What follows belongs to an exercise in optimizing a design on an open flow for small area; a production flow would make more cautious choices. In this exercise RTL edits were held to simulation tests only and were not proved equivalent to the original. The series may have gaps, and a smaller design here may also do less where the tests do not look.

Run 1, sequential cells grouped by signal name:
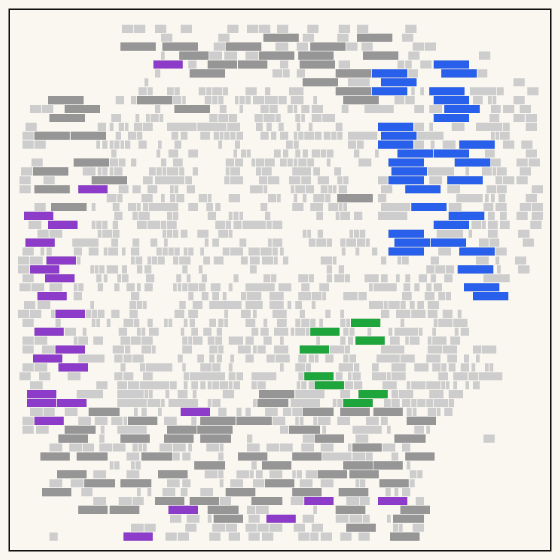
Run 1, routed metal per tile:
Bar = 50 um. The die is cut into 33 by 33 equal tiles; black is low, pale yellow is high, scaled to the fullest tile. Values are wire area over tile area, all layers added.
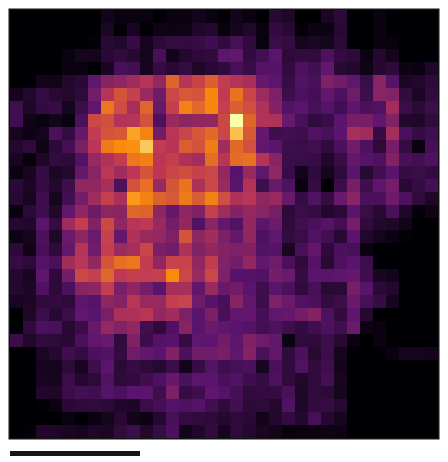
Run 1, clock tree branches:
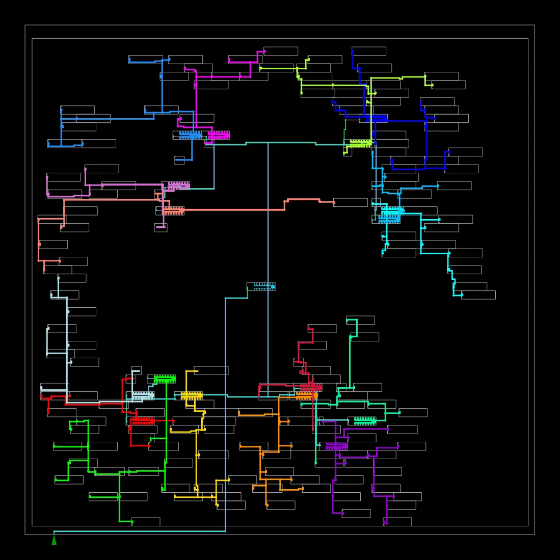
Run 1, cell area per tile:
The die is cut into 16 by 16 equal tiles; black is low, pale yellow is high, 0 to 100% covered.
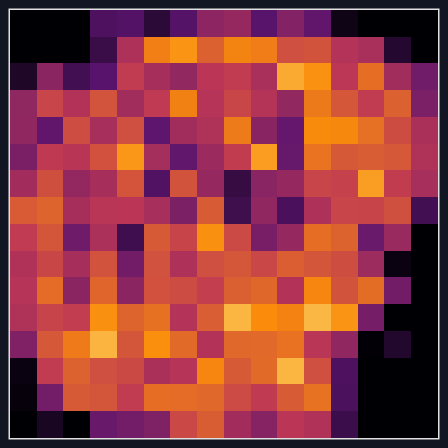
--- flow/config.mk ---
export PLATFORM = sky130hd
export DESIGN_NAME = EF_PSRAM_CTRL_AHBL
export DESIGN_NICKNAME = EF_PSRAM_CTRL_AHBL
export VERILOG_FILES = /design/flow/design.v
export SDC_FILE = /design/flow/constraint.sdc
export NUM_CORES = 4
export LEC_CHECK = 0
export CAP_MARGIN = 20
export CORE_MARGIN = 2
export CORE_UTILIZATION = 40
export SLEW_MARGIN = 20
--- flow/constraint.sdc ---
create_clock -name core_clock -period 10.0 [get_ports {HCLK}]
set_input_delay 2.0000 -clock core_clock [delete_from_list [all_inputs] [get_ports {HCLK}]]
set_output_delay 2.0000 -clock core_clock [all_outputs]
set_load 0.01 [all_outputs]
--- flow/design.v ---
`timescale              1ns/1ps
`default_nettype        none
module EF_PSRAM_CTRL (
    input   wire            clk,
    input   wire            rst_n,
    input   wire [23:0]     addr,
    input   wire [31: 0]    data_i,
    output  wire [31: 0]    data_o,
    input   wire [2:0]      size,
    input   wire            start,
    output  wire            done,
    input   wire  [3:0]     wait_states,
    input   wire  [7:0]     cmd,
    input   wire            rd_wr,
    input   wire            qspi,
    input   wire            qpi,
    input   wire            short_cmd,
    output  reg             sck,
    output  reg             ce_n,
    input   wire [3:0]      din,
    output  wire [3:0]      dout,
    output  wire [3:0]      douten
);
    localparam  IDLE = 1'b0, 
                BUSY = 1'b1;
    reg         state, nstate;
    reg [7:0]   counter;
    reg [23:0]  saddr;
    reg [7:0]   data [3:0]; 
    always @*
        case (state)
            IDLE: if(start) nstate = BUSY; else nstate = IDLE;
            BUSY: if(done) nstate = IDLE; else nstate = BUSY;
        endcase 
    always @ (posedge clk or negedge rst_n)
        if(!rst_n) state <= IDLE;
        else state <= nstate;
    always @ (posedge clk or negedge rst_n)
        if(!rst_n) 
            sck <= 1'b0;
        else if(done) 
            sck <= 1'b0;
        else if(~ce_n) 
            sck <= ~ sck;
    always @ (posedge clk or negedge rst_n)
        if(!rst_n) 
            ce_n <= 1'b1;
        else if(done)
            ce_n <= 1'b1;
        else if (state == BUSY) 
            ce_n <= 1'b0;
        else 
            ce_n <= 1'b1;
    wire [7:0]  wait_start  = (~qpi ? 8 : 2)                     
                            + ((qpi | qspi) ? 6 : 24);           
    wire [7:0]  data_start  = wait_start + (rd_wr ? wait_states : 0);
    wire [7:0]  data_count  = ((qpi | qspi) ? 2 : 8) * size;    
    wire [7:0]  final_count = short_cmd ? 8 : data_start + data_count;
    assign done     = (counter == final_count);
    always @ (posedge clk or negedge rst_n)
        if(!rst_n) 
            counter <= 8'b0;
        else if(sck & ~done) 
            counter <= counter + 1'b1;
        else if(state == IDLE) 
            counter <= 8'b0;
    wire [3:0]      dout_spi;
    wire [3:0]      dout_qspi;
    wire [3:0]      dout_qpi;
    wire [7:0]      spi_bit_index = (counter < 40)  ?   39 - (counter)  :
                                    (counter < 48)  ?   55 - (counter)  :
                                    (counter < 56)  ?   71 - (counter)  :
                                    (counter < 64)  ?   87 - (counter)  :
                                    0;
    assign dout_spi =   (counter < 8)   ?   cmd[7 - counter]            :
                        (counter < 32)  ?   addr[31 - counter]          : 
                        data_i[spi_bit_index];
    assign dout_qspi=   (counter < 8)   ?   cmd[7 - counter]            :
                        (counter == 8)  ?   addr[23:20]                 : 
                        (counter == 9)  ?   addr[19:16]                 :
                        (counter == 10) ?   addr[15:12]                 :
                        (counter == 11) ?   addr[11:8]                  :
                        (counter == 12) ?   addr[7:4]                   :
                        (counter == 13) ?   addr[3:0]                   :
                        (counter == 14) ?   data_i[7:4]                 :
                        (counter == 15) ?   data_i[3:0]                 :
                        (counter == 16) ?   data_i[15:12]               :
                        (counter == 17) ?   data_i[11:8]                :
                        (counter == 18) ?   data_i[23:20]               :
                        (counter == 19) ?   data_i[19:16]               :
                        (counter == 20) ?   data_i[31:28]               :                   
                        (counter == 21) ?   data_i[27:24]                 :
                        4'b0000;
    assign dout_qpi =   (counter == 0)  ?   cmd[7:4]                    :
                        (counter == 1)  ?   cmd[3:0]                    :
                        (counter == 2)  ?   addr[23:20]                 : 
                        (counter == 3)  ?   addr[19:16]                 :
                        (counter == 4)  ?   addr[15:12]                 :
                        (counter == 5)  ?   addr[11:8]                  :
                        (counter == 6)  ?   addr[7:4]                   :
                        (counter == 7)  ?   addr[3:0]                   :
                        (counter == 8)  ?   data_i[7:4]                 :
                        (counter == 9)  ?   data_i[3:0]                 :
                        (counter == 10) ?   data_i[15:12]               :
                        (counter == 11) ?   data_i[11:8]                :
                        (counter == 12) ?   data_i[23:20]               :
                        (counter == 13) ?   data_i[19:16]               :
                        (counter == 14) ?   data_i[31:28]               :                   
                        (counter == 15) ?   data_i[27:24]                 :
                        4'b0000;
    assign  dout    =   qpi     ?   dout_qpi    :
                        qspi    ?   dout_qspi   :
                        dout_spi;
    wire [7:0]  byte_index = (counter - data_start) >> ((qpi | qspi) ? 1 : 3);
    always @ (posedge clk)
        if(counter >= data_start && counter <= final_count)
            if(sck) 
                if(qpi | qspi) 
                    data[byte_index] <= {data[byte_index][3:0], din}; 
                else
                    data[byte_index] <= {data[byte_index][6:0], din[1]};  
    assign data_o = {data[3], data[2], data[1], data[0]};
    wire [3:0]  douten_qpi;
    wire [3:0]  douten_qspi;
    wire [3:0]  douten_spi;
    wire        has_wait_states = (wait_states != 0) & rd_wr;
    assign douten_spi   =   4'b0001;
    assign douten_qspi  =   (counter < 8)                               ?   4'b0001 :
                            (counter < 14)                              ?   4'b1111 :
                            ((counter < data_start) & has_wait_states)  ?   4'b0000 :
                            (rd_wr)                                     ?   4'b0000 :
                            4'b1111;
    assign douten_qpi   =   (counter < 2)                               ?   4'b1111 :
                            (counter < 8)                               ?   4'b1111 :
                            ((counter < data_start) & has_wait_states)  ?   4'b0000 :
                            (rd_wr)                                     ?   4'b0000 :
                            4'b1111;
    assign  douten      =   qpi     ?   douten_qpi    :
                            qspi    ?   douten_qspi   :
                            douten_spi;
endmodule
`timescale              1ns/1ps
`default_nettype        none
module EF_PSRAM_CTRL_AHBL #(parameter REGISTER_HWDATA = 1) 
(
    input   wire            HCLK,
    input   wire            HRESETn,
    input   wire            HSEL,
    input   wire [31:0]     HADDR,
    input   wire [31:0]     HWDATA,
    input   wire [1:0]      HTRANS,
    input   wire [2:0]      HSIZE,
    input   wire            HWRITE,
    input   wire            HREADY,
    output  reg             HREADYOUT,
    output  reg [31:0]      HRDATA,
    output  wire            sck,
    output  wire            ce_n,
    input   wire [3:0]      din,
    output  wire [3:0]      dout,
    output  wire [3:0]      douten     
);
    localparam  ST_IDLE = 1'b0,
                ST_WAIT = 1'b1;
    reg         state, nstate;
    reg         last_HSEL;
    reg [31:0]  last_HADDR;
    reg         last_HWRITE;
    reg [1:0]   last_HTRANS;
    reg [2:0]   last_HSIZE;
    wire [2:0]  size =  (last_HSIZE == 0) ? 1 :
                        (last_HSIZE == 1) ? 2 :
                        (last_HSIZE == 2) ? 4 : 4;
    reg data_cfg;
    wire        last_data_cfg   =   ~last_HADDR[23];
    wire        control         =   HADDR[22];
    wire        ahb_addr_phase  =   HTRANS[1] & HSEL & HREADY;
    wire        rd_wr;
    reg         rd_wr_reg;
    wire [3:0]  wait_states;
    wire [7:0]  cmd;
    wire        qspi;
    wire        qpi;
    wire        start;
    wire        done;
    reg [31:0]  data_i;
    reg [31:0]  data_i_sized;
    wire [31:0]  data_o;
    wire is_byte     = (last_HSIZE == 3'b000);
    wire is_half     = (last_HSIZE == 3'b001);
    wire is_word     = (last_HSIZE == 3'b010);
    wire byte_0      = is_byte & (last_HADDR[1:0] == 2'b00);
    wire byte_1      = is_byte & (last_HADDR[1:0] == 2'b01);
    wire byte_2      = is_byte & (last_HADDR[1:0] == 2'b10);
    wire byte_3      = is_byte & (last_HADDR[1:0] == 2'b11);
    wire half_0      = is_half & ~last_HADDR[1];
    wire half_2      = is_half & last_HADDR[1];
    always @(*) begin
        if (is_word) begin
            data_i_sized = data_i;   
        end
        else if (is_half) begin
            if (half_0) begin
                data_i_sized = data_i[15:0];   
            end
            else begin
                data_i_sized = data_i[31:16];   
            end
        end
        else begin
            if (byte_0) begin
                data_i_sized = data_i[7:0];   
            end
            else if (byte_1) begin
                data_i_sized = data_i[15:8];   
            end
            else if (byte_2) begin
                data_i_sized = data_i[23:16];   
            end
            else begin
                data_i_sized = data_i[31:24];   
            end
        end
    end
    always @(*) begin
        if (is_word) begin
            HRDATA = data_o;   
        end
        else if (is_half) begin
            if (half_0) begin
                HRDATA = data_o[15:0];   
            end
            else begin
                HRDATA = {data_o[15:0], 16'b0};   
            end
        end else begin
            if (byte_0) begin
                HRDATA = data_o[7:0];   
            end
            else if (byte_1) begin
                HRDATA = {data_o[7:0], 8'b0};   
            end
            else if (byte_2) begin
                HRDATA = {data_o[7:0], 16'b0};   
            end
            else begin
                HRDATA = {data_o[7:0], 24'b0};   
            end
        end
    end
    always@ (posedge HCLK or negedge HRESETn) begin
        if (!HRESETn) begin
            last_HSEL       <= 0;
            last_HADDR      <= 0;
            last_HWRITE     <= 0;
            last_HTRANS     <= 0;
        end
        else if(HREADY) begin
            last_HSEL       <= HSEL;
            last_HADDR      <= HADDR;
            last_HWRITE     <= HWRITE;
            last_HTRANS     <= HTRANS;
        end
    end
    always@(posedge HCLK or negedge HRESETn) begin 
        if(!HRESETn) 
            last_HSIZE <= 0;
        else if (HTRANS[1] & HREADYOUT)
                last_HSIZE<=HSIZE;
    end
    reg [7:0]   RD_CMD_REG;
    reg [7:0]   WR_CMD_REG;
    reg [7:0]   EQPI_CMD_REG;
    reg [7:0]   XQPI_CMD_REG;
    reg [3:0]   WAIT_STATES_REG;
    reg [1:0]   MODE_REG;
    reg         ENTER_QPI_REG;
    reg         EXIT_QPI_REG;
    always@(posedge HCLK or negedge HRESETn)
        if(!HRESETn) begin
            RD_CMD_REG      <= 8'h03;
            WR_CMD_REG      <= 8'h02;
            EQPI_CMD_REG    <= 8'h35;
            XQPI_CMD_REG    <= 8'hF5;
            WAIT_STATES_REG <= 8'd0;
            MODE_REG        <= 2'd0;
            ENTER_QPI_REG   <= 1'b0;
            EXIT_QPI_REG    <= 1'b0;
        end
        else if(~last_data_cfg & last_HWRITE & last_HSEL & last_HTRANS[1]) begin
            if(last_HADDR[8])   RD_CMD_REG      <= HWDATA;
            if(last_HADDR[9])   WR_CMD_REG      <= HWDATA;
            if(last_HADDR[10])  EQPI_CMD_REG    <= HWDATA;
            if(last_HADDR[11])  XQPI_CMD_REG    <= HWDATA;
            if(last_HADDR[12])  WAIT_STATES_REG <= HWDATA;
            if(last_HADDR[13])  MODE_REG        <= HWDATA;
            if(last_HADDR[14])  ENTER_QPI_REG   <= HWDATA;
            if(last_HADDR[15])  EXIT_QPI_REG    <= HWDATA;
        end
    assign  wait_states = WAIT_STATES_REG;
    assign  qspi        = MODE_REG[0];
    assign  qpi         = MODE_REG[1];
    always @ (posedge HCLK or negedge HRESETn)
        if(HRESETn == 0) 
            state <= ST_IDLE;
        else 
            state <= nstate;
    always @* begin
        case(state)
            ST_IDLE :   
                if(start) 
                    nstate = ST_WAIT;
                else
                    nstate = ST_IDLE;
            ST_WAIT :   
                if((done & last_data_cfg))
                    nstate = ST_IDLE;
                else
                    nstate = ST_WAIT; 
        endcase
    end
    reg         last_ahb_addr_phase;
    always @(posedge HCLK or negedge HRESETn)
        if(!HRESETn) 
            HREADYOUT <= 1'b1;
        else
            case (state)
                ST_IDLE :   
                    if((last_ahb_addr_phase|ahb_addr_phase)) 
                        HREADYOUT <= 1'b0;
                    else 
                        HREADYOUT <= 1'b1;
                ST_WAIT :   
                    if((done & last_data_cfg))  
                        HREADYOUT <= 1'b1;
                    else 
                        HREADYOUT <= 1'b0;
            endcase
    assign  rd_wr   =   ~last_HWRITE;
    always @(posedge HCLK or negedge HRESETn)
        if(!HRESETn)
            rd_wr_reg <= 1'b0;
        else if (last_HTRANS[1])
            rd_wr_reg <= rd_wr;
    assign  cmd     =   ENTER_QPI_REG   ?   EQPI_CMD_REG    :
                        EXIT_QPI_REG    ?   XQPI_CMD_REG    :
                        rd_wr_reg           ?   RD_CMD_REG      :
                        WR_CMD_REG; 
    wire    short_cmd   =   (ENTER_QPI_REG|EXIT_QPI_REG);
    wire [23:0] mctrl_addr = {1'b0,last_HADDR[22:0]};
            always @(posedge HCLK or negedge HRESETn) begin
                if(!HRESETn)
                    last_ahb_addr_phase <= 0;
                else
                    last_ahb_addr_phase <= ahb_addr_phase;
            end
            always @(posedge HCLK)
                if(last_ahb_addr_phase)
                    data_i <= HWDATA;
            assign  start   =   ( last_ahb_addr_phase & (state == ST_IDLE ) & data_cfg );
        always@(posedge HCLK or negedge HRESETn)
        if(!HRESETn)
            data_cfg <= 0;
        else if (ahb_addr_phase)
            data_cfg <= ~HADDR[23];
    EF_PSRAM_CTRL MCTRL(
        .clk(HCLK), 
        .rst_n(HRESETn), 
	    .addr(mctrl_addr), 
        .data_i(data_i_sized),
        .data_o(data_o),
        .size(size),
        .start(start),
        .done(done), 
        .wait_states(wait_states),
        .cmd(cmd),
        .rd_wr(rd_wr_reg),
        .qspi(qspi),
        .qpi(qpi),
        .sck(sck), 
        .ce_n(ce_n), 
        .din(din), 
        .dout(dout), 
        .douten(douten),
        .short_cmd(short_cmd)
    );
endmodule
--- flow/run.sh ---
#!/bin/bash
# synth_recipe.tcl (not shown) runs the flow's synth.tcl, then flattens the netlist and writes it again
# the make line also repeats each setting of config.mk as NAME=value (left out here)
make -C /OpenROAD-flow-scripts/flow DESIGN_CONFIG=/design/flow/config.mk WORK_HOME=/design/flow/orfs CLKGATE_MAP_FILE= SYNTH_SCRIPT=/design/flow/synth_recipe.tcl finish
==> out/qor.csv, run 1 <==
metric;value;unit
setup_tns;0;ns
startpoint;MCTRL.counter[1];
synth_edf_count;64;
met2_usage;40.8;%
grt_pass1_wl;52800;um
hold_depth;1;
hp-class;flip-flop to flip-flop;
cp.required;8.00;ns
dieArea;0.0272;mm^2
critPathBufInv;5;
grt-busiest-layer;met2;
status;complete, no violations;
dp_cells;1442;
clock_buffers;18;
num_rows;58;
grt_use_met1;36.8;%
hold-worst-slack;0.465;ns
yosys.area_share.adder;5.05;%
crit_chain;buf_4 > inv_1 > ha_1 > buf_4 > clkinv_1 > nor2_1 > a221oi_1 > a22o_1 > a31oi_1 > o211ai_2 > o221ai_2 > clkdlybuf4s50_1;
critPathMaxStageDelay;0.76;ns
reg2reg_setup_slack;3.59;ns
finClkSkew;0.0134;ns
grt_pass1_vias;8711;
finalSetupViolCount;0;
min_to;rd_wr_reg;
cap_violations;0;
totalWireLength;34700;um
fill_cells;2386;
ys_async_sr_fraction;57.3;%
final_common_cell;clkdlybuf4s50_1;
yosys_warnings;2;
yosysMostFrequentCell;nand2_1;
inv_count;36;
wl_met3;2690;um
use_met3;3.92;%
post-route-util;48.5;%
r2r_cells;20;
placed_cell_area;0.0117;mm^2
taps;330;
bufAreaShareNonClock;10.2;%
gp_congestion;1.01;
rsz0062_at_grt;false;
yosysUniqueCellTypes;92;
wire_per_inst;23.5;um
num-multi-input-gates;795;
final-hold-violation-count;0;
vias;9199;
synth_top_family_by_area;compound AO/OA/AOI/OAI gates;
synthTopCellsByCount;nand2_1, mux2_2, nor2_1, dfrtp_1, edfxtp_1;
timing.critical_path.to_type;output port;
synth_top_area_cell;edfxtp_1;
netlist_area;0.0104;mm^2
place_ws;3.61;ns
cp.arrival;4.62;ns
critPathSlowestCell;nor2_1;
Back to the opening pictures, 'sequential cells grouped by signal name':
green -> MCTRL.counter  # flops 8
blue -> MCTRL.data  # flops 32
purple -> last_HADDR  # flops 24

Back to the opening pictures, 'routed metal per tile':
tiles over half the peak = 9.6%
fullest tile = 0.99
emptiest ninth of the die = bottom right

Back to the opening pictures, 'clock tree branches':
FFs & Latches: 150
CTS Buf Count: 17
Clock Sinks: 150
clock root buffer: clkbuf_16
H-tree Lvls: 4

Back to the opening pictures, 'cell area per tile':
emptiest ninth of the die = bottom right
fullest tile = 84%
densest ninth of the die = bottom middle

Run 1, the worst timing path:
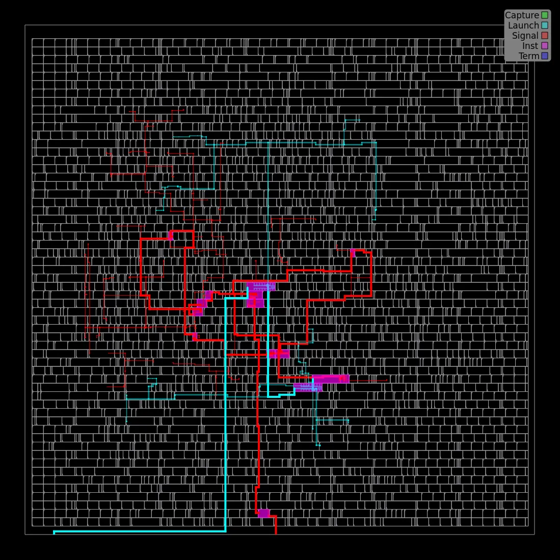

==> run 1 -> run 2 <==
==> flow/flow/run.sh (new file) <==
#!/bin/bash
# Standard ORFS layout, with small port buffers and a CTS without dummy loads.
set -euo pipefail
export BUFFER_PORTS_ARGS="-buffer_cell sky130_fd_sc_hd__buf_1"
export CTS_ARGS="-sink_clustering_enable -repair_clock_nets -dont_use_dummy_load -buf_list sky130_fd_sc_hd__clkbuf_8"
bash standard.sh > standard_flow.log 2>&1
==> flow/standard.sh (new file) <==
#!/bin/bash
# synth_recipe.tcl (not shown) runs the flow's synth.tcl, then flattens the netlist and writes it again
# the make line also repeats each setting of config.mk as NAME=value (left out here)
make -C /OpenROAD-flow-scripts/flow DESIGN_CONFIG=/design/flow/config.mk WORK_HOME=/design/flow/orfs CLKGATE_MAP_FILE= SYNTH_SCRIPT=/design/flow/synth_recipe.tcl "${@:-finish}"
removed: flow/run.sh
Run 2, the worst timing path:
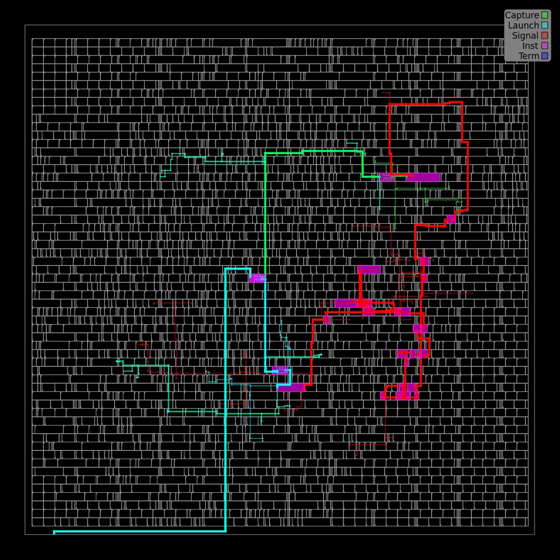
setup ws final: 3.43 ns
non-filler cells, final: 1454

Run 2, clock distribution:
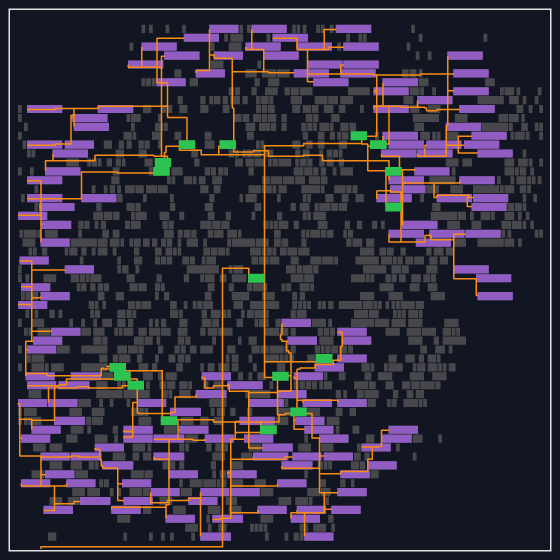
green -> cells driving clock nets  # count 17
purple -> flip-flops  # count 150
orange -> clock wires  # length 2130 um
flops lie = widely spread

Run 2, routed metal per tile:
Bar = 50 um. The die is cut into 33 by 33 equal tiles; black is low, pale yellow is high, scaled to the fullest tile. Values are wire area over tile area, all layers added.
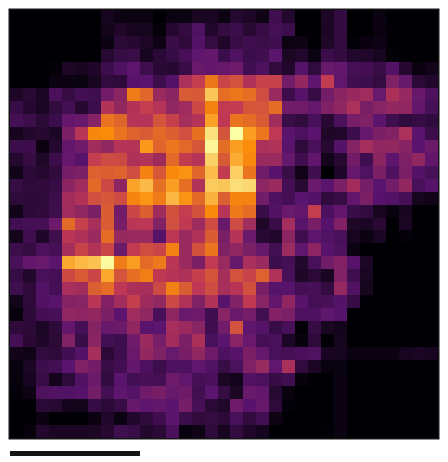
emptiest ninth of the die = bottom right
densest ninth of the die = middle
mean over tiles = 0.21
fullest tile = 0.84

==> run 2 against run 1 <==
- sequential cell count stayed put
- still clean
- setup slack better by 0.050 ns
- register-to-register slack worse by 0.16 ns
==> out/qor.csv, run 2 <==
metric;value;unit;change
status;complete, no violations;;unchanged
taps;330;;unchanged
seqCellArea;0.00409;mm^2;unchanged
post-route-util;44.4;%;was 48.5%
clock_buffers;17;;was 18
synth_top_family_by_area;compound AO/OA/AOI/OAI gates;;unchanged
num-multi-input-gates;795;;unchanged
dp_cells;1437;;was 1442
timing.critical_path.to_type;flip-flop;;was output port
min_to;rd_wr_reg;;unchanged
synth_top_area_cell;edfxtp_1;;unchanged
wire_per_inst;23.5;um;about the same
diodes;0;;unchanged
synthTopCellsByCount;nand2_1, mux2_2, nor2_1, dfrtp_1, edfxtp_1;;unchanged
critPathBufInv;3;;was 5
grt_pass1_wl;51900;um;was 52800 um
syn_nets;1168;;unchanged
yosysMostFrequentCell;nand2_1;;unchanged
totalWireLength;34200;um;was 34700 um
placed_cell_area;0.0110;mm^2;was 0.0117 mm^2
synth-xor-area-share;1.02;%;unchanged
clock-sinks;150;;unchanged
hold_depth;1;;unchanged
final_common_cell;buf_1;;was clkdlybuf4s50_1
synth_edf_count;64;;unchanged
finClkSkew;0.0373;ns;was 0.0134 ns
final-hold-violation-count;0;;unchanged
yosys.area_share.adder;5.05;%;unchanged
hp-class;flip-flop to flip-flop;;unchanged
numCtsBuffers;17;;unchanged
wl_met3;2910;um;was 2690 um
vias;9211;;was 9199
fill_cells;2468;;was 2386
cp.arrival;6.72;ns;was 4.62 ns
yosys_warnings;2;;unchanged
netlist_area;0.0104;mm^2;unchanged
startpoint;MODE_REG[1];;was MCTRL.counter[1]
r2r_cells;21;;was 20
rsz0062_at_grt;false;;unchanged
htreeDepth;4;;unchanged
slew_viol_final;0;;unchanged
gp_congestion;0.990;;was 1.01
cap_violations;0;;unchanged
reg2reg_setup_slack;3.43;ns;was 3.59 ns
bufAreaShareNonClock;4.76;%;was 10.2%
use_met3;3.87;%;was 3.92%
nFlopsAndLatches;150;;unchanged
dieArea;0.0272;mm^2;unchanged
grt_use_met1;35.8;%;was 36.8%
grt_max_degree;58;;was 56
inv_count;36;;unchanged
num_rows;58;;unchanged
met2_usage;39.2;%;was 40.8%
hold-worst-slack;0.472;ns;was 0.465 ns
route.top_layer_used;met4;;unchanged
setup_tns;0;ns;unchanged
place_ws;3.43;ns;was 3.61 ns
synthMuxAreaShare;13.2;%;unchanged
ys_ff_latch;150;;unchanged
critPathSlowestCell;nor2_1;;unchanged
maxSlewHeadroom;31.9;%;was 30.5%
cts_root_buffer;clkbuf_8;;was clkbuf_16
grt_pass1_vias;8544;;was 8711
cp.required;10.14;ns;was 8.00 ns
Run 2, cell area per tile:
The die is cut into 16 by 16 equal tiles; black is low, pale yellow is high, 0 to 100% covered.
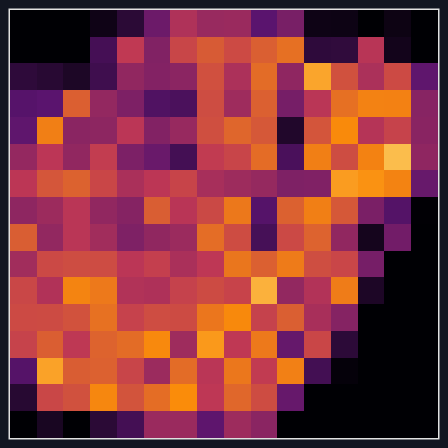

--- run 3 (changed files replaced; the others as in run 2) ---
==> flow/design.v <==
`timescale              1ns/1ps
`default_nettype        none
module EF_PSRAM_CTRL (
    input   wire            clk,
    input   wire            rst_n,
    input   wire            load,        
    input   wire            busy,        
    input   wire [31:0]     wdata,
    input   wire [22:0]     addr,
    input   wire [1:0]      size,        
    input   wire            rd_wr,
    input   wire            qspi,
    input   wire            qpi,
    input   wire            short_cmd,
    input   wire [3:0]      wait_states,
    input   wire [7:0]      cmd,
    output  wire            done,
    output  reg  [31:0]     sr,
    output  reg             sck,
    output  reg             ce_n,
    input   wire [3:0]      din,
    output  wire [3:0]      dout,
    output  wire [3:0]      douten
);
    reg  [6:0]  c;
    reg         d0;              
    wire        spi     = ~(qpi | qspi);
    wire        word    = size[1];
    wire        half    = size[0];
    wire [6:0]  dlen    = spi ? (word ? 7'd32 : half ? 7'd16 : 7'd8)
                              : (word ? 7'd8  : half ? 7'd4  : 7'd2);
    wire [6:0]  dend    = (spi ? 7'd56 : 7'd38) + dlen;
    wire [6:0]  nfinal  = short_cmd ? (qpi ? 7'd38 : 7'd32)
                                    : dend + (rd_wr ? {3'd0, wait_states} : 7'd0);
    assign done = (c == nfinal);
    wire        in_data = spi ? (c >= 7'd56) : (c >= 7'd38);
    wire        past    = (c >= dend);
    wire        bitmode = spi | (qspi & ~qpi & ~c[5]);
    always @(posedge clk)
        if (ce_n | done)
            c <= {2'b00, 2'b11, qpi, qpi, 1'b0};
        else
            c <= c + {6'd0, sck};
    always @(posedge clk or negedge rst_n)
        if (!rst_n)
            sck <= 1'b0;
        else
            sck <= ~(ce_n | done | sck);
    always @(posedge clk or negedge rst_n)
        if (!rst_n)
            ce_n <= 1'b1;
        else
            ce_n <= ~busy | done;
    wire [7:0]  lane_byte = (addr[1:0] == 2'd0) ? wdata[7:0]   :
                            (addr[1:0] == 2'd1) ? wdata[15:8]  :
                            (addr[1:0] == 2'd2) ? wdata[23:16] :
                                                  wdata[31:24];
    always @(posedge clk)
        if (load) begin
            sr  <= {lane_byte, (addr[1] ? wdata[31:24] : wdata[15:8]), wdata[23:16], wdata[31:24]};
            d0  <= spi & word & wdata[0];
        end
        else if (sck & in_data)
            sr  <= spi ? {sr[30:0], din[1]} : {sr[27:0], din};
    wire [2:0]  q = bitmode ? c[4:2] : c[2:0];
    reg  [3:0]  nib;
    always @*
        case (q)
            3'd6:   nib = cmd[7:4];
            3'd7:   nib = cmd[3:0];
            3'd0:   nib = {1'b0, addr[22:20]};
            3'd1:   nib = addr[19:16];
            3'd2:   nib = addr[15:12];
            3'd3:   nib = addr[11:8];
            3'd4:   nib = addr[7:4];
            default:nib = addr[3:0];
        endcase
    wire        head_bit = nib[~c[1:0]];
    assign dout[3:1] = in_data ? (past ? 3'b000 : sr[31:29]) : nib[3:1];
    assign dout[0]   = in_data ? (past ? d0 : (spi ? sr[31] : sr[28]))
                               : (bitmode ? head_bit : nib[0]);
    wire        oe_off  = in_data & rd_wr;
    assign douten[0]    = bitmode | ~oe_off;
    assign douten[3:1]  = {3{~bitmode & ~oe_off}};
endmodule
`timescale              1ns/1ps
`default_nettype        none
module EF_PSRAM_CTRL_AHBL #(parameter REGISTER_HWDATA = 1)
(
    input   wire            HCLK,
    input   wire            HRESETn,
    input   wire            HSEL,
    input   wire [31:0]     HADDR,
    input   wire [31:0]     HWDATA,
    input   wire [1:0]      HTRANS,
    input   wire [2:0]      HSIZE,
    input   wire            HWRITE,
    input   wire            HREADY,
    output  reg             HREADYOUT,
    output  reg [31:0]      HRDATA,
    output  wire            sck,
    output  wire            ce_n,
    input   wire [3:0]      din,
    output  wire [3:0]      dout,
    output  wire [3:0]      douten
);
    reg [22:0]  last_HADDR;
    reg         last_cfg;            
    reg         last_HWRITE;
    reg [1:0]   last_HSIZE;          
    reg         last_ahb_addr_phase;
    wire        ahb_addr_phase  = HTRANS[1] & HSEL & HREADY;
    always @(posedge HCLK)
        if (HREADY) begin
            last_HADDR  <= HADDR[22:0];
            last_cfg    <= HADDR[23];
            last_HWRITE <= HWRITE;
            last_HSIZE  <= HSIZE[1:0];
        end
    always @(posedge HCLK or negedge HRESETn)
        if (!HRESETn)
            last_ahb_addr_phase <= 1'b0;
        else
            last_ahb_addr_phase <= ahb_addr_phase;
    reg [7:0]   RD_CMD_REG;
    reg [7:0]   WR_CMD_REG;
    reg [7:0]   EQPI_CMD_REG;
    reg [7:0]   XQPI_CMD_REG;
    reg [3:0]   WAIT_STATES_REG;
    reg [1:0]   MODE_REG;
    reg         ENTER_QPI_REG;
    reg         EXIT_QPI_REG;
    wire        cfg_we = last_ahb_addr_phase & last_cfg & last_HWRITE;
    always @(posedge HCLK)
        if (!HRESETn) begin
            RD_CMD_REG      <= 8'h03;
            WR_CMD_REG      <= 8'h02;
            EQPI_CMD_REG    <= 8'h35;
            XQPI_CMD_REG    <= 8'hF5;
            WAIT_STATES_REG <= 4'd0;
            MODE_REG        <= 2'd0;
            ENTER_QPI_REG   <= 1'b0;
            EXIT_QPI_REG    <= 1'b0;
        end
        else if (cfg_we) begin
            if (last_HADDR[8])  RD_CMD_REG      <= HWDATA[7:0];
            if (last_HADDR[9])  WR_CMD_REG      <= HWDATA[7:0];
            if (last_HADDR[10]) EQPI_CMD_REG    <= HWDATA[7:0];
            if (last_HADDR[11]) XQPI_CMD_REG    <= HWDATA[7:0];
            if (last_HADDR[12]) WAIT_STATES_REG <= HWDATA[3:0];
            if (last_HADDR[13]) MODE_REG        <= HWDATA[1:0];
            if (last_HADDR[14]) ENTER_QPI_REG   <= HWDATA[0];
            if (last_HADDR[15]) EXIT_QPI_REG    <= HWDATA[0];
        end
    wire        done;
    wire        busy = ~HREADYOUT & ~last_ahb_addr_phase & ~last_cfg;
    always @(posedge HCLK or negedge HRESETn)
        if (!HRESETn)
            HREADYOUT <= 1'b1;
        else
            HREADYOUT <= ~ahb_addr_phase & ~last_ahb_addr_phase & (HREADYOUT | last_cfg | done);
    wire        rd_wr   = ~last_HWRITE;
    wire        short_cmd = ENTER_QPI_REG | EXIT_QPI_REG;
    wire [7:0]  cmd     = ENTER_QPI_REG ? EQPI_CMD_REG :
                          EXIT_QPI_REG  ? XQPI_CMD_REG :
                          rd_wr         ? RD_CMD_REG   :
                                          WR_CMD_REG;
    wire [31:0] sr;
    EF_PSRAM_CTRL MCTRL (
        .clk(HCLK),
        .rst_n(HRESETn),
        .load(last_ahb_addr_phase),
        .busy(busy),
        .wdata(HWDATA),
        .addr(last_HADDR),
        .size(last_HSIZE),
        .rd_wr(rd_wr),
        .qspi(MODE_REG[0]),
        .qpi(MODE_REG[1]),
        .short_cmd(short_cmd),
        .wait_states(WAIT_STATES_REG),
        .cmd(cmd),
        .done(done),
        .sr(sr),
        .sck(sck),
        .ce_n(ce_n),
        .din(din),
        .dout(dout),
        .douten(douten)
    );
    wire        is_word = last_HSIZE[1];
    wire        is_half = last_HSIZE[0];
    wire        is_byte = ~is_word & ~is_half;
    wire [1:0]  lane    = last_HADDR[1:0];
    always @* begin
        HRDATA[7:0]   = is_word ? sr[31:24] :
                        (is_half & ~lane[1]) ? sr[15:8] :
                        (is_byte & (lane == 2'd0)) ? sr[7:0] : 8'd0;
        HRDATA[15:8]  = is_word ? sr[23:16] :
                        (is_half & ~lane[1]) ? sr[7:0] :
                        (is_byte & (lane == 2'd1)) ? sr[7:0] : 8'd0;
        HRDATA[23:16] = is_word ? sr[15:8] :
                        (is_half & lane[1]) ? sr[15:8] :
                        (is_byte & (lane == 2'd2)) ? sr[7:0] : 8'd0;
        HRDATA[31:24] = (is_word | (is_half & lane[1]) | (is_byte & (lane == 2'd3))) ? sr[7:0] : 8'd0;
    end
endmodule
==> flow/config.mk <==
export PLATFORM = sky130hd
export DESIGN_NAME = EF_PSRAM_CTRL_AHBL
export DESIGN_NICKNAME = EF_PSRAM_CTRL_AHBL
export VERILOG_FILES = /design/flow/design.v
export SDC_FILE = /design/flow/constraint.sdc
export NUM_CORES = 4
export LEC_CHECK = 0
export ABC_AREA = 1
export CAP_MARGIN = 20
export CORE_MARGIN = 2
export CORE_UTILIZATION = 40
export SLEW_MARGIN = 20
Run 3, cell area per tile:
The die is cut into 13 by 13 equal tiles; black is low, pale yellow is high, 0 to 100% covered.
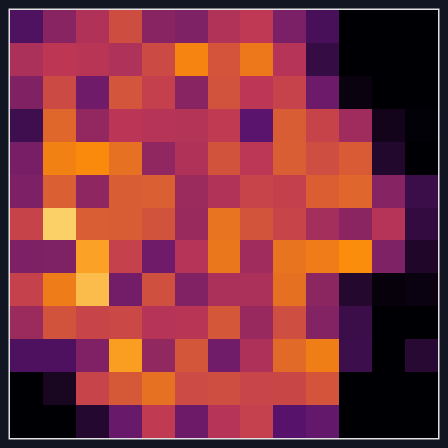
tiles over 75% full = 3.0%
nearly empty tiles = 14%
emptiest ninth of the die = top right

Run 3, clock distribution:
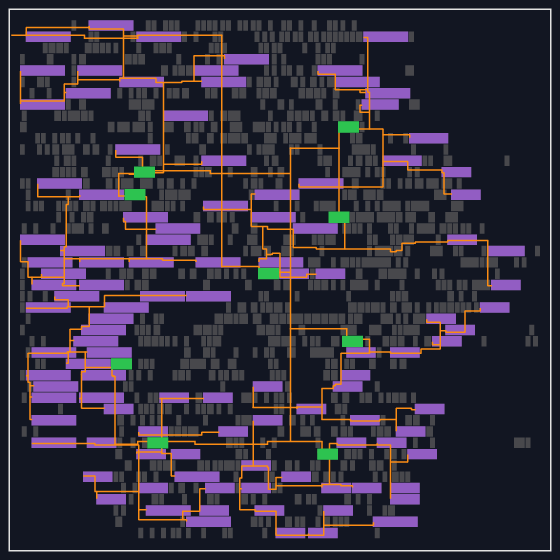
purple -> flip-flops  # count 111
green -> cells driving clock nets  # count 9
orange -> clock wires  # length 1480 um
flops lie = widely spread
routed clock nets = 10

Run 3, the worst timing path:
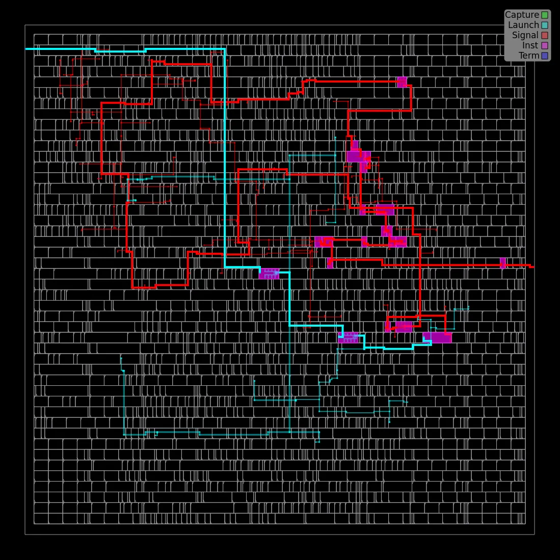
setup TNS: 0 ns
setup ws final: 4.27 ns
non-filler cells, final: 1145
min cycle time layout: 5.73 ns
fin util: 44.8%

==> run 3 against run 2 <==
- still clean
- register-to-register slack better by 2.7 ns
- sequential share of layout area is 4.0 points higher
- setup slack better by 0.84 ns
- cell count is 21% lower
- synthesized area is 38% lower
- final area is 37% lower
- sequential cell count is 39 lower
- first-iteration DRC count is 48% lower
- count of clock-buffer cells in the layout is 8 lower
- highest routed layer unchanged
==> out/qor.csv, run 3 <==
metric;value;unit;change
status;complete, no violations;;unchanged
met2_usage;34.5;%;was 39.2%
critPathMaxStageDelay;0.43;ns;was 0.76 ns
taps;216;;was 330
final-hold-violation-count;0;;unchanged
critPathBufInv;6;;was 3
yosysMostFrequentCell;nand2_1;;unchanged
min_to;WR_CMD_REG[6];;was rd_wr_reg
placed_cell_area;0.00691;mm^2;was 0.0110 mm^2
nFlopsAndLatches;111;;was 150
synth_edf_count;60;;was 64
crit_chain;inv_2 > nand2_4 > inv_4 > a21oi_1 > ha_1 > nor2_1 > nor3_1 > inv_1 > ha_1 > nand2_1 > inv_1 > o211ai_1 > nand3_1 > inv_1 > o21ai_0 > o211ai_1 > nand2_1 > buf_1;;was nor2_1 > inv_1 > fa_1 > inv_1 > fa_1 > xnor2_1 > xnor2_1 > xnor2_1 > ha_1 > a21o_1 > a21oi_1 > xnor2_1 > nand2_1 > ha_1 > nand4_1 > nor2_1 > nor2_1 > o31ai_1 > nand3_1 > nor3b_1 > buf_4
dp_cells;1136;;was 1437
num-multi-input-gates;614;;was 795
startpoint;MODE_REG[1];;unchanged
numCtsBuffers;9;;was 17
synth-xor-area-share;0.825;%;was 1.02%
ys_ff_latch;111;;was 150
place_ws;4.74;ns;was 3.43 ns
cp.arrival;3.73;ns;was 6.72 ns
grt_use_met1;35.8;%;about the same
fill_cells;1646;;was 2468
grt_max_degree;52;;was 58
hp-class;flip-flop to flip-flop;;unchanged
r2r_cells;19;;was 21
clock-sinks;111;;was 150
cts_root_buffer;clkbuf_8;;unchanged
route.top_layer_used;met4;;unchanged
rsz0062_at_grt;false;;unchanged
finClkSkew;0.0204;ns;was 0.0373 ns
use_met3;4.39;%;was 3.87%
synthTopCellsByCount;nand2_1, nor2_1, a21oi_1, inv_1, o21ai_0;;was nand2_1, mux2_2, nor2_1, dfrtp_1, edfxtp_1
critPathSlowestCell;dfxtp_1;;was nor2_1
cap_violations;0;;unchanged
inv_count;81;;was 36
cp.required;8.00;ns;was 10.14 ns
reg2reg_setup_slack;6.14;ns;was 3.43 ns
Run 3, clock tree branches:
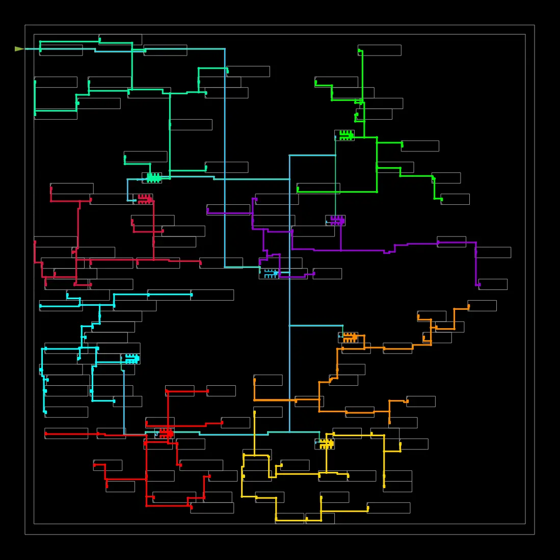

==> run 3 -> run 4 <==
--- a/flow/design.v
+++ b/flow/design.v
@@ -30,17 +30,23 @@
     wire [6:0]  dlen    = spi ? (word ? 7'd32 : half ? 7'd16 : 7'd8)
                               : (word ? 7'd8  : half ? 7'd4  : 7'd2);
     wire [6:0]  dend    = (spi ? 7'd56 : 7'd38) + dlen;
-    wire [6:0]  nfinal  = short_cmd ? (qpi ? 7'd38 : 7'd32)
-                                    : dend + (rd_wr ? {3'd0, wait_states} : 7'd0);
-    assign done = (c == nfinal);
-    wire        in_data = spi ? (c >= 7'd56) : (c >= 7'd38);
-    wire        past    = (c >= dend);
-    wire        bitmode = spi | (qspi & ~qpi & ~c[5]);
+    wire [3:0]  ws      = rd_wr ? wait_states : 4'd0;
+    reg         pf;
+    wire        at_end  = ~short_cmd & ~pf & (c == dend);
+    assign done = short_cmd ? (c == (qpi ? 7'd38 : 7'd32))
+                            : (pf ? (c[3:0] == 4'hF) : (at_end & (ws == 4'd0)));
+    wire        in_data = pf | (spi ? (c >= 7'd56) : (c >= 7'd38));
+    wire        past    = pf | at_end;
+    wire        bitmode = spi | (qspi & ~qpi & ~c[5] & ~pf);
     always @(posedge clk)
         if (ce_n | done)
             c <= {2'b00, 2'b11, qpi, qpi, 1'b0};
+        else if (at_end)
+            c <= {3'b000, ~ws};
         else
             c <= c + {6'd0, sck};
+    always @(posedge clk)
+        pf <= ~ce_n & ~done & (pf | at_end);
     always @(posedge clk or negedge rst_n)
         if (!rst_n)
             sck <= 1'b0;
@@ -51,17 +57,17 @@
             ce_n <= 1'b1;
         else
             ce_n <= ~busy | done;
-    wire [7:0]  lane_byte = (addr[1:0] == 2'd0) ? wdata[7:0]   :
-                            (addr[1:0] == 2'd1) ? wdata[15:8]  :
-                            (addr[1:0] == 2'd2) ? wdata[23:16] :
-                                                  wdata[31:24];
     always @(posedge clk)
         if (load) begin
-            sr  <= {lane_byte, (addr[1] ? wdata[31:24] : wdata[15:8]), wdata[23:16], wdata[31:24]};
+            sr  <= {wdata[7:0], wdata[15:8], wdata[23:16], wdata[31:24]};
             d0  <= spi & word & wdata[0];
         end
         else if (sck & in_data)
             sr  <= spi ? {sr[30:0], din[1]} : {sr[27:0], din};
+    wire [3:0]  sr_head = (addr[1:0] == 2'd0) ? sr[31:28] :
+                          (addr[1:0] == 2'd1) ? sr[23:20] :
+                          (addr[1:0] == 2'd2) ? sr[15:12] :
+                                                sr[7:4];
     wire [2:0]  q = bitmode ? c[4:2] : c[2:0];
     reg  [3:0]  nib;
     always @*
@@ -76,8 +82,8 @@
             default:nib = addr[3:0];
         endcase
     wire        head_bit = nib[~c[1:0]];
-    assign dout[3:1] = in_data ? (past ? 3'b000 : sr[31:29]) : nib[3:1];
-    assign dout[0]   = in_data ? (past ? d0 : (spi ? sr[31] : sr[28]))
+    assign dout[3:1] = in_data ? (past ? 3'b000 : sr_head[3:1]) : nib[3:1];
+    assign dout[0]   = in_data ? (past ? d0 : (spi ? sr_head[3] : sr_head[0]))
                                : (bitmode ? head_bit : nib[0]);
     wire        oe_off  = in_data & rd_wr;
     assign douten[0]    = bitmode | ~oe_off;
@@ -192,16 +198,16 @@
     wire        is_half = last_HSIZE[0];
     wire        is_byte = ~is_word & ~is_half;
     wire [1:0]  lane    = last_HADDR[1:0];
+    wire b0 = is_byte & (lane == 2'd0);
+    wire b1 = is_byte & (lane == 2'd1);
+    wire b2 = is_byte & (lane == 2'd2);
+    wire b3 = is_byte & (lane == 2'd3);
+    wire h0 = ~is_word & is_half & ~lane[1];
+    wire h2 = ~is_word & is_half & lane[1];
     always @* begin
-        HRDATA[7:0]   = is_word ? sr[31:24] :
-                        (is_half & ~lane[1]) ? sr[15:8] :
-                        (is_byte & (lane == 2'd0)) ? sr[7:0] : 8'd0;
-        HRDATA[15:8]  = is_word ? sr[23:16] :
-                        (is_half & ~lane[1]) ? sr[7:0] :
-                        (is_byte & (lane == 2'd1)) ? sr[7:0] : 8'd0;
-        HRDATA[23:16] = is_word ? sr[15:8] :
-                        (is_half & lane[1]) ? sr[15:8] :
-                        (is_byte & (lane == 2'd2)) ? sr[7:0] : 8'd0;
-        HRDATA[31:24] = (is_word | (is_half & lane[1]) | (is_byte & (lane == 2'd3))) ? sr[7:0] : 8'd0;
+        HRDATA[7:0]   = ({8{is_word}} & sr[31:24]) | ({8{h0}} & sr[15:8]) | ({8{b0}} & sr[7:0]);
+        HRDATA[15:8]  = ({8{is_word}} & sr[23:16]) | ({8{h0 | b1}} & sr[7:0]);
+        HRDATA[23:16] = ({8{is_word | h2}} & sr[15:8]) | ({8{b2}} & sr[7:0]);
+        HRDATA[31:24] = {8{is_word | h2 | b3}} & sr[7:0];
     end
 endmodule
==> flow/flow/run.sh (replaced) <==
#!/bin/bash
# Standard ORFS layout, with small port buffers and a CTS without dummy loads.
set -euo pipefail
export BUFFER_PORTS_ARGS="-buffer_cell sky130_fd_sc_hd__buf_1"
export CTS_ARGS="-sink_clustering_enable -repair_clock_nets -dont_use_dummy_load -sink_clustering_size 60 -sink_clustering_max_diameter 200 -buf_list sky130_fd_sc_hd__clkbuf_16"
bash standard.sh > standard_flow.log 2>&1
Run 4, clock tree branches:
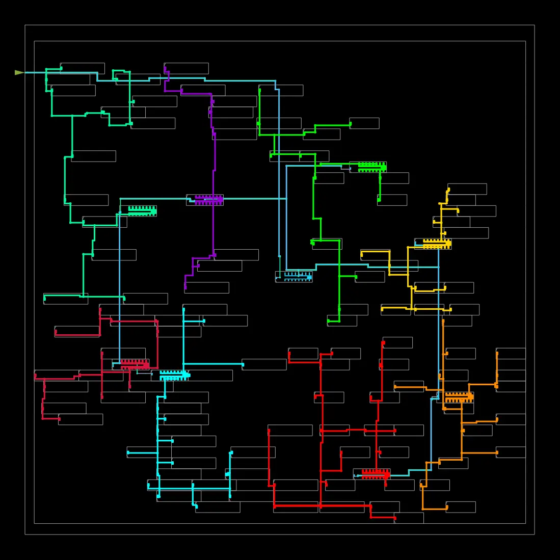
FFs & Latches: 112
CTS Buf Count: 9
H-tree Lvls: 3

Run 4, sequential cells grouped by signal name:
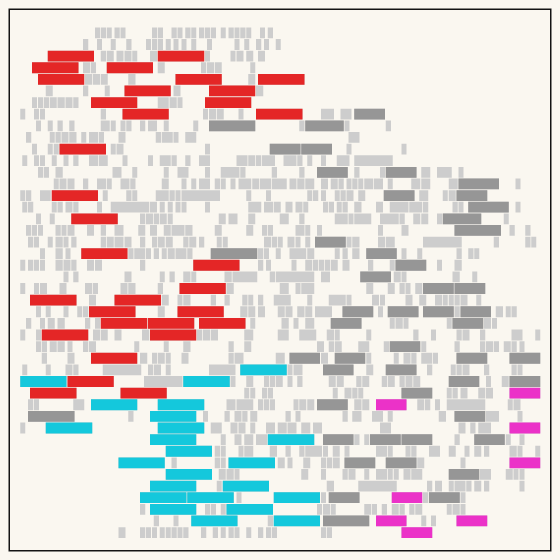
magenta -> EQPI_CMD_REG  # flops 8, where bottom right
red -> MCTRL.sr  # flops 32
cyan -> last_HADDR  # flops 23
not coloured = 49

==> run 4 against run 3 <==
- still clean
- global-route usage decreased by 1.3 points
- first-iteration DRC count decreased by 38%
- critical endpoint unchanged
==> out/qor.csv, run 4 <==
metric;value;unit;change
ys_ff_latch;112;;was 111
maxSlewHeadroom;46.1;%;was 29.8%
num-multi-input-gates;559;;was 614
taps;184;;was 216
critPathBufInv;3;;was 6
use_met3;3.54;%;was 4.39%
grt_use_met1;32.0;%;was 35.8%
setup_ws;4.42;ns;was 4.27 ns
drive_gt1_share;5.21;%;was 4.84%
synth_edf_count;60;;unchanged
diodes;0;;unchanged
hold-worst-slack;0.457;ns;was 0.454 ns
min_to;WR_CMD_REG[1];;was WR_CMD_REG[6]
finalInstanceArea;0.00675;mm^2;was 0.00703 mm^2
synthMuxAreaShare;0.188;%;was 0%
crit_chain;nor2_4 > buf_4 > inv_2 > nand2_4 > o21ai_2 > nor3b_1 > nor3_1 > nand4_1 > nand2_1 > nand2_1 > nand2_1 > nand2_1 > buf_1;;was inv_2 > nand2_4 > inv_4 > a21oi_1 > ha_1 > nor2_1 > nor3_1 > inv_1 > ha_1 > nand2_1 > inv_1 > o211ai_1 > nand3_1 > inv_1 > o21ai_0 > o211ai_1 > nand2_1 > buf_1
finClkSkew;0.0283;ns;was 0.0204 ns
ys_async_sr_fraction;3.57;%;was 3.60%
totalWireLength;17900;um;was 20000 um
netlist_area;0.00599;mm^2;was 0.00637 mm^2
layout.cells.non_filler;1047;;was 1145
dieHeight;126;um;was 130 um
cp.arrival;3.58;ns;was 3.73 ns
portBuffers;110;;unchanged
startpoint;MODE_REG[1];;unchanged
cp.required;8.00;ns;about the same
timing.critical_path.to_type;output port;;unchanged
grt_pass1_wl;28200;um;was 30300 um
grt-busiest-layer;met2;;was met1
synth_top_area_cell;edfxtp_1;;unchanged
yosysUniqueCellTypes;44;;was 51
finalSetupViolCount;0;;unchanged
dieArea;0.0160;mm^2;was 0.0170 mm^2
yosys_warnings;2;;unchanged
synthTopCellsByCount;nand2_1, nor2_1, a21oi_1, inv_1, o21ai_0;;unchanged
clock-sinks;112;;was 111
placed_cell_area;0.00653;mm^2;was 0.00691 mm^2
max_freq;179;MHz;was 174 MHz
cap_violations;0;;unchanged
setup_tns;0;ns;unchanged
critPathSlowestCell;inv_2;;was dfxtp_1
wire_per_inst;17.1;um;was 17.4 um
synth_area_per_cell;7.82;um^2;was 7.54 um^2
drtIter0Drc;439;;was 709
synth_top_family_by_area;simple AND/OR/NAND/NOR gates;;unchanged
synth-compound-area-share;17.1;%;was 18.0%
final_common_cell;nand2_1;;unchanged
syn_nets;847;;was 936
reg2reg_setup_slack;6.52;ns;was 6.14 ns
critPathMaxStageDelay;0.57;ns;was 0.43 ns
r2r_cells;10;;was 19
start_kind;flip-flop;;unchanged
gp_congestion;0.885;;was 0.917
grt_pass1_vias;5150;;was 5503
hold_depth;2;;unchanged
finalCriticalPeriod;5.58;ns;was 5.73 ns
slew_viol_final;0;;unchanged
rsz0062_at_grt;false;;unchanged
cts_root_buffer;clkbuf_16;;was clkbuf_8
route.top_layer_used;met4;;unchanged
buffers_excl_clock;116;;was 114
fill_cells;1506;;was 1646
hp-class;flip-flop to flip-flop;;unchanged
seqCellArea;0.00287;mm^2;was 0.00285 mm^2
inv_count;67;;was 81
num_rows;44;;was 46
clock_buffers;9;;unchanged
synth-xor-area-share;1.17;%;was 0.825%
yosysMostFrequentCell;nand2_1;;unchanged
grt_max_degree;45;;was 52
wl_met3;1140;um;was 1490 um
met2_usage;35.4;%;was 34.5%
cp_num_cells;13;;was 18
vias;5681;;was 6101
sh_seq_area;42.4;%;was 40.5%
place_ws;4.80;ns;was 4.74 ns
post-route-util;46.3;%;was 44.8%
yosys.area_share.adder;0.626;%;was 2.67%
bufAreaShareNonClock;6.80;%;was 6.32%
hpwl;12800;um;was 14200 um
final-hold-violation-count;0;;unchanged
max_flop_register;MCTRL.sr;;unchanged
dp_cells;1038;;was 1136
status;complete, no violations;;unchanged
Run 4, cell area per tile:
The die is cut into 13 by 13 equal tiles; black is low, pale yellow is high, 0 to 100% covered.
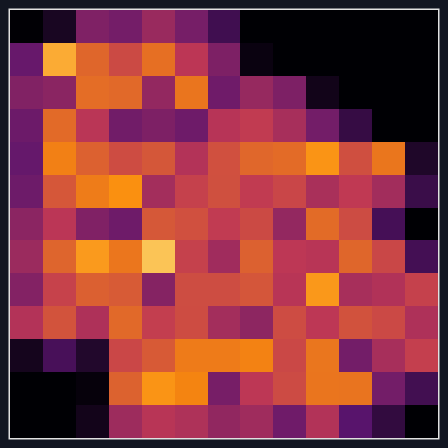
mean over tiles = 41%
emptiest ninth of the die = top right
fullest tile = 87%
nearly empty tiles = 14%
tiles over 75% full = 4.1%

Run 4, routed metal per tile:
Bar = 50 um. The die is cut into 25 by 25 equal tiles; black is low, pale yellow is high, scaled to the fullest tile. Values are wire area over tile area, all layers added.
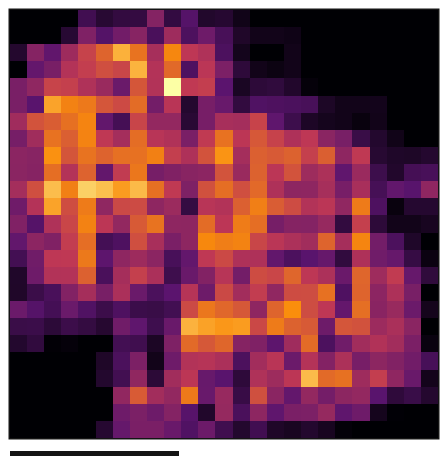

==> run 4 -> run 5 <==
==> flow/flow/run.sh (replaced) <==
#!/bin/bash
# Standard ORFS layout, with small port buffers and a CTS without dummy loads.
set -euo pipefail
export BUFFER_PORTS_ARGS="-buffer_cell sky130_fd_sc_hd__buf_1"
export CTS_ARGS="-sink_clustering_enable -repair_clock_nets -dont_use_dummy_load -buf_list sky130_fd_sc_hd__clkbuf_8"
bash standard.sh > standard_flow.log 2>&1
Run 5, routed metal per tile:
Bar = 50 um. The die is cut into 25 by 25 equal tiles; black is low, pale yellow is high, scaled to the fullest tile. Values are wire area over tile area, all layers added.
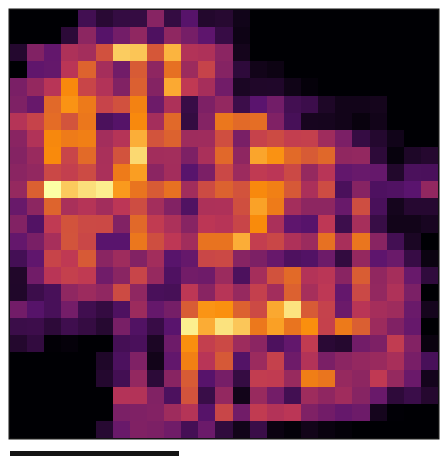
DR vias: 5638
drt total wl: 17900 um
Total GRT Usage: 22.5%
routed len/inst: 17.1 um

Run 5, the worst timing path:
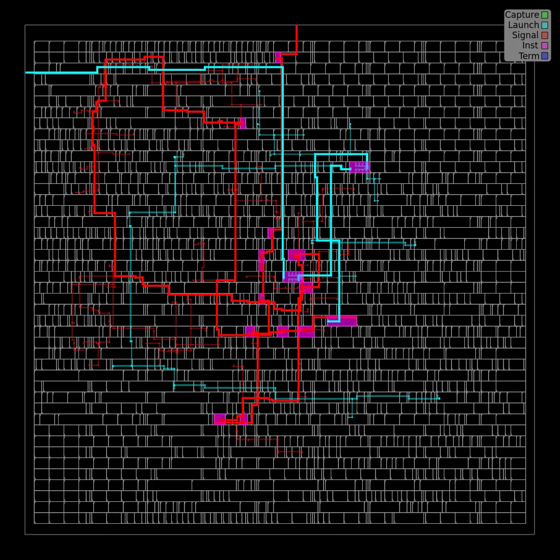
setup ws final: 4.38 ns
non-filler cells, final: 1047
min cycle time layout: 5.62 ns
fin util: 45.6%

==> run 5 against run 4 <==
- core utilization down 0.69 points
- via count fell by 0.76%
- final area shrank 1.5%
- sequential share of layout area up 0.65 points
- critical endpoint unchanged
- clock skew increased by 0.023 ns
- cell count is the same
- setup slack worse by 0.040 ns
- still clean
==> out/qor.csv, run 5 <==
metric;value;unit;change
slew_viol_final;0;;unchanged
grt_use_met1;32.0;%;about the same
use_met3;4.39;%;was 3.54%
synth-xor-area-share;1.17;%;unchanged
yosysMostFrequentCell;nand2_1;;unchanged
clock-sinks;112;;unchanged
grt_pass1_vias;5151;;was 5150
drive_gt1_share;5.21;%;unchanged
hp-class;flip-flop to flip-flop;;unchanged
dieArea;0.0160;mm^2;unchanged
critPathSlowestCell;inv_2;;unchanged
numCtsBuffers;9;;unchanged
inv_count;67;;unchanged
met2_usage;35.4;%;about the same
buffers_excl_clock;116;;unchanged
max_freq;178;MHz;was 179 MHz
synth_top_family_by_area;simple AND/OR/NAND/NOR gates;;unchanged
htreeDepth;3;;unchanged
placed_cell_area;0.00653;mm^2;unchanged
finClkSkew;0.0516;ns;was 0.0283 ns
num_rows;44;;unchanged
timing.critical_path.to_type;output port;;unchanged
r2r_cells;10;;unchanged
crit_chain;nor2_4 > buf_4 > inv_2 > nand2_4 > o21ai_2 > nor3b_1 > nor3_1 > nand4_1 > nand2_1 > nand2_1 > nand2_1 > nand2_1 > buf_1;;unchanged
route.top_layer_used;met4;;unchanged
cp.required;8.00;ns;about the same
rsz0062_at_grt;false;;unchanged
yosys_warnings;2;;unchanged
ys_ff_latch;112;;unchanged
reg2reg_setup_slack;6.51;ns;was 6.52 ns
yosys.area_share.adder;0.626;%;unchanged
final-hold-violation-count;0;;unchanged
seqCellArea;0.00287;mm^2;unchanged
cp_num_cells;13;;unchanged
syn_nets;847;;unchanged
synthMuxAreaShare;0.188;%;unchanged
synth_area_per_cell;7.82;um^2;unchanged
gp_congestion;0.885;;unchanged
sh_seq_area;43.1;%;was 42.4%
portBuffers;110;;unchanged
grt_pass1_wl;28200;um;about the same
start_kind;flip-flop;;unchanged
synthTopCellsByCount;nand2_1, nor2_1, a21oi_1, inv_1, o21ai_0;;unchanged
setup_tns;0;ns;unchanged
finalInstanceArea;0.00665;mm^2;was 0.00675 mm^2
dieHeight;126;um;unchanged
yosysUniqueCellTypes;44;;unchanged
clock_buffers;9;;unchanged
nFlopsAndLatches;112;;unchanged
dp_cells;1038;;unchanged
cp.arrival;3.62;ns;was 3.58 ns
place_ws;4.80;ns;unchanged
status;complete, no violations;;unchanged
diodes;0;;unchanged
startpoint;MODE_REG[1];;unchanged
bufAreaShareNonClock;6.90;%;was 6.80%
synth-compound-area-share;17.1;%;unchanged
netlist_area;0.00599;mm^2;unchanged
hpwl;12800;um;unchanged
wl_met3;1190;um;was 1140 um
Run 5, clock distribution:
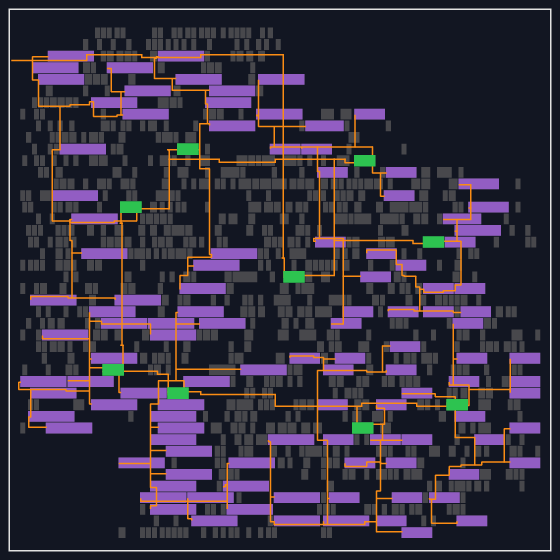
orange -> clock wires  # length 1410 um
green -> cells driving clock nets  # count 9
purple -> flip-flops  # count 112
flops lie = widely spread
routed clock nets = 10

Run 5, clock tree branches:
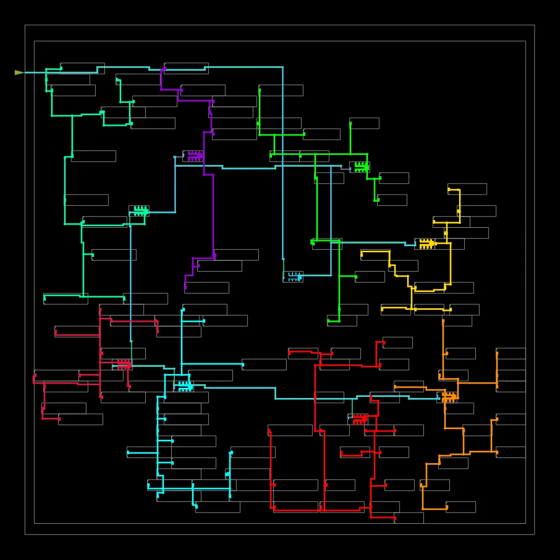

==> run 5 -> run 6 <==
==> flow/flow/run.sh (replaced) <==
#!/bin/bash
# Layout flow: the standard synthesis, then the combinational logic is
# re-mapped by ABC for area (flip-flops untouched, proven equivalent), then
# the standard ORFS layout with buf_1 port buffers and a CTS without dummy loads.
set -euo pipefail
HERE=$(pwd)
FL=$HERE/flow
LIB=$FLOW_HOME/platforms/sky130hd/lib/sky130_fd_sc_hd__tt_025C_1v80.lib
YOSYS=$FLOW_HOME/../tools/install/yosys/bin/yosys
[ -x "$YOSYS" ] || YOSYS=yosys
RES=$HERE/orfs/results/sky130hd/EF_PSRAM_CTRL_AHBL/base

export BUFFER_PORTS_ARGS="-buffer_cell sky130_fd_sc_hd__buf_1"
export CTS_ARGS="${CTS_ARGS_OVERRIDE:--sink_clustering_enable -repair_clock_nets -dont_use_dummy_load -buf_list sky130_fd_sc_hd__clkbuf_8}"

# 1. standard synthesis
bash standard.sh synth > synth_standard.log 2>&1
cp $RES/1_2_yosys.v $HERE/synth_standard.v

# 2. re-map the combinational logic
cat > $HERE/remap.ys <<EOF
read_liberty -ignore_miss_func $LIB
read_verilog $HERE/synth_standard.v
hierarchy -top $FLOW_TOP
blackbox sky130_fd_sc_hd__df* sky130_fd_sc_hd__edf*
flatten
opt -purge
abc -script $FL/remap.abc -liberty $LIB -dont_use *probe* -dont_use *lpflow*
opt_clean -purge
hilomap -singleton -hicell sky130_fd_sc_hd__conb_1 HI -locell sky130_fd_sc_hd__conb_1 LO
insbuf -buf sky130_fd_sc_hd__buf_4 A X
splitnets
opt_clean -purge
tee -o $HERE/remap_stat.txt stat -liberty $LIB
write_verilog -noattr -nohex -nodec $HERE/synth_remap.v
EOF
$YOSYS -s $HERE/remap.ys > remap_yosys.log 2>&1

# 3. prove the re-mapped logic equal to the standard synthesis (flip-flops cut)
python3 $FL/cut_flops.py $HERE/synth_standard.v $HERE/eq_std.v
python3 $FL/cut_flops.py $HERE/synth_remap.v $HERE/eq_remap.v
cat > $HERE/equiv.ys <<EOF
read_liberty -ignore_miss_func $LIB
read_verilog $HERE/eq_std.v
rename $FLOW_TOP gold
read_verilog $HERE/eq_remap.v
rename $FLOW_TOP gate
miter -equiv -flatten -make_outputs gold gate miter
hierarchy -top miter
sat -verify -prove trigger 0 miter
EOF
$YOSYS -s $HERE/equiv.ys > equiv_yosys.log 2>&1
grep -q "SUCCESS" equiv_yosys.log

# 4. layout from the re-mapped netlist
cp $HERE/synth_remap.v $RES/1_2_yosys.v
touch $RES/1_2_yosys.v
bash standard.sh > layout_standard.log 2>&1
==> flow/flow/cut_flops.py (new file) <==
import re,sys
# cut flops out of a yosys-written netlist: flop outputs become inputs, flop inputs become outputs
src=open(sys.argv[1]).read()
m=re.search(r'module\s+(\S+)\s*\((.*?)\);',src,re.S)
inst_re=re.compile(r'(sky130_fd_sc_hd__(?:df|edf)\w+)\s+(\\?\S+)\s*\((.*?)\);',re.S)
newports=[];decls=[];assigns=[]
def pname(inst,pin): 
    return 'ff_'+re.sub(r'[^A-Za-z0-9_]','_',inst)+'_'+pin
def repl(mo):
    cell,inst,conns=mo.groups()
    for pin,net in re.findall(r'\.(\w+)\((.*?)\)\s*(?:,|$)',conns.strip(),re.S):
        net=net.strip()
        if net.startswith('\\'): net=net+' '
        p=pname(inst,pin)
        newports.append(p)
        if pin in ('Q','Q_N'):
            decls.append('  input %s;'%p); assigns.append('  assign %s = %s;'%(net,p))
        else:
            decls.append('  output %s;'%p); assigns.append('  assign %s = %s;'%(p,net))
    return ''
body=inst_re.sub(repl,src)
body=body.replace(m.group(0),'module %s(%s, %s);'%(m.group(1),m.group(2),', '.join(newports)),1)
body=body.replace('endmodule','\n'.join(decls)+'\n'+'\n'.join(assigns)+'\nendmodule')
open(sys.argv[2],'w').write(body)
==> flow/flow/remap.abc (new file) <==
strash
dch
amap
mfs2
strash
dch
amap
mfs2
strash
dch
amap
Run 6, clock tree branches:
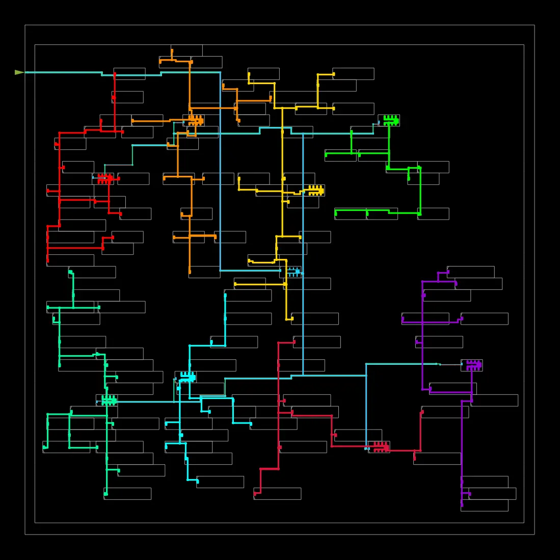
clock root buffer: clkbuf_8
Clock Sinks: 112

Run 6, clock distribution:
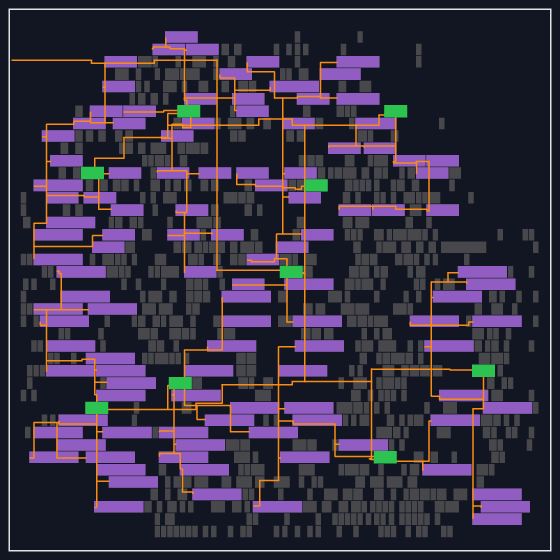
worst skew pair latency: 0.39 ns
Final Skew: 0.0325 ns

==> run 6 against run 5 <==
- routed wire length down 9.9%
- synthesized area fell by 12%
- non-clock buffer count up 1
==> out/qor.csv, run 6 <==
metric;value;unit;change
status;complete, no violations;;unchanged
reg2reg_setup_slack;6.27;ns;was 6.51 ns
portBuffers;110;;unchanged
cp_num_cells;18;;was 13
finalSetupViolCount;0;;unchanged
buffers_excl_clock;117;;was 116
grt_pass1_wl;25200;um;was 28200 um
use_met3;4.74;%;was 4.39%
wl_met1;7420;um;was 8140 um
num_rows;41;;was 44
taps;172;;was 184
cp.required;8.00;ns;about the same
yosys_warnings;2;;unchanged
hpwl;11700;um;was 12800 um
drtIter0Drc;527;;was 386
syn_nets;648;;was 847
diodes;0;;unchanged
layout_common_cells;buf_1, clkinv_1, nor2_1, edfxtp_1, o21ai_0;;was nand2_1, nor2_1, buf_1, a21oi_1, inv_1
placed_cell_area;0.00596;mm^2;was 0.00653 mm^2
start_kind;flip-flop;;unchanged
max_flop_register;MCTRL.sr;;unchanged
hp-class;flip-flop to flip-flop;;unchanged
hold_depth;2;;unchanged
cap_violations;0;;unchanged
grt_use_met1;33.6;%;was 32.0%
hold-worst-slack;0.464;ns;was 0.461 ns
numCtsBuffers;9;;unchanged
layout.cells.non_filler;866;;was 1047
totalWireLength;16100;um;was 17900 um
grt-busiest-layer;met2;;unchanged
finalInstanceArea;0.00609;mm^2;was 0.00665 mm^2
dp_cells;857;;was 1038
synth_area_per_cell;9.25;um^2;was 7.82 um^2
grt_pass1_vias;4667;;was 5151
final_common_cell;buf_1;;was nand2_1
startpoint;MODE_REG[1];;unchanged
r2r_cells;17;;was 10
largest_reg_flops;32;;unchanged
final-hold-violation-count;0;;unchanged
cp.arrival;4.84;ns;was 3.62 ns
drive_gt1_share;2.88;%;was 5.21%
dieArea;0.0141;mm^2;was 0.0160 mm^2
netlist_area;0.00528;mm^2;was 0.00599 mm^2
num-multi-input-gates;375;;was 559
fin_nets;774;;was 946
setup_tns;0;ns;unchanged
critPathBufInv;6;;was 3
inv_count;81;;was 67
place_ws;3.74;ns;was 4.80 ns
dieHeight;119;um;was 126 um
gp_congestion;0.874;;was 0.885
grt_max_degree;38;;was 45
min_to;RD_CMD_REG[2];;was WAIT_STATES_REG[2]
setup_ws;3.16;ns;was 4.38 ns
wl_met3;1050;um;was 1190 um
wire_per_inst;18.6;um;was 17.1 um
syn-instance-count;570;;was 766
finalCriticalPeriod;6.84;ns;was 5.62 ns
endpoint;dout[0];;unchanged
clock_buffers;9;;unchanged
crit_chain;nor2_2 > buf_4 > clkinv_1 > buf_4 > o31ai_1 > clkinv_1 > o22ai_1 > clkinv_1 > nand3_1 > o21ai_0 > a2111oi_0 > o211ai_1 > o21ai_0 > nor2b_1 > o32ai_1 > a22o_1 > o32ai_1 > buf_1;;was nor2_4 > buf_4 > inv_2 > nand2_4 > o21ai_2 > nor3b_1 > nor3_1 > nand4_1 > nand2_1 > nand2_1 > nand2_1 > nand2_1 > buf_1
bufAreaShareNonClock;7.99;%;was 6.90%
slew_viol_final;0;;unchanged
fill_cells;1281;;was 1517
critPathMaxStageDelay;0.56;ns;was 0.57 ns
multi_input_area_share;34.4;%;was 40.9%
grt_usage;23.0;%;was 22.5%
met2_usage;35.1;%;was 35.4%
max_freq;146;MHz;was 178 MHz
top_level_ports;121;;unchanged
rsz0062_at_grt;false;;unchanged
timing.critical_path.to_type;output port;;unchanged
vias;5058;;was 5638
maxSlewHeadroom;34.9;%;was 45.9%
crit_family;compound AO/OA/AOI/OAI gates;;was simple AND/OR/NAND/NOR gates
die_w;119;um;was 126 um
critPathSlowestCell;o22ai_1;;was inv_2
met2_length;7400;um;was 8280 um
nFlopsAndLatches;112;;unchanged
route.top_layer_used;met4;;unchanged
htreeDepth;3;;unchanged
Run 6, sequential cells grouped by signal name:
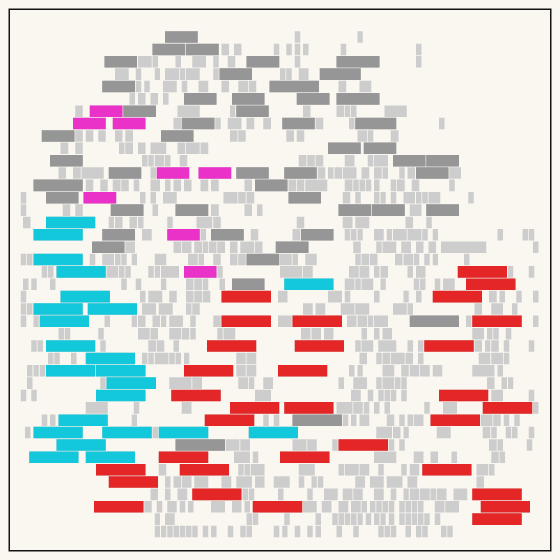
fin util: 47.9%
Reg area: 0.00287 mm^2
fraction of area in registers: 47.1%

Run 6, cell area per tile:
The die is cut into 12 by 12 equal tiles; black is low, pale yellow is high, 0 to 100% covered.
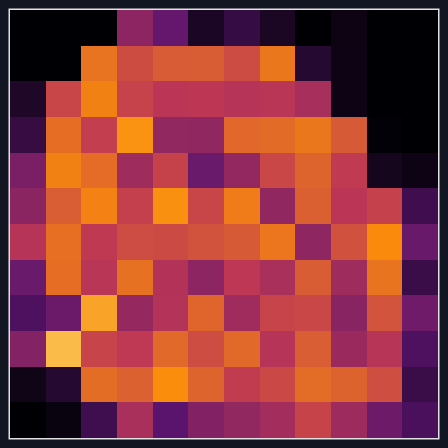

==> run 6 -> run 7 <==
--- a/flow/config.mk
+++ b/flow/config.mk
@@ -8,5 +8,5 @@
 export ABC_AREA = 1
 export CAP_MARGIN = 20
 export CORE_MARGIN = 2
-export CORE_UTILIZATION = 40
+export CORE_UTILIZATION = 60
 export SLEW_MARGIN = 20
Run 7, cell area per tile:
The die is cut into 10 by 10 equal tiles; black is low, pale yellow is high, 0 to 100% covered.
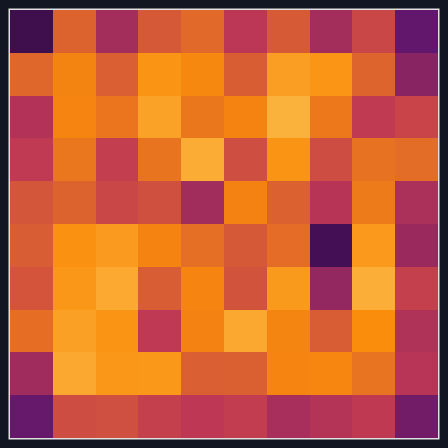
tiles over 75% full = 21%
fullest tile = 83%
mean over tiles = 61%

Run 7, routed metal per tile:
Bar = 20 um. The die is cut into 20 by 20 equal tiles; black is low, pale yellow is high, scaled to the fullest tile. Values are wire area over tile area, all layers added.
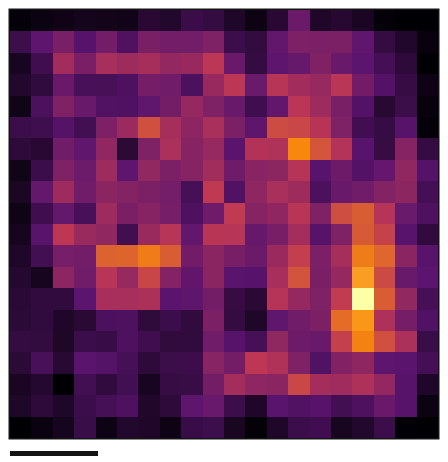
tiles over half the peak = 7.7%
emptiest ninth of the die = bottom left
fullest tile = 0.97

==> run 7 against run 6 <==
- synthesized cell count stayed put
- clock skew is 0.0058 ns lower
- worst hold slack better by 0.0029 ns
- non-clock buffer count is 2 lower
- register-to-register slack worse by 0.40 ns
- synthesized area stayed put
- die area is 32% lower
- first-iteration DRC count is 0.57% lower
- via count is 0.79% higher
- core utilization is 22 points higher
- cell count is 7.6% lower
- fmax is 6.8% lower
- critical path type unchanged
==> out/qor.csv, run 7 <==
metric;value;unit;change
cts_root_buffer;clkbuf_8;;unchanged
grt_pass1_vias;4755;;was 4667
hpwl;11100;um;was 11700 um
finalCriticalPeriod;7.34;ns;was 6.84 ns
multi_input_area_share;34.9;%;was 34.4%
grt-busiest-layer;met2;;unchanged
fill_cells;750;;was 1281
antenna_found_initial;0;;unchanged
dp_cells;790;;was 857
diodes;0;;unchanged
layout.cells.non_filler;800;;was 866
hold-worst-slack;0.466;ns;was 0.464 ns
placed_cell_area;0.00584;mm^2;was 0.00596 mm^2
final-hold-violation-count;0;;unchanged
final_common_cell;buf_1;;unchanged
crit_family;compound AO/OA/AOI/OAI gates;;unchanged
htreeDepth;3;;unchanged
max_flop_register;MCTRL.sr;;unchanged
critPathSlowestCell;o22ai_1;;unchanged
wl_met1;6160;um;was 7420 um
totalWireLength;15500;um;was 16100 um
finalInstanceArea;0.00599;mm^2;was 0.00609 mm^2
bufAreaShareNonClock;7.85;%;was 7.99%
vias;5098;;was 5058
endpoint;dout[0];;unchanged
dieArea;0.00956;mm^2;was 0.0141 mm^2
timing.critical_path.to_type;output port;;unchanged
netlist_area;0.00528;mm^2;unchanged
cap_violations;0;;unchanged
finalSetupViolCount;0;;unchanged
wl_met3;1510;um;was 1050 um
post_cts_buffers;0;;unchanged
setup_tns;0;ns;unchanged
startpoint;MODE_REG[1];;unchanged
grt.overflow.total;0;;unchanged
drtIter0Drc;524;;was 527
grt_pass1_wl;24800;um;was 25200 um
grt_use_met1;45.0;%;was 33.6%
initial_core_util;61.1;%;was 41.5%
clockBufferDepth;2;;unchanged
inv_count;81;;unchanged
finClkSkew;0.0267;ns;was 0.0325 ns
wire_per_inst;19.4;um;was 18.6 um
status;complete, no violations;;unchanged
critPathBufInv;6;;unchanged
fin_nets;772;;was 774
top_level_ports;121;;unchanged
cp.required;8.00;ns;about the same
crit_chain;nor2_2 > buf_4 > clkinv_1 > buf_16 > o31ai_1 > clkinv_1 > o22ai_1 > clkinv_1 > nand3_1 > o21ai_0 > a2111oi_0 > o211ai_1 > o21ai_0 > nor2b_1 > o32ai_1 > a22o_1 > o32ai_1 > buf_1;;was nor2_2 > buf_4 > clkinv_1 > buf_4 > o31ai_1 > clkinv_1 > o22ai_1 > clkinv_1 > nand3_1 > o21ai_0 > a2111oi_0 > o211ai_1 > o21ai_0 > nor2b_1 > o32ai_1 > a22o_1 > o32ai_1 > buf_1
route.top_layer_used;met4;;unchanged
max_freq;136;MHz;was 146 MHz
hp-class;flip-flop to flip-flop;;unchanged
cp_num_cells;18;;unchanged
buffers_excl_clock;115;;was 117
num-multi-input-gates;375;;unchanged
hold_depth;2;;unchanged
largest_reg_flops;32;;unchanged
yosys_warnings;2;;unchanged
met2_usage;54.6;%;was 35.1%
grt_max_degree;39;;was 38
place_ws;2.84;ns;was 3.74 ns
clock_buffers;9;;unchanged
sh_seq_area;47.8;%;was 47.1%
r2r_cells;17;;unchanged
drive_gt1_share;2.75;%;was 2.88%
drt-vias-per-instance;6.37;;was 5.84
cp.arrival;5.34;ns;was 4.84 ns
die_w;97.8;um;was 119 um
gp_congestion;0.926;;was 0.874
synth_area_per_cell;9.25;um^2;unchanged
slew_viol_final;0;;unchanged
nFlopsAndLatches;112;;unchanged
clock-sinks;112;;unchanged
dieHeight;97.8;um;was 119 um
syn_nets;648;;unchanged
reg2reg_setup_slack;5.87;ns;was 6.27 ns
critPathMaxStageDelay;0.60;ns;was 0.56 ns
min_to;WR_CMD_REG[0];;was RD_CMD_REG[2]
numCtsBuffers;9;;unchanged
maxSlewHeadroom;26.9;%;was 34.9%
use_met3;4.58;%;was 4.74%
clk_latency;0.37;ns;was 0.39 ns
rsz0062_at_grt;false;;unchanged
setup_ws;2.66;ns;was 3.16 ns
met2_length;7570;um;was 7400 um
seqCellArea;0.00287;mm^2;about the same
taps;108;;was 172
start_kind;flip-flop;;unchanged
grt_usage;32.6;%;was 23.0%
post-route-util;69.4;%;was 47.9%
syn-instance-count;570;;unchanged
layout_common_cells;buf_1, clkinv_1, nor2_1, edfxtp_1, o21ai_0;;unchanged
num_rows;34;;was 41
portBuffers;110;;unchanged
Run 7, clock distribution:
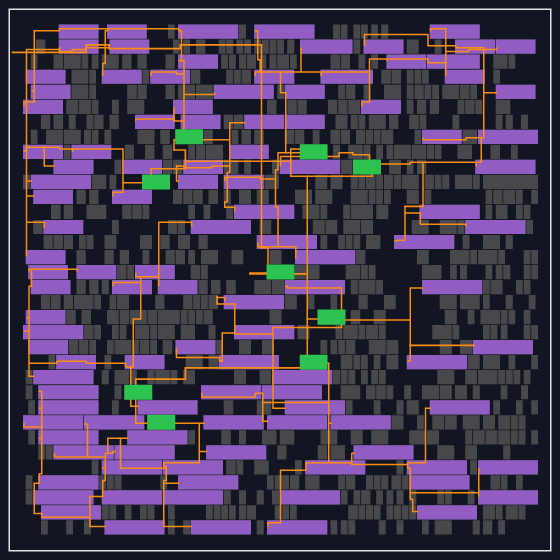
purple -> flip-flops  # count 112
green -> cells driving clock nets  # count 9
orange -> clock wires  # length 1280 um
routed clock nets = 10
flops lie = widely spread

Run 7, sequential cells grouped by signal name:
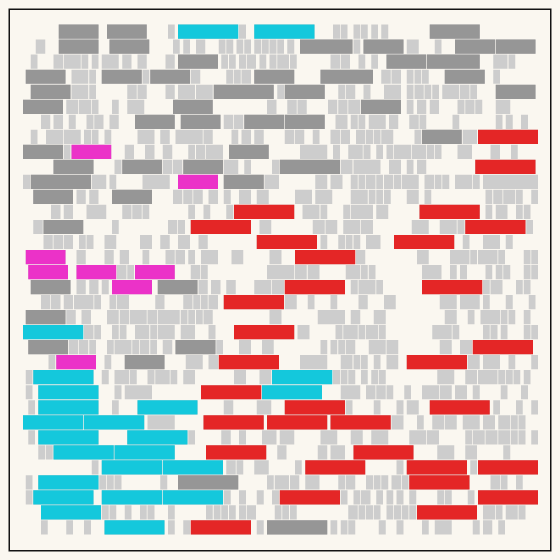

==> run 7 -> run 8 <==
--- a/flow/design.v
+++ b/flow/design.v
@@ -31,7 +31,7 @@
                               : (word ? 7'd8  : half ? 7'd4  : 7'd2);
     wire [6:0]  dend    = (spi ? 7'd56 : 7'd38) + dlen;
     wire [3:0]  ws      = rd_wr ? wait_states : 4'd0;
-    reg         pf;
+    wire        pf      = (c[6:4] == 3'd0);    
     wire        at_end  = ~short_cmd & ~pf & (c == dend);
     assign done = short_cmd ? (c == (qpi ? 7'd38 : 7'd32))
                             : (pf ? (c[3:0] == 4'hF) : (at_end & (ws == 4'd0)));
@@ -45,8 +45,6 @@
             c <= {3'b000, ~ws};
         else
             c <= c + {6'd0, sck};
-    always @(posedge clk)
-        pf <= ~ce_n & ~done & (pf | at_end);
     always @(posedge clk or negedge rst_n)
         if (!rst_n)
             sck <= 1'b0;
@@ -57,13 +55,15 @@
             ce_n <= 1'b1;
         else
             ce_n <= ~busy | done;
-    always @(posedge clk)
-        if (load) begin
-            sr  <= {wdata[7:0], wdata[15:8], wdata[23:16], wdata[31:24]};
+    wire        shift = sck & in_data;
+    wire [31:0] sr_ld = {wdata[7:0], wdata[15:8], wdata[23:16], wdata[31:24]};
+    wire [31:0] sr_sh = spi ? {sr[30:0], din[1]} : {sr[27:0], din};
+    wire        hold  = ~load & ~shift;
+    always @(posedge clk) begin
+        sr  <= ({32{hold}} & sr) | ({32{load}} & sr_ld) | ({32{~load & shift}} & sr_sh);
+        if (load)
             d0  <= spi & word & wdata[0];
-        end
-        else if (sck & in_data)
-            sr  <= spi ? {sr[30:0], din[1]} : {sr[27:0], din};
+    end
     wire [3:0]  sr_head = (addr[1:0] == 2'd0) ? sr[31:28] :
                           (addr[1:0] == 2'd1) ? sr[23:20] :
                           (addr[1:0] == 2'd2) ? sr[15:12] :
--- a/flow/config.mk
+++ b/flow/config.mk
@@ -6,7 +6,8 @@
 export NUM_CORES = 4
 export LEC_CHECK = 0
 export ABC_AREA = 1
-export CAP_MARGIN = 20
+export CAP_MARGIN = 0
 export CORE_MARGIN = 2
-export CORE_UTILIZATION = 60
-export SLEW_MARGIN = 20
+export CORE_UTILIZATION = 40
+export GPL_TIMING_DRIVEN = 0
+export SLEW_MARGIN = 0
Run 8, sequential cells grouped by signal name:
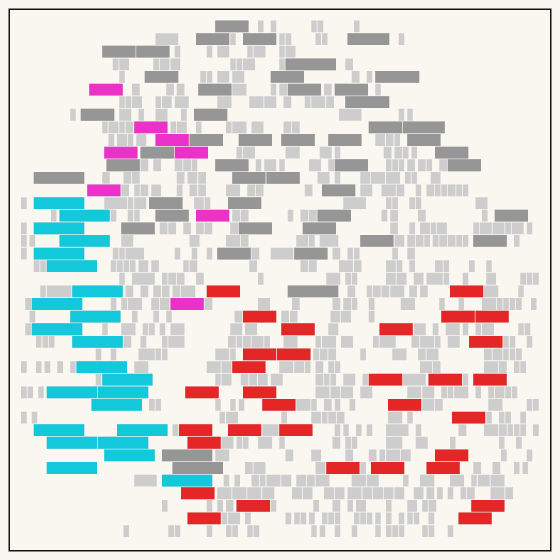
magenta -> EQPI_CMD_REG  # flops 8, where top left
cyan -> last_HADDR  # flops 23
red -> MCTRL.sr  # flops 32

Run 8, clock distribution:
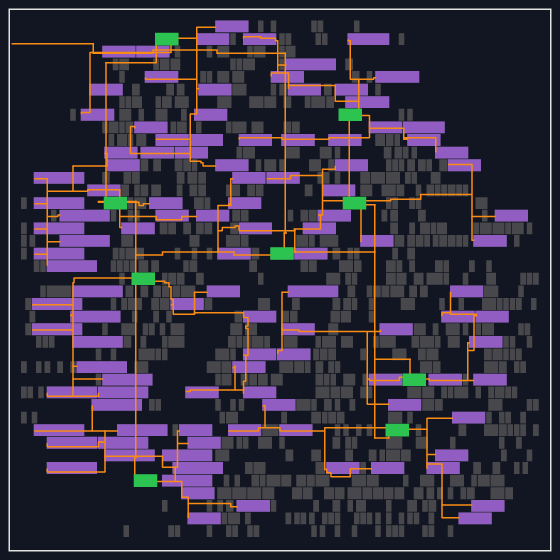
Final Skew: 0.0181 ns

==> run 8 against run 7 <==
- routed wire length increased by 5.2%
- setup slack improved by 0.33 ns
- final area decreased by 2.6%
- count of clock-buffer cells in the layout unchanged
- sequential share of layout area decreased by 4.6 points
- critical path type unchanged
==> out/qor.csv, run 8 <==
metric;value;unit;change
multi_input_area_share;38.5;%;was 34.9%
critPathMaxStageDelay;0.86;ns;was 0.60 ns
place_ws;3.58;ns;was 2.84 ns
dieArea;0.0136;mm^2;was 0.00956 mm^2
drive_gt1_share;2.28;%;was 2.75%
fill_cells;1247;;was 750
met2_usage;36.7;%;was 54.6%
htreeDepth;3;;unchanged
buffers_excl_clock;114;;was 115
grt.overflow.total;0;;unchanged
cp_num_cells;15;;was 18
diodes;0;;unchanged
final_common_cell;buf_1;;unchanged
rsz0062_at_grt;false;;unchanged
wl_met3;1390;um;was 1510 um
grt_pass1_wl;25100;um;was 24800 um
hpwl;11800;um;was 11100 um
critPathSlowestCell;a2111oi_0;;was o22ai_1
top_level_ports;121;;unchanged
largest_reg_flops;32;;unchanged
taps;172;;was 108
post-route-util;46.8;%;was 69.4%
min_to;EQPI_CMD_REG[0];;was WR_CMD_REG[0]
sh_seq_area;43.3;%;was 47.8%
grt-busiest-layer;met2;;unchanged
portBuffers;110;;unchanged
layout_common_cells;buf_1, dfxtp_1, clkinv_1, nor2_1, nand2_1;;was buf_1, clkinv_1, nor2_1, edfxtp_1, o21ai_0
clock_buffers;9;;unchanged
antenna_found_initial;0;;unchanged
status;complete, no violations;;unchanged
dieHeight;116;um;was 97.8 um
post_cts_buffers;0;;unchanged
clockBufferDepth;2;;unchanged
yosys_warnings;2;;unchanged
cts_root_buffer;clkbuf_8;;unchanged
critPathBufInv;3;;was 6
slew_viol_final;0;;unchanged
finalCriticalPeriod;7.01;ns;was 7.34 ns
dominant_cells;flip-flops and latches;;unchanged
max_freq;143;MHz;was 136 MHz
hp-class;flip-flop to flip-flop;;unchanged
startpoint;MODE_REG[1];;unchanged
maxSlewHeadroom;14.6;%;was 26.9%
inv_count;74;;was 81
nFlopsAndLatches;111;;was 112
drt-vias-per-instance;5.88;;was 6.37
synth_area_per_cell;8.70;um^2;was 9.25 um^2
wire_per_inst;18.7;um;was 19.4 um
num_rows;41;;was 34
final-hold-violation-count;0;;unchanged
route.top_layer_used;met4;;unchanged
cap_violations;0;;unchanged
gp_congestion;0.902;;was 0.926
drtIter0Drc;531;;was 524
totalWireLength;16300;um;was 15500 um
crit_chain;nor2_4 > a31oi_1 > clkinv_1 > o22ai_1 > clkinv_1 > nand2_1 > nor2_1 > a311o_1 > a2111oi_0 > nor3_1 > nor3_1 > a31oi_1 > o21ai_0 > o32ai_1 > buf_1;;was nor2_2 > buf_4 > clkinv_1 > buf_16 > o31ai_1 > clkinv_1 > o22ai_1 > clkinv_1 > nand3_1 > o21ai_0 > a2111oi_0 > o211ai_1 > o21ai_0 > nor2b_1 > o32ai_1 > a22o_1 > o32ai_1 > buf_1
hold_depth;2;;unchanged
hold-worst-slack;0.479;ns;was 0.466 ns
layout.cells.non_filler;874;;was 800
clk_latency;0.39;ns;was 0.37 ns
grt_max_degree;40;;was 39
met2_length;7130;um;was 7570 um
cp.required;8.00;ns;about the same
syn_nets;659;;was 648
setup_tns;0;ns;unchanged
grt_usage;24.4;%;was 32.6%
wl_met1;7400;um;was 6160 um
num-multi-input-gates;394;;was 375
bufAreaShareNonClock;7.67;%;was 7.85%
start_kind;flip-flop;;unchanged
timing.critical_path.to_type;output port;;unchanged
max_flop_register;MCTRL.sr;;unchanged
reg2reg_setup_slack;5.43;ns;was 5.87 ns
fin_nets;782;;was 772
use_met3;5.09;%;was 4.58%
clock-sinks;111;;was 112
die_w;116;um;was 97.8 um
cp.arrival;5.01;ns;was 5.34 ns
dp_cells;865;;was 790
crit_family;compound AO/OA/AOI/OAI gates;;unchanged
netlist_area;0.00506;mm^2;was 0.00528 mm^2
r2r_cells;15;;was 17
vias;5142;;was 5098
finalInstanceArea;0.00584;mm^2;was 0.00599 mm^2
setup_ws;2.99;ns;was 2.66 ns
finalSetupViolCount;0;;unchanged
grt_pass1_vias;4674;;was 4755
endpoint;dout[0];;unchanged
seqCellArea;0.00252;mm^2;was 0.00287 mm^2
grt_use_met1;34.3;%;was 45.0%
numCtsBuffers;9;;unchanged
initial_core_util;40.6;%;was 61.1%
placed_cell_area;0.00571;mm^2;was 0.00584 mm^2
Run 8, cell area per tile:
The die is cut into 12 by 12 equal tiles; black is low, pale yellow is high, 0 to 100% covered.
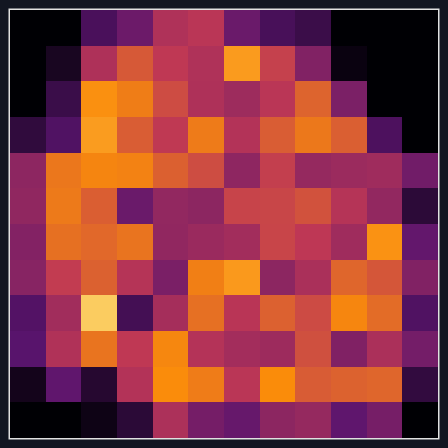
mean over tiles = 42%
emptiest ninth of the die = top right
nearly empty tiles = 10%
tiles over 75% full = 4.9%
fullest tile = 89%

Run 8, clock tree branches:
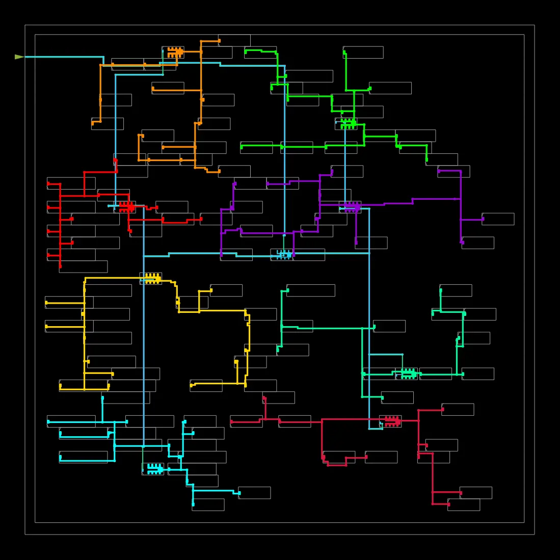

==> run 8 -> run 9 <==
--- a/flow/config.mk
+++ b/flow/config.mk
@@ -6,8 +6,7 @@
 export NUM_CORES = 4
 export LEC_CHECK = 0
 export ABC_AREA = 1
-export CAP_MARGIN = 0
+export CAP_MARGIN = 20
 export CORE_MARGIN = 2
 export CORE_UTILIZATION = 40
-export GPL_TIMING_DRIVEN = 0
-export SLEW_MARGIN = 0
+export SLEW_MARGIN = 20
Run 9, clock tree branches:
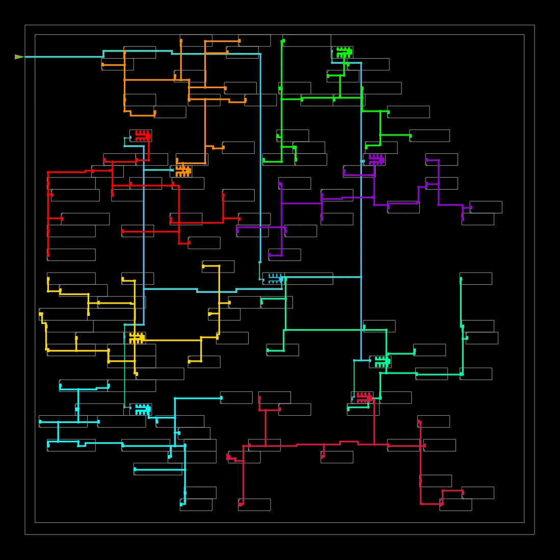
Clock Sinks: 111
FFs & Latches: 111

Run 9, cell area per tile:
The die is cut into 12 by 12 equal tiles; black is low, pale yellow is high, 0 to 100% covered.
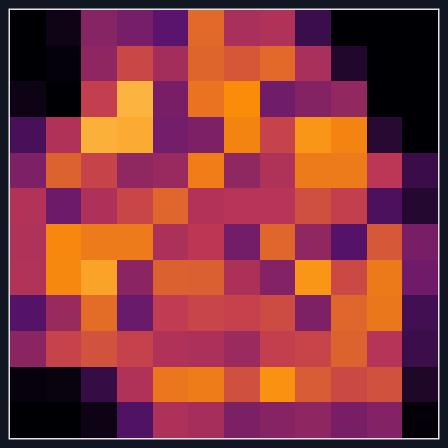
emptiest ninth of the die = top right
fullest tile = 84%
tiles over 75% full = 4.9%
nearly empty tiles = 11%
mean over tiles = 42%

==> run 9 against run 8 <==
- die area unchanged
- first-iteration DRC count grew 22%
- final area rose by 0.19%
- sequential cell count unchanged
- count of clock-buffer cells in the layout did not move
- core utilization rose by 0.090 points
- routed wire length is 0.48% higher
- clock skew fell by 0.0045 ns
==> out/qor.csv, run 9 <==
metric;value;unit;change
hold_depth;2;;unchanged
critPathMaxStageDelay;0.87;ns;was 0.86 ns
num_rows;41;;unchanged
htreeDepth;3;;unchanged
numCtsBuffers;9;;unchanged
diodes;0;;unchanged
sh_seq_area;43.2;%;was 43.3%
die_w;116;um;unchanged
taps;172;;unchanged
cts_root_buffer;clkbuf_8;;unchanged
r2r_cells;17;;was 15
start_kind;flip-flop;;unchanged
max_flop_register;MCTRL.sr;;unchanged
maxSlewHeadroom;29.9;%;was 14.6%
critPathSlowestCell;a2111oi_0;;unchanged
cp_num_cells;16;;was 15
buffers_excl_clock;117;;was 114
drt-vias-per-instance;6.02;;was 5.88
syn-instance-count;581;;unchanged
status;complete, no violations;;unchanged
critPathBufInv;4;;was 3
dieArea;0.0136;mm^2;unchanged
finalInstanceArea;0.00585;mm^2;was 0.00584 mm^2
final_common_cell;buf_1;;unchanged
finalSetupViolCount;0;;unchanged
clockBufferDepth;2;;unchanged
cp.required;8.00;ns;about the same
top_level_ports;121;;unchanged
dieHeight;116;um;unchanged
grt_pass1_wl;25100;um;unchanged
drive_gt1_share;2.70;%;was 2.28%
seqCellArea;0.00252;mm^2;unchanged
hp-class;flip-flop to flip-flop;;unchanged
layout.cells.non_filler;877;;was 874
slew_viol_final;0;;unchanged
synth_area_per_cell;8.70;um^2;unchanged
Run 9, routed metal per tile:
Bar = 20 um. The die is cut into 23 by 23 equal tiles; black is low, pale yellow is high, scaled to the fullest tile. Values are wire area over tile area, all layers added.
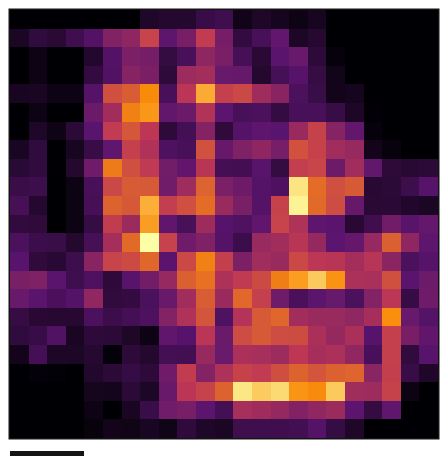
Total GRT Usage: 24.4%
DR vias: 5281
routed len/inst: 18.7 um
drt total wl: 16400 um

Run 9, the worst timing path:
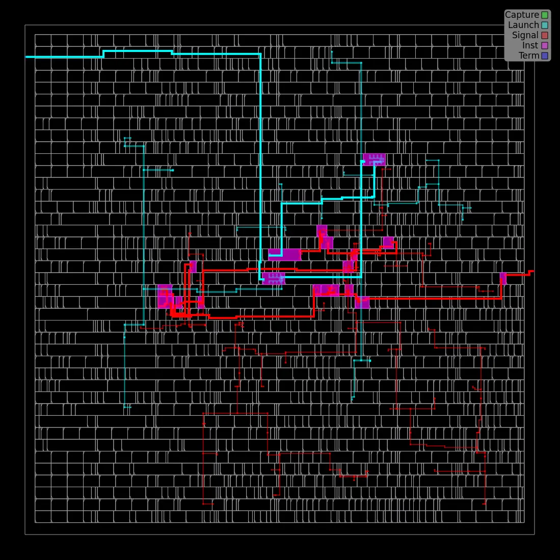

==> run 9 -> run 10 <==
--- a/flow/design.v
+++ b/flow/design.v
@@ -27,24 +27,23 @@
     wire        spi     = ~(qpi | qspi);
     wire        word    = size[1];
     wire        half    = size[0];
-    wire [6:0]  dlen    = spi ? (word ? 7'd32 : half ? 7'd16 : 7'd8)
-                              : (word ? 7'd8  : half ? 7'd4  : 7'd2);
-    wire [6:0]  dend    = (spi ? 7'd56 : 7'd38) + dlen;
+    wire [6:0]  dend    = word ? 7'd88 : half ? 7'd72 : 7'd64;
     wire [3:0]  ws      = rd_wr ? wait_states : 4'd0;
-    wire        pf      = (c[6:4] == 3'd0);    
+    wire        pf      = &c[6:4];
     wire        at_end  = ~short_cmd & ~pf & (c == dend);
-    assign done = short_cmd ? (c == (qpi ? 7'd38 : 7'd32))
+    assign done = short_cmd ? (c == (qpi ? 7'd56 : 7'd32))
                             : (pf ? (c[3:0] == 4'hF) : (at_end & (ws == 4'd0)));
-    wire        in_data = pf | (spi ? (c >= 7'd56) : (c >= 7'd38));
+    wire        in_data = c >= 7'd56;
     wire        past    = pf | at_end;
-    wire        bitmode = spi | (qspi & ~qpi & ~c[5] & ~pf);
+    wire        bitmode = spi | (qspi & ~qpi & ~c[6] & ~c[5]);
+    wire        by4     = ~bitmode & ~pf;
     always @(posedge clk)
         if (ce_n | done)
-            c <= {2'b00, 2'b11, qpi, qpi, 1'b0};
+            c <= 7'd24;
         else if (at_end)
-            c <= {3'b000, ~ws};
-        else
-            c <= c + {6'd0, sck};
+            c <= {3'b111, ~ws};
+        else
+            c <= c + {4'd0, sck & by4, 1'b0, sck & ~by4};
     always @(posedge clk or negedge rst_n)
         if (!rst_n)
             sck <= 1'b0;
@@ -68,7 +67,7 @@
                           (addr[1:0] == 2'd1) ? sr[23:20] :
                           (addr[1:0] == 2'd2) ? sr[15:12] :
                                                 sr[7:4];
-    wire [2:0]  q = bitmode ? c[4:2] : c[2:0];
+    wire [2:0]  q = c[4:2];
     reg  [3:0]  nib;
     always @*
         case (q)
==> flow/flow/remap.abc (replaced) <==
strash
&get -n
&deepsyn -T 240
&put
dch
amap
mfs2
strash
dch
amap
mfs2
strash
dch
amap
--- a/flow/config.mk
+++ b/flow/config.mk
@@ -6,7 +6,8 @@
 export NUM_CORES = 4
 export LEC_CHECK = 0
 export ABC_AREA = 1
-export CAP_MARGIN = 20
+export CAP_MARGIN = 0
 export CORE_MARGIN = 2
 export CORE_UTILIZATION = 40
-export SLEW_MARGIN = 20
+export GPL_TIMING_DRIVEN = 0
+export SLEW_MARGIN = 0
Run 10, the worst timing path:
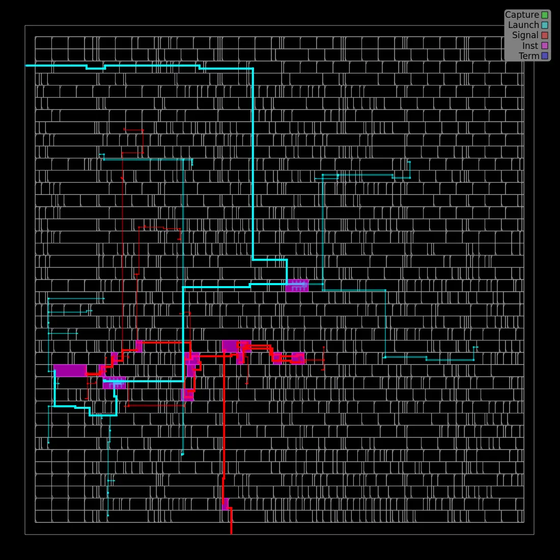
min cycle time layout: 5.43 ns
setup ws final: 4.57 ns

Run 10, sequential cells grouped by signal name:
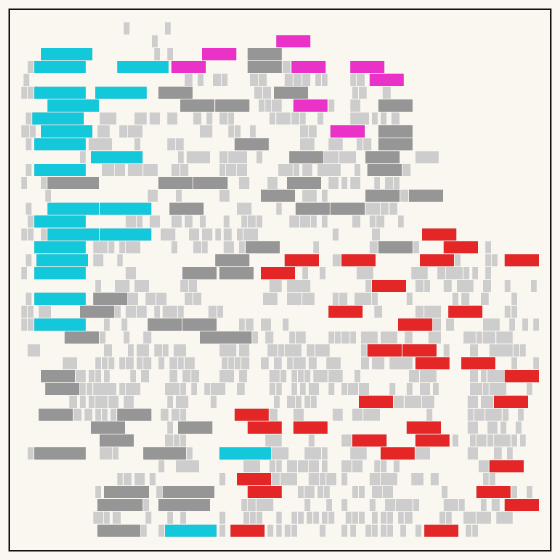
Reg area: 0.00252 mm^2
fin util: 46.7%
fraction of area in registers: 45.3%

Run 10, clock distribution:
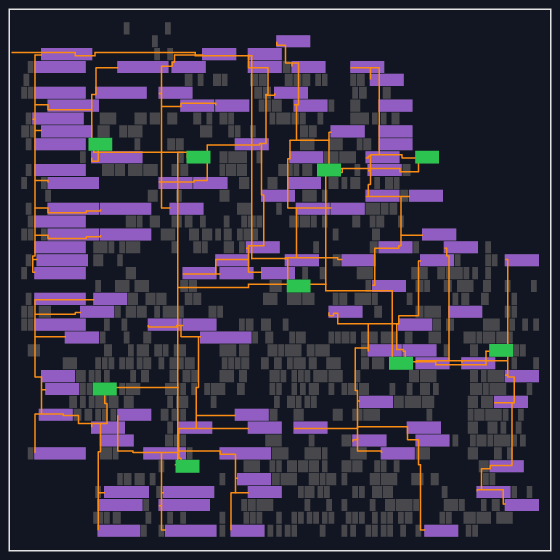
orange -> clock wires  # length 1340 um
green -> cells driving clock nets  # count 9
purple -> flip-flops  # count 111
routed clock nets = 10
flops lie = widely spread

==> run 10 against run 9 <==
- synthesized cell count down 8.8%
- synthesized area decreased by 4.2%
- sequential cell count unchanged
- non-clock buffer count is 5 lower
- global-route usage decreased by 0.67 points
- still clean
==> out/qor.csv, run 10 <==
metric;value;unit;change
grt_usage;23.7;%;was 24.4%
cts_root_buffer;clkbuf_8;;unchanged
grt_pass1_wl;23800;um;was 25100 um
critPathSlowestCell;a211oi_1;;was a2111oi_0
drt-vias-per-instance;6.03;;was 6.02
clockBufferDepth;2;;unchanged
post_cts_buffers;0;;unchanged
max_freq;184;MHz;was 144 MHz
hold_depth;1;;was 2
htreeDepth;3;;unchanged
finClkSkew;0.0274;ns;was 0.0136 ns
gp_congestion;0.927;;was 0.912
endpoint;dout[0];;unchanged
met2_length;7200;um;was 7260 um
grt_max_degree;39;;was 40
rsz0062_at_grt;false;;unchanged
route.top_layer_used;met4;;unchanged
status;complete, no violations;;unchanged
netlist_area;0.00484;mm^2;was 0.00506 mm^2
crit_chain;clkinv_1 > nor2_1 > clkinv_1 > a31oi_1 > o21ai_0 > a211oi_1 > nor2_1 > nand2_1 > a211oi_1 > o21ai_0 > o22ai_1 > a311o_1 > buf_1;;was nor2_2 > buf_4 > a31oi_1 > clkinv_1 > o22ai_1 > clkinv_1 > nand2_1 > nor2_1 > a311o_1 > a2111oi_0 > nor3_1 > nor3_1 > a31oi_1 > o21ai_0 > o32ai_1 > buf_1
vias;4803;;was 5281
syn_nets;608;;was 659
cp_num_cells;13;;was 16
totalWireLength;15200;um;was 16400 um
cp.arrival;3.43;ns;was 4.96 ns
layout_common_cells;buf_1, clkinv_1, dfxtp_1, nor2_1, o21ai_0;;was buf_1, dfxtp_1, clkinv_1, nor2_1, nand2_1
portBuffers;110;;unchanged
met2_usage;38.3;%;was 37.2%
layout.cells.non_filler;796;;was 877
taps;147;;was 172
setup_tns;0;ns;unchanged
grt-busiest-layer;met2;;unchanged
timing.critical_path.to_type;output port;;unchanged
critPathMaxStageDelay;0.50;ns;was 0.87 ns
startpoint;MCTRL.c[3];;was MODE_REG[1]
yosys_warnings;2;;unchanged
dieHeight;114;um;was 116 um
crit_family;compound AO/OA/AOI/OAI gates;;unchanged
hold-worst-slack;0.477;ns;was 0.476 ns
use_met3;5.63;%;was 4.26%
clock-sinks;111;;unchanged
syn-instance-count;530;;was 581
start_kind;flip-flop;;unchanged
hpwl;11200;um;was 11900 um
max_flop_register;MCTRL.sr;;unchanged
final_common_cell;buf_1;;unchanged
grt.overflow.total;0;;unchanged
numCtsBuffers;9;;unchanged
slew_viol_final;0;;unchanged
initial_core_util;40.7;%;was 40.6%
final-hold-violation-count;0;;unchanged
dieArea;0.0130;mm^2;was 0.0136 mm^2
place_ws;5.03;ns;was 3.66 ns
clock_buffers;9;;unchanged
drive_gt1_share;2.31;%;was 2.70%
dominant_cells;flip-flops and latches;;unchanged
largest_reg_flops;32;;unchanged
inv_count;87;;was 74
cap_violations;0;;unchanged
diodes;0;;unchanged
dp_cells;787;;was 868
cp.required;8.00;ns;about the same
die_w;114;um;was 116 um
maxSlewHeadroom;6.38;%;was 29.9%
synth_area_per_cell;9.14;um^2;was 8.70 um^2
top_level_ports;121;;unchanged
Run 10, cell area per tile:
The die is cut into 11 by 11 equal tiles; black is low, pale yellow is high, 0 to 100% covered.
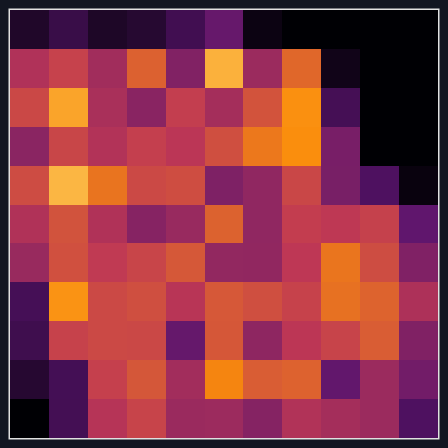

==> run 10 -> run 11 <==
==> flow/flow/run.sh (replaced) <==
#!/bin/bash
# Layout flow: the standard synthesis; then the combinational logic is
# re-synthesised by ABC for area (flip-flops untouched; several ABC seeds are
# tried and the smallest netlist is kept, after a SAT proof that it equals the
# standard synthesis); then the standard ORFS layout, with buf_1 port buffers
# and a CTS without dummy loads.
set -euo pipefail
HERE=$(pwd)
FL=$HERE/flow
LIB=$FLOW_HOME/platforms/sky130hd/lib/sky130_fd_sc_hd__tt_025C_1v80.lib
YOSYS=$FLOW_HOME/../tools/install/yosys/bin/yosys
[ -x "$YOSYS" ] || YOSYS=yosys
RES=$HERE/orfs/results/sky130hd/EF_PSRAM_CTRL_AHBL/base
SEEDS="1"
DSTIME="20"

export BUFFER_PORTS_ARGS="-buffer_cell sky130_fd_sc_hd__buf_1"
export CTS_ARGS="-sink_clustering_enable -repair_clock_nets -dont_use_dummy_load -buf_list sky130_fd_sc_hd__clkbuf_8"

# 1. standard synthesis
bash standard.sh synth > synth_standard.log 2>&1
cp $RES/1_2_yosys.v $HERE/synth_standard.v

# 2. re-synthesise the combinational logic, one ABC run per seed
for s in $SEEDS; do
  printf '%s\n' strash '&get -n' "&deepsyn -S $s -T $DSTIME" '&put' strash amap > $HERE/remap_$s.abc
  cat > $HERE/remap_$s.ys <<EOF
read_liberty -ignore_miss_func $LIB
read_verilog $HERE/synth_standard.v
hierarchy -top $FLOW_TOP
blackbox sky130_fd_sc_hd__df* sky130_fd_sc_hd__edf*
flatten
opt -purge
abc -script $HERE/remap_$s.abc -liberty $LIB -dont_use *probe* -dont_use *lpflow*
opt_clean -purge
hilomap -singleton -hicell sky130_fd_sc_hd__conb_1 HI -locell sky130_fd_sc_hd__conb_1 LO
insbuf -buf sky130_fd_sc_hd__buf_4 A X
splitnets
opt_clean -purge
tee -o $HERE/remap_stat_$s.txt stat -liberty $LIB
write_verilog -noattr -nohex -nodec $HERE/synth_remap_$s.v
EOF
  $YOSYS -s $HERE/remap_$s.ys > remap_yosys_$s.log 2>&1 &
done
wait
best=""; barea=""
for s in $SEEDS; do
  a=$(grep "Chip area for module" $HERE/remap_stat_$s.txt | awk '{print $NF}' || true)
  [ -n "$a" ] || continue
  if [ -z "$barea" ] || awk "BEGIN{exit !($a < $barea)}"; then best=$s; barea=$a; fi
done
echo "remap: seed $best, area $barea" | tee remap_choice.log
cp $HERE/synth_remap_$best.v $HERE/synth_remap.v

# 3. prove the re-synthesised logic equal to the standard synthesis (flip-flops cut)
python3 $FL/cut_flops.py $HERE/synth_standard.v $HERE/eq_std.v
python3 $FL/cut_flops.py $HERE/synth_remap.v $HERE/eq_remap.v
cat > $HERE/equiv.ys <<EOF
read_liberty -ignore_miss_func $LIB
read_verilog $HERE/eq_std.v
rename $FLOW_TOP gold
read_verilog $HERE/eq_remap.v
rename $FLOW_TOP gate
miter -equiv -flatten -make_outputs gold gate miter
hierarchy -top miter
sat -verify -prove trigger 0 miter
EOF
$YOSYS -s $HERE/equiv.ys > equiv_yosys.log 2>&1
grep -q "SUCCESS" equiv_yosys.log

# 4. layout from the re-synthesised netlist
cp $HERE/synth_remap.v $RES/1_2_yosys.v
touch $RES/1_2_yosys.v
bash standard.sh > layout_standard.log 2>&1
removed: flow/flow/remap.abc
Run 11, cell area per tile:
The die is cut into 11 by 11 equal tiles; black is low, pale yellow is high, 0 to 100% covered.
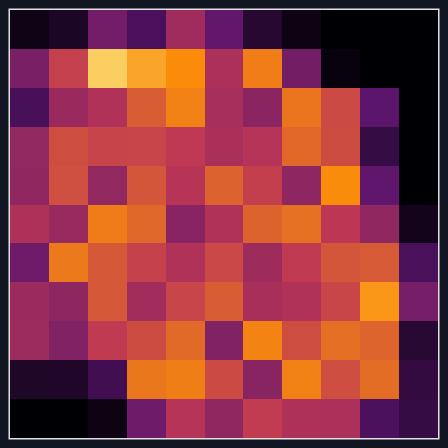
tiles over 75% full = 3.3%
mean over tiles = 42%
fullest tile = 89%

Run 11, clock tree branches:
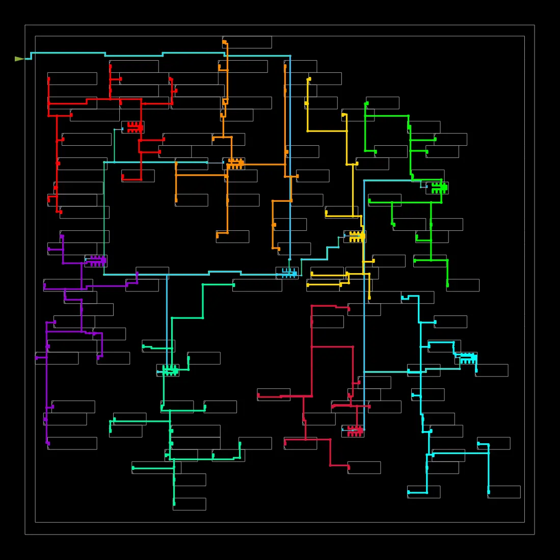

==> run 11 against run 10 <==
- synthesized area barely moved
- via count rose by 1.1%
- critical path depth fell by 4
- worst hold slack got worse by 0.013 ns
- first-iteration DRC count rose by 45%
- sequential cell count did not move
- critical endpoint unchanged
==> out/qor.csv, run 11 <==
metric;value;unit;change
setup_ws;4.46;ns;was 4.57 ns
num-multi-input-gates;311;;was 330
syn_nets;609;;was 608
initial_core_util;40.6;%;was 40.7%
hpwl;11500;um;was 11200 um
crit_chain;clkinv_1 > o2111ai_1 > clkinv_1 > nor2_1 > nand2_1 > or3_1 > o221ai_1 > a31o_1 > buf_1;;was clkinv_1 > nor2_1 > clkinv_1 > a31oi_1 > o21ai_0 > a211oi_1 > nor2_1 > nand2_1 > a211oi_1 > o21ai_0 > o22ai_1 > a311o_1 > buf_1
clk_latency;0.39;ns;about the same
grt_max_degree;41;;was 39
dieHeight;114;um;about the same
nFlopsAndLatches;111;;unchanged
grt-busiest-layer;met2;;unchanged
diodes;0;;unchanged
synth_area_per_cell;9.12;um^2;was 9.14 um^2
crit_family;compound AO/OA/AOI/OAI gates;;unchanged
multi_input_area_share;34.1;%;was 35.6%
htreeDepth;3;;unchanged
grt_pass1_vias;4538;;was 4543
reg2reg_setup_slack;5.37;ns;was 6.02 ns
netlist_area;0.00484;mm^2;about the same
final-hold-violation-count;0;;unchanged
final_common_cell;buf_1;;unchanged
cp.arrival;3.54;ns;was 3.43 ns
endpoint;dout[0];;unchanged
r2r_cells;8;;was 9
die_w;114;um;about the same
rsz0062_at_grt;false;;unchanged
grt_use_met1;33.5;%;was 31.5%
top_level_ports;121;;unchanged
bufAreaShareNonClock;7.95;%;was 7.71%
drtIter0Drc;738;;was 508
finalSetupViolCount;0;;unchanged
critPathMaxStageDelay;0.66;ns;was 0.50 ns
clock_buffers;9;;unchanged
antenna_found_initial;0;;unchanged
met2_usage;37.9;%;was 38.3%
hold_depth;2;;was 1
status;complete, no violations;;unchanged
cp.required;8.00;ns;about the same
critPathBufInv;3;;unchanged
taps;147;;unchanged
max_freq;180;MHz;was 184 MHz
maxSlewHeadroom;14.0;%;was 6.38%
numCtsBuffers;9;;unchanged
fin_nets;731;;was 729
cp_num_cells;9;;was 13
dominant_cells;flip-flops and latches;;unchanged
post-route-util;46.9;%;was 46.7%
layout_common_cells;buf_1, clkinv_1, dfxtp_1, nor2_1, o21ai_0;;unchanged
cap_violations;0;;unchanged
startpoint;last_HSIZE[1];;was MCTRL.c[3]
critPathSlowestCell;edfxtp_1;;was a211oi_1
grt_pass1_wl;24100;um;was 23800 um
hp-class;flip-flop to flip-flop;;unchanged
wl_met1;6660;um;was 6450 um
wl_met3;1340;um;was 1240 um
layout.cells.non_filler;798;;was 796
place_ws;4.93;ns;was 5.03 ns
route.top_layer_used;met4;;unchanged
finClkSkew;0.0191;ns;was 0.0274 ns
slew_viol_final;0;;unchanged
min_to;WR_CMD_REG[5];;was MCTRL.sck
max_flop_register;MCTRL.sr;;unchanged
yosys_warnings;2;;unchanged
sh_seq_area;45.2;%;was 45.3%
num_rows;40;;unchanged
fill_cells;1185;;was 1200
met2_length;7250;um;was 7200 um
buffers_excl_clock;113;;was 112
gp_congestion;0.883;;was 0.927
timing.critical_path.to_type;output port;;unchanged
dieArea;0.0130;mm^2;about the same
clockBufferDepth;2;;unchanged
finalCriticalPeriod;5.54;ns;was 5.43 ns
portBuffers;110;;unchanged
placed_cell_area;0.00546;mm^2;was 0.00544 mm^2
Run 11, routed metal per tile:
Bar = 20 um. The die is cut into 23 by 23 equal tiles; black is low, pale yellow is high, scaled to the fullest tile. Values are wire area over tile area, all layers added.
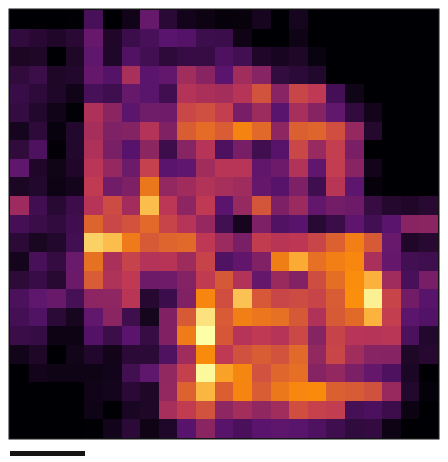
DR vias: 4856
Total GRT Usage: 24.3%
routed len/inst: 19.5 um
drt total wl: 15600 um

Run 11, clock distribution:
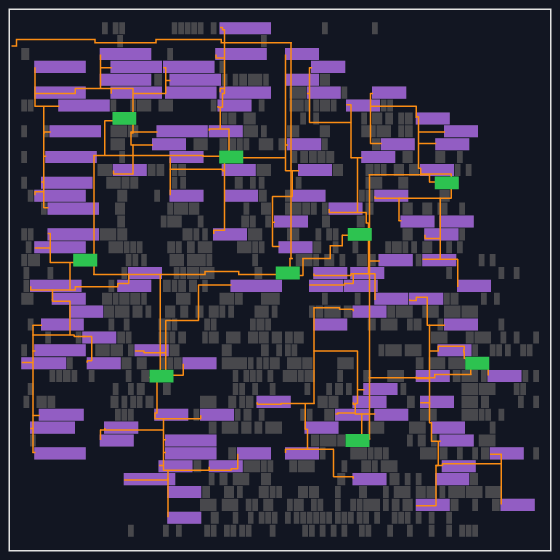

==> run 11 -> run 12 <==
--- a/flow/flow/run.sh
+++ b/flow/flow/run.sh
@@ -11,8 +11,8 @@
 YOSYS=$FLOW_HOME/../tools/install/yosys/bin/yosys
 [ -x "$YOSYS" ] || YOSYS=yosys
 RES=$HERE/orfs/results/sky130hd/EF_PSRAM_CTRL_AHBL/base
-SEEDS="1"
-DSTIME="20"
+SEEDS="${REMAP_SEEDS:-1 2 3 4}"
+DSTIME="${REMAP_TIME:-200}"
 
 export BUFFER_PORTS_ARGS="-buffer_cell sky130_fd_sc_hd__buf_1"
 export CTS_ARGS="-sink_clustering_enable -repair_clock_nets -dont_use_dummy_load -buf_list sky130_fd_sc_hd__clkbuf_8"
Run 12, clock distribution:
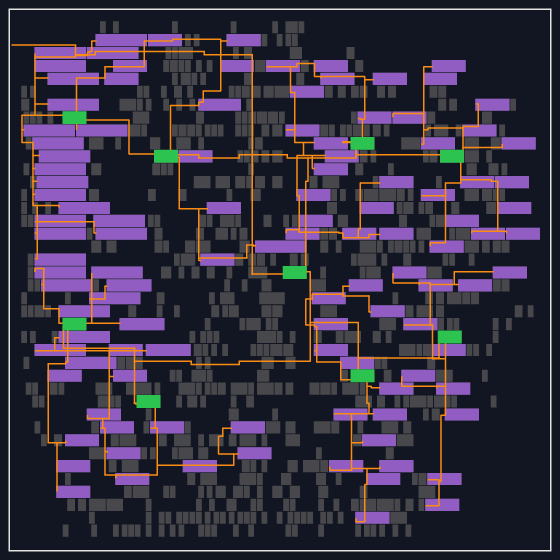
Final Skew: 0.0240 ns

Run 12, cell area per tile:
The die is cut into 11 by 11 equal tiles; black is low, pale yellow is high, 0 to 100% covered.
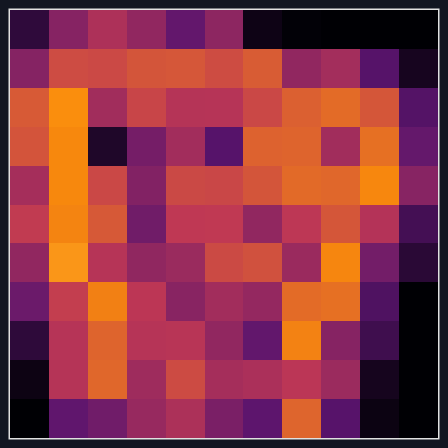
starting density of the core: 40.5%
core outline area: 0.0119 mm^2

Run 12, the worst timing path:
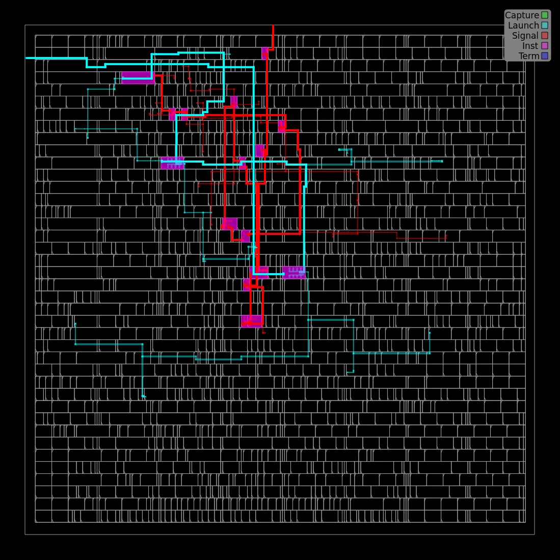
non-filler cells, final: 800
setup ws final: 4.73 ns
min cycle time layout: 5.27 ns

==> run 12 against run 11 <==
- critical path depth increased by 4
- still clean
- largest cell class unchanged
- setup slack better by 0.27 ns
- sequential share of layout area up 0.14 points
==> out/qor.csv, run 12 <==
metric;value;unit;change
status;complete, no violations;;unchanged
num-multi-input-gates;331;;was 311
grt_use_met1;36.1;%;was 33.5%
syn_nets;611;;was 609
portBuffers;110;;unchanged
syn-instance-count;533;;was 531
grt_max_degree;41;;unchanged
drtIter0Drc;643;;was 738
cts_root_buffer;clkbuf_8;;unchanged
slew_viol_final;0;;unchanged
hp-class;flip-flop to flip-flop;;unchanged
drive_gt1_share;2.91;%;was 2.76%
clockBufferDepth;2;;unchanged
cp_num_cells;13;;was 9
grt_pass1_vias;4501;;was 4538
hold_depth;2;;unchanged
final_common_cell;buf_1;;unchanged
fill_cells;1202;;was 1185
dominant_cells;flip-flops and latches;;unchanged
hold-worst-slack;0.471;ns;was 0.464 ns
grt.overflow.total;0;;unchanged
post_cts_buffers;0;;unchanged
min_to;WR_CMD_REG[4];;was WR_CMD_REG[5]
htreeDepth;3;;unchanged
numCtsBuffers;9;;unchanged
cap_violations;0;;unchanged
r2r_cells;10;;was 8
top_level_ports;121;;unchanged
dieArea;0.0129;mm^2;was 0.0130 mm^2
drt-vias-per-instance;5.98;;was 6.09
clock_buffers;9;;unchanged
wl_met3;1060;um;was 1340 um
multi_input_area_share;35.1;%;was 34.1%
timing.critical_path.to_type;output port;;unchanged
clk_latency;0.39;ns;about the same
place_ws;5.14;ns;was 4.93 ns
met2_length;7150;um;was 7250 um
post-route-util;46.7;%;was 46.9%
met2_usage;36.8;%;was 37.9%
bufAreaShareNonClock;8.00;%;was 7.95%
largest_reg_flops;32;;unchanged
setup_tns;0;ns;unchanged
endpoint;dout[0];;unchanged
hpwl;11800;um;was 11500 um
critPathSlowestCell;nor2_1;;was edfxtp_1
sh_seq_area;45.4;%;was 45.2%
cp.required;8.00;ns;about the same
vias;4781;;was 4856
antenna_found_initial;0;;unchanged
maxSlewHeadroom;15.9;%;was 14.0%
die_w;114;um;about the same
grt-busiest-layer;met2;;unchanged
cp.arrival;3.27;ns;was 3.54 ns
dp_cells;791;;was 789
layout_common_cells;buf_1, clkinv_1, dfxtp_1, nor2_1, o21ai_0;;unchanged
diodes;0;;unchanged
synth_area_per_cell;9.05;um^2;was 9.12 um^2
totalWireLength;15900;um;was 15600 um
num_rows;40;;unchanged
grt_usage;25.1;%;was 24.3%
clock-sinks;111;;unchanged
nFlopsAndLatches;111;;unchanged
use_met3;6.54;%;was 5.31%
critPathMaxStageDelay;0.47;ns;was 0.66 ns
yosys_warnings;2;;unchanged
rsz0062_at_grt;false;;unchanged
crit_family;buffers and inverters;;was compound AO/OA/AOI/OAI gates
inv_count;89;;was 107
finalInstanceArea;0.00557;mm^2;was 0.00559 mm^2
final-hold-violation-count;0;;unchanged
critPathBufInv;5;;was 3
gp_congestion;0.953;;was 0.883
fin_nets;733;;was 731
finalSetupViolCount;0;;unchanged
crit_chain;clkinv_1 > nor2_1 > clkinv_1 > a21oi_1 > o2111ai_1 > clkinv_1 > nor2_1 > nand2_1 > clkinv_1 > o2111ai_1 > o221a_1 > o21ai_0 > buf_1;;was clkinv_1 > o2111ai_1 > clkinv_1 > nor2_1 > nand2_1 > or3_1 > o221ai_1 > a31o_1 > buf_1

## separate check: timing with driven ports
In the flow no input, the clock included, has a driving cell. The finished layouts below were timed again as built, in two steps. Step 1 sets driving cells, clkbuf_16 on the clock port and buf_2 on the other inputs (assumed; they add their load-dependent delay and slew). Step 2 also shifts input and output timing later by t, the mid clock arrival at the registers, as if the neighbouring blocks saw the same clock. Three values: ideal ports, drivers, drivers and shift; two values: the first two.
| run | t (ns) | slack for setup (ns) | slew at the worst register clock pin (ns) | worst data-port slew with drivers (ns) | cell pins on the clock port's net |
|---|---|---|---|---|---|
| run 1 | 0.476 | 3.375 / 3.330 / 3.585 | 0.07 / 0.07 | 0.06 | 1 |
| run 2 | 0.489 | 3.425 / 3.425 / 3.425 | 0.10 / 0.10 | 0.05 | 1 |
| run 3 | 0.421 | 4.266 / 4.226 / 4.647 | 0.10 / 0.10 | 0.03 | 1 |
| run 4 | 0.397 | 4.422 / 4.379 / 4.776 | 0.08 / 0.08 | 0.04 | 1 |
| run 5 | 0.427 | 4.382 / 4.343 / 4.770 | 0.13 / 0.13 | 0.04 | 1 |
| run 6 | 0.414 | 3.164 / 3.127 / 3.542 | 0.11 / 0.11 | 0.04 | 1 |
| run 7 | 0.393 | 2.664 / 2.629 / 3.022 | 0.11 / 0.11 | 0.04 | 1 |
| run 8 | 0.420 | 2.992 / 2.956 / 3.377 | 0.10 / 0.10 | 0.04 | 1 |
| run 9 | 0.411 | 3.039 / 3.002 / 3.414 | 0.10 / 0.10 | 0.04 | 1 |
| run 10 | 0.413 | 4.566 / 4.531 / 4.944 | 0.11 / 0.11 | 0.05 | 1 |
| run 11 | 0.415 | 4.459 / 4.423 / 4.839 | 0.10 / 0.10 | 0.04 | 1 |
| run 12 | 0.416 | 4.731 / 4.693 / 5.109 | 0.10 / 0.10 | 0.04 | 1 |
After both steps every run listed still meets setup and hold.
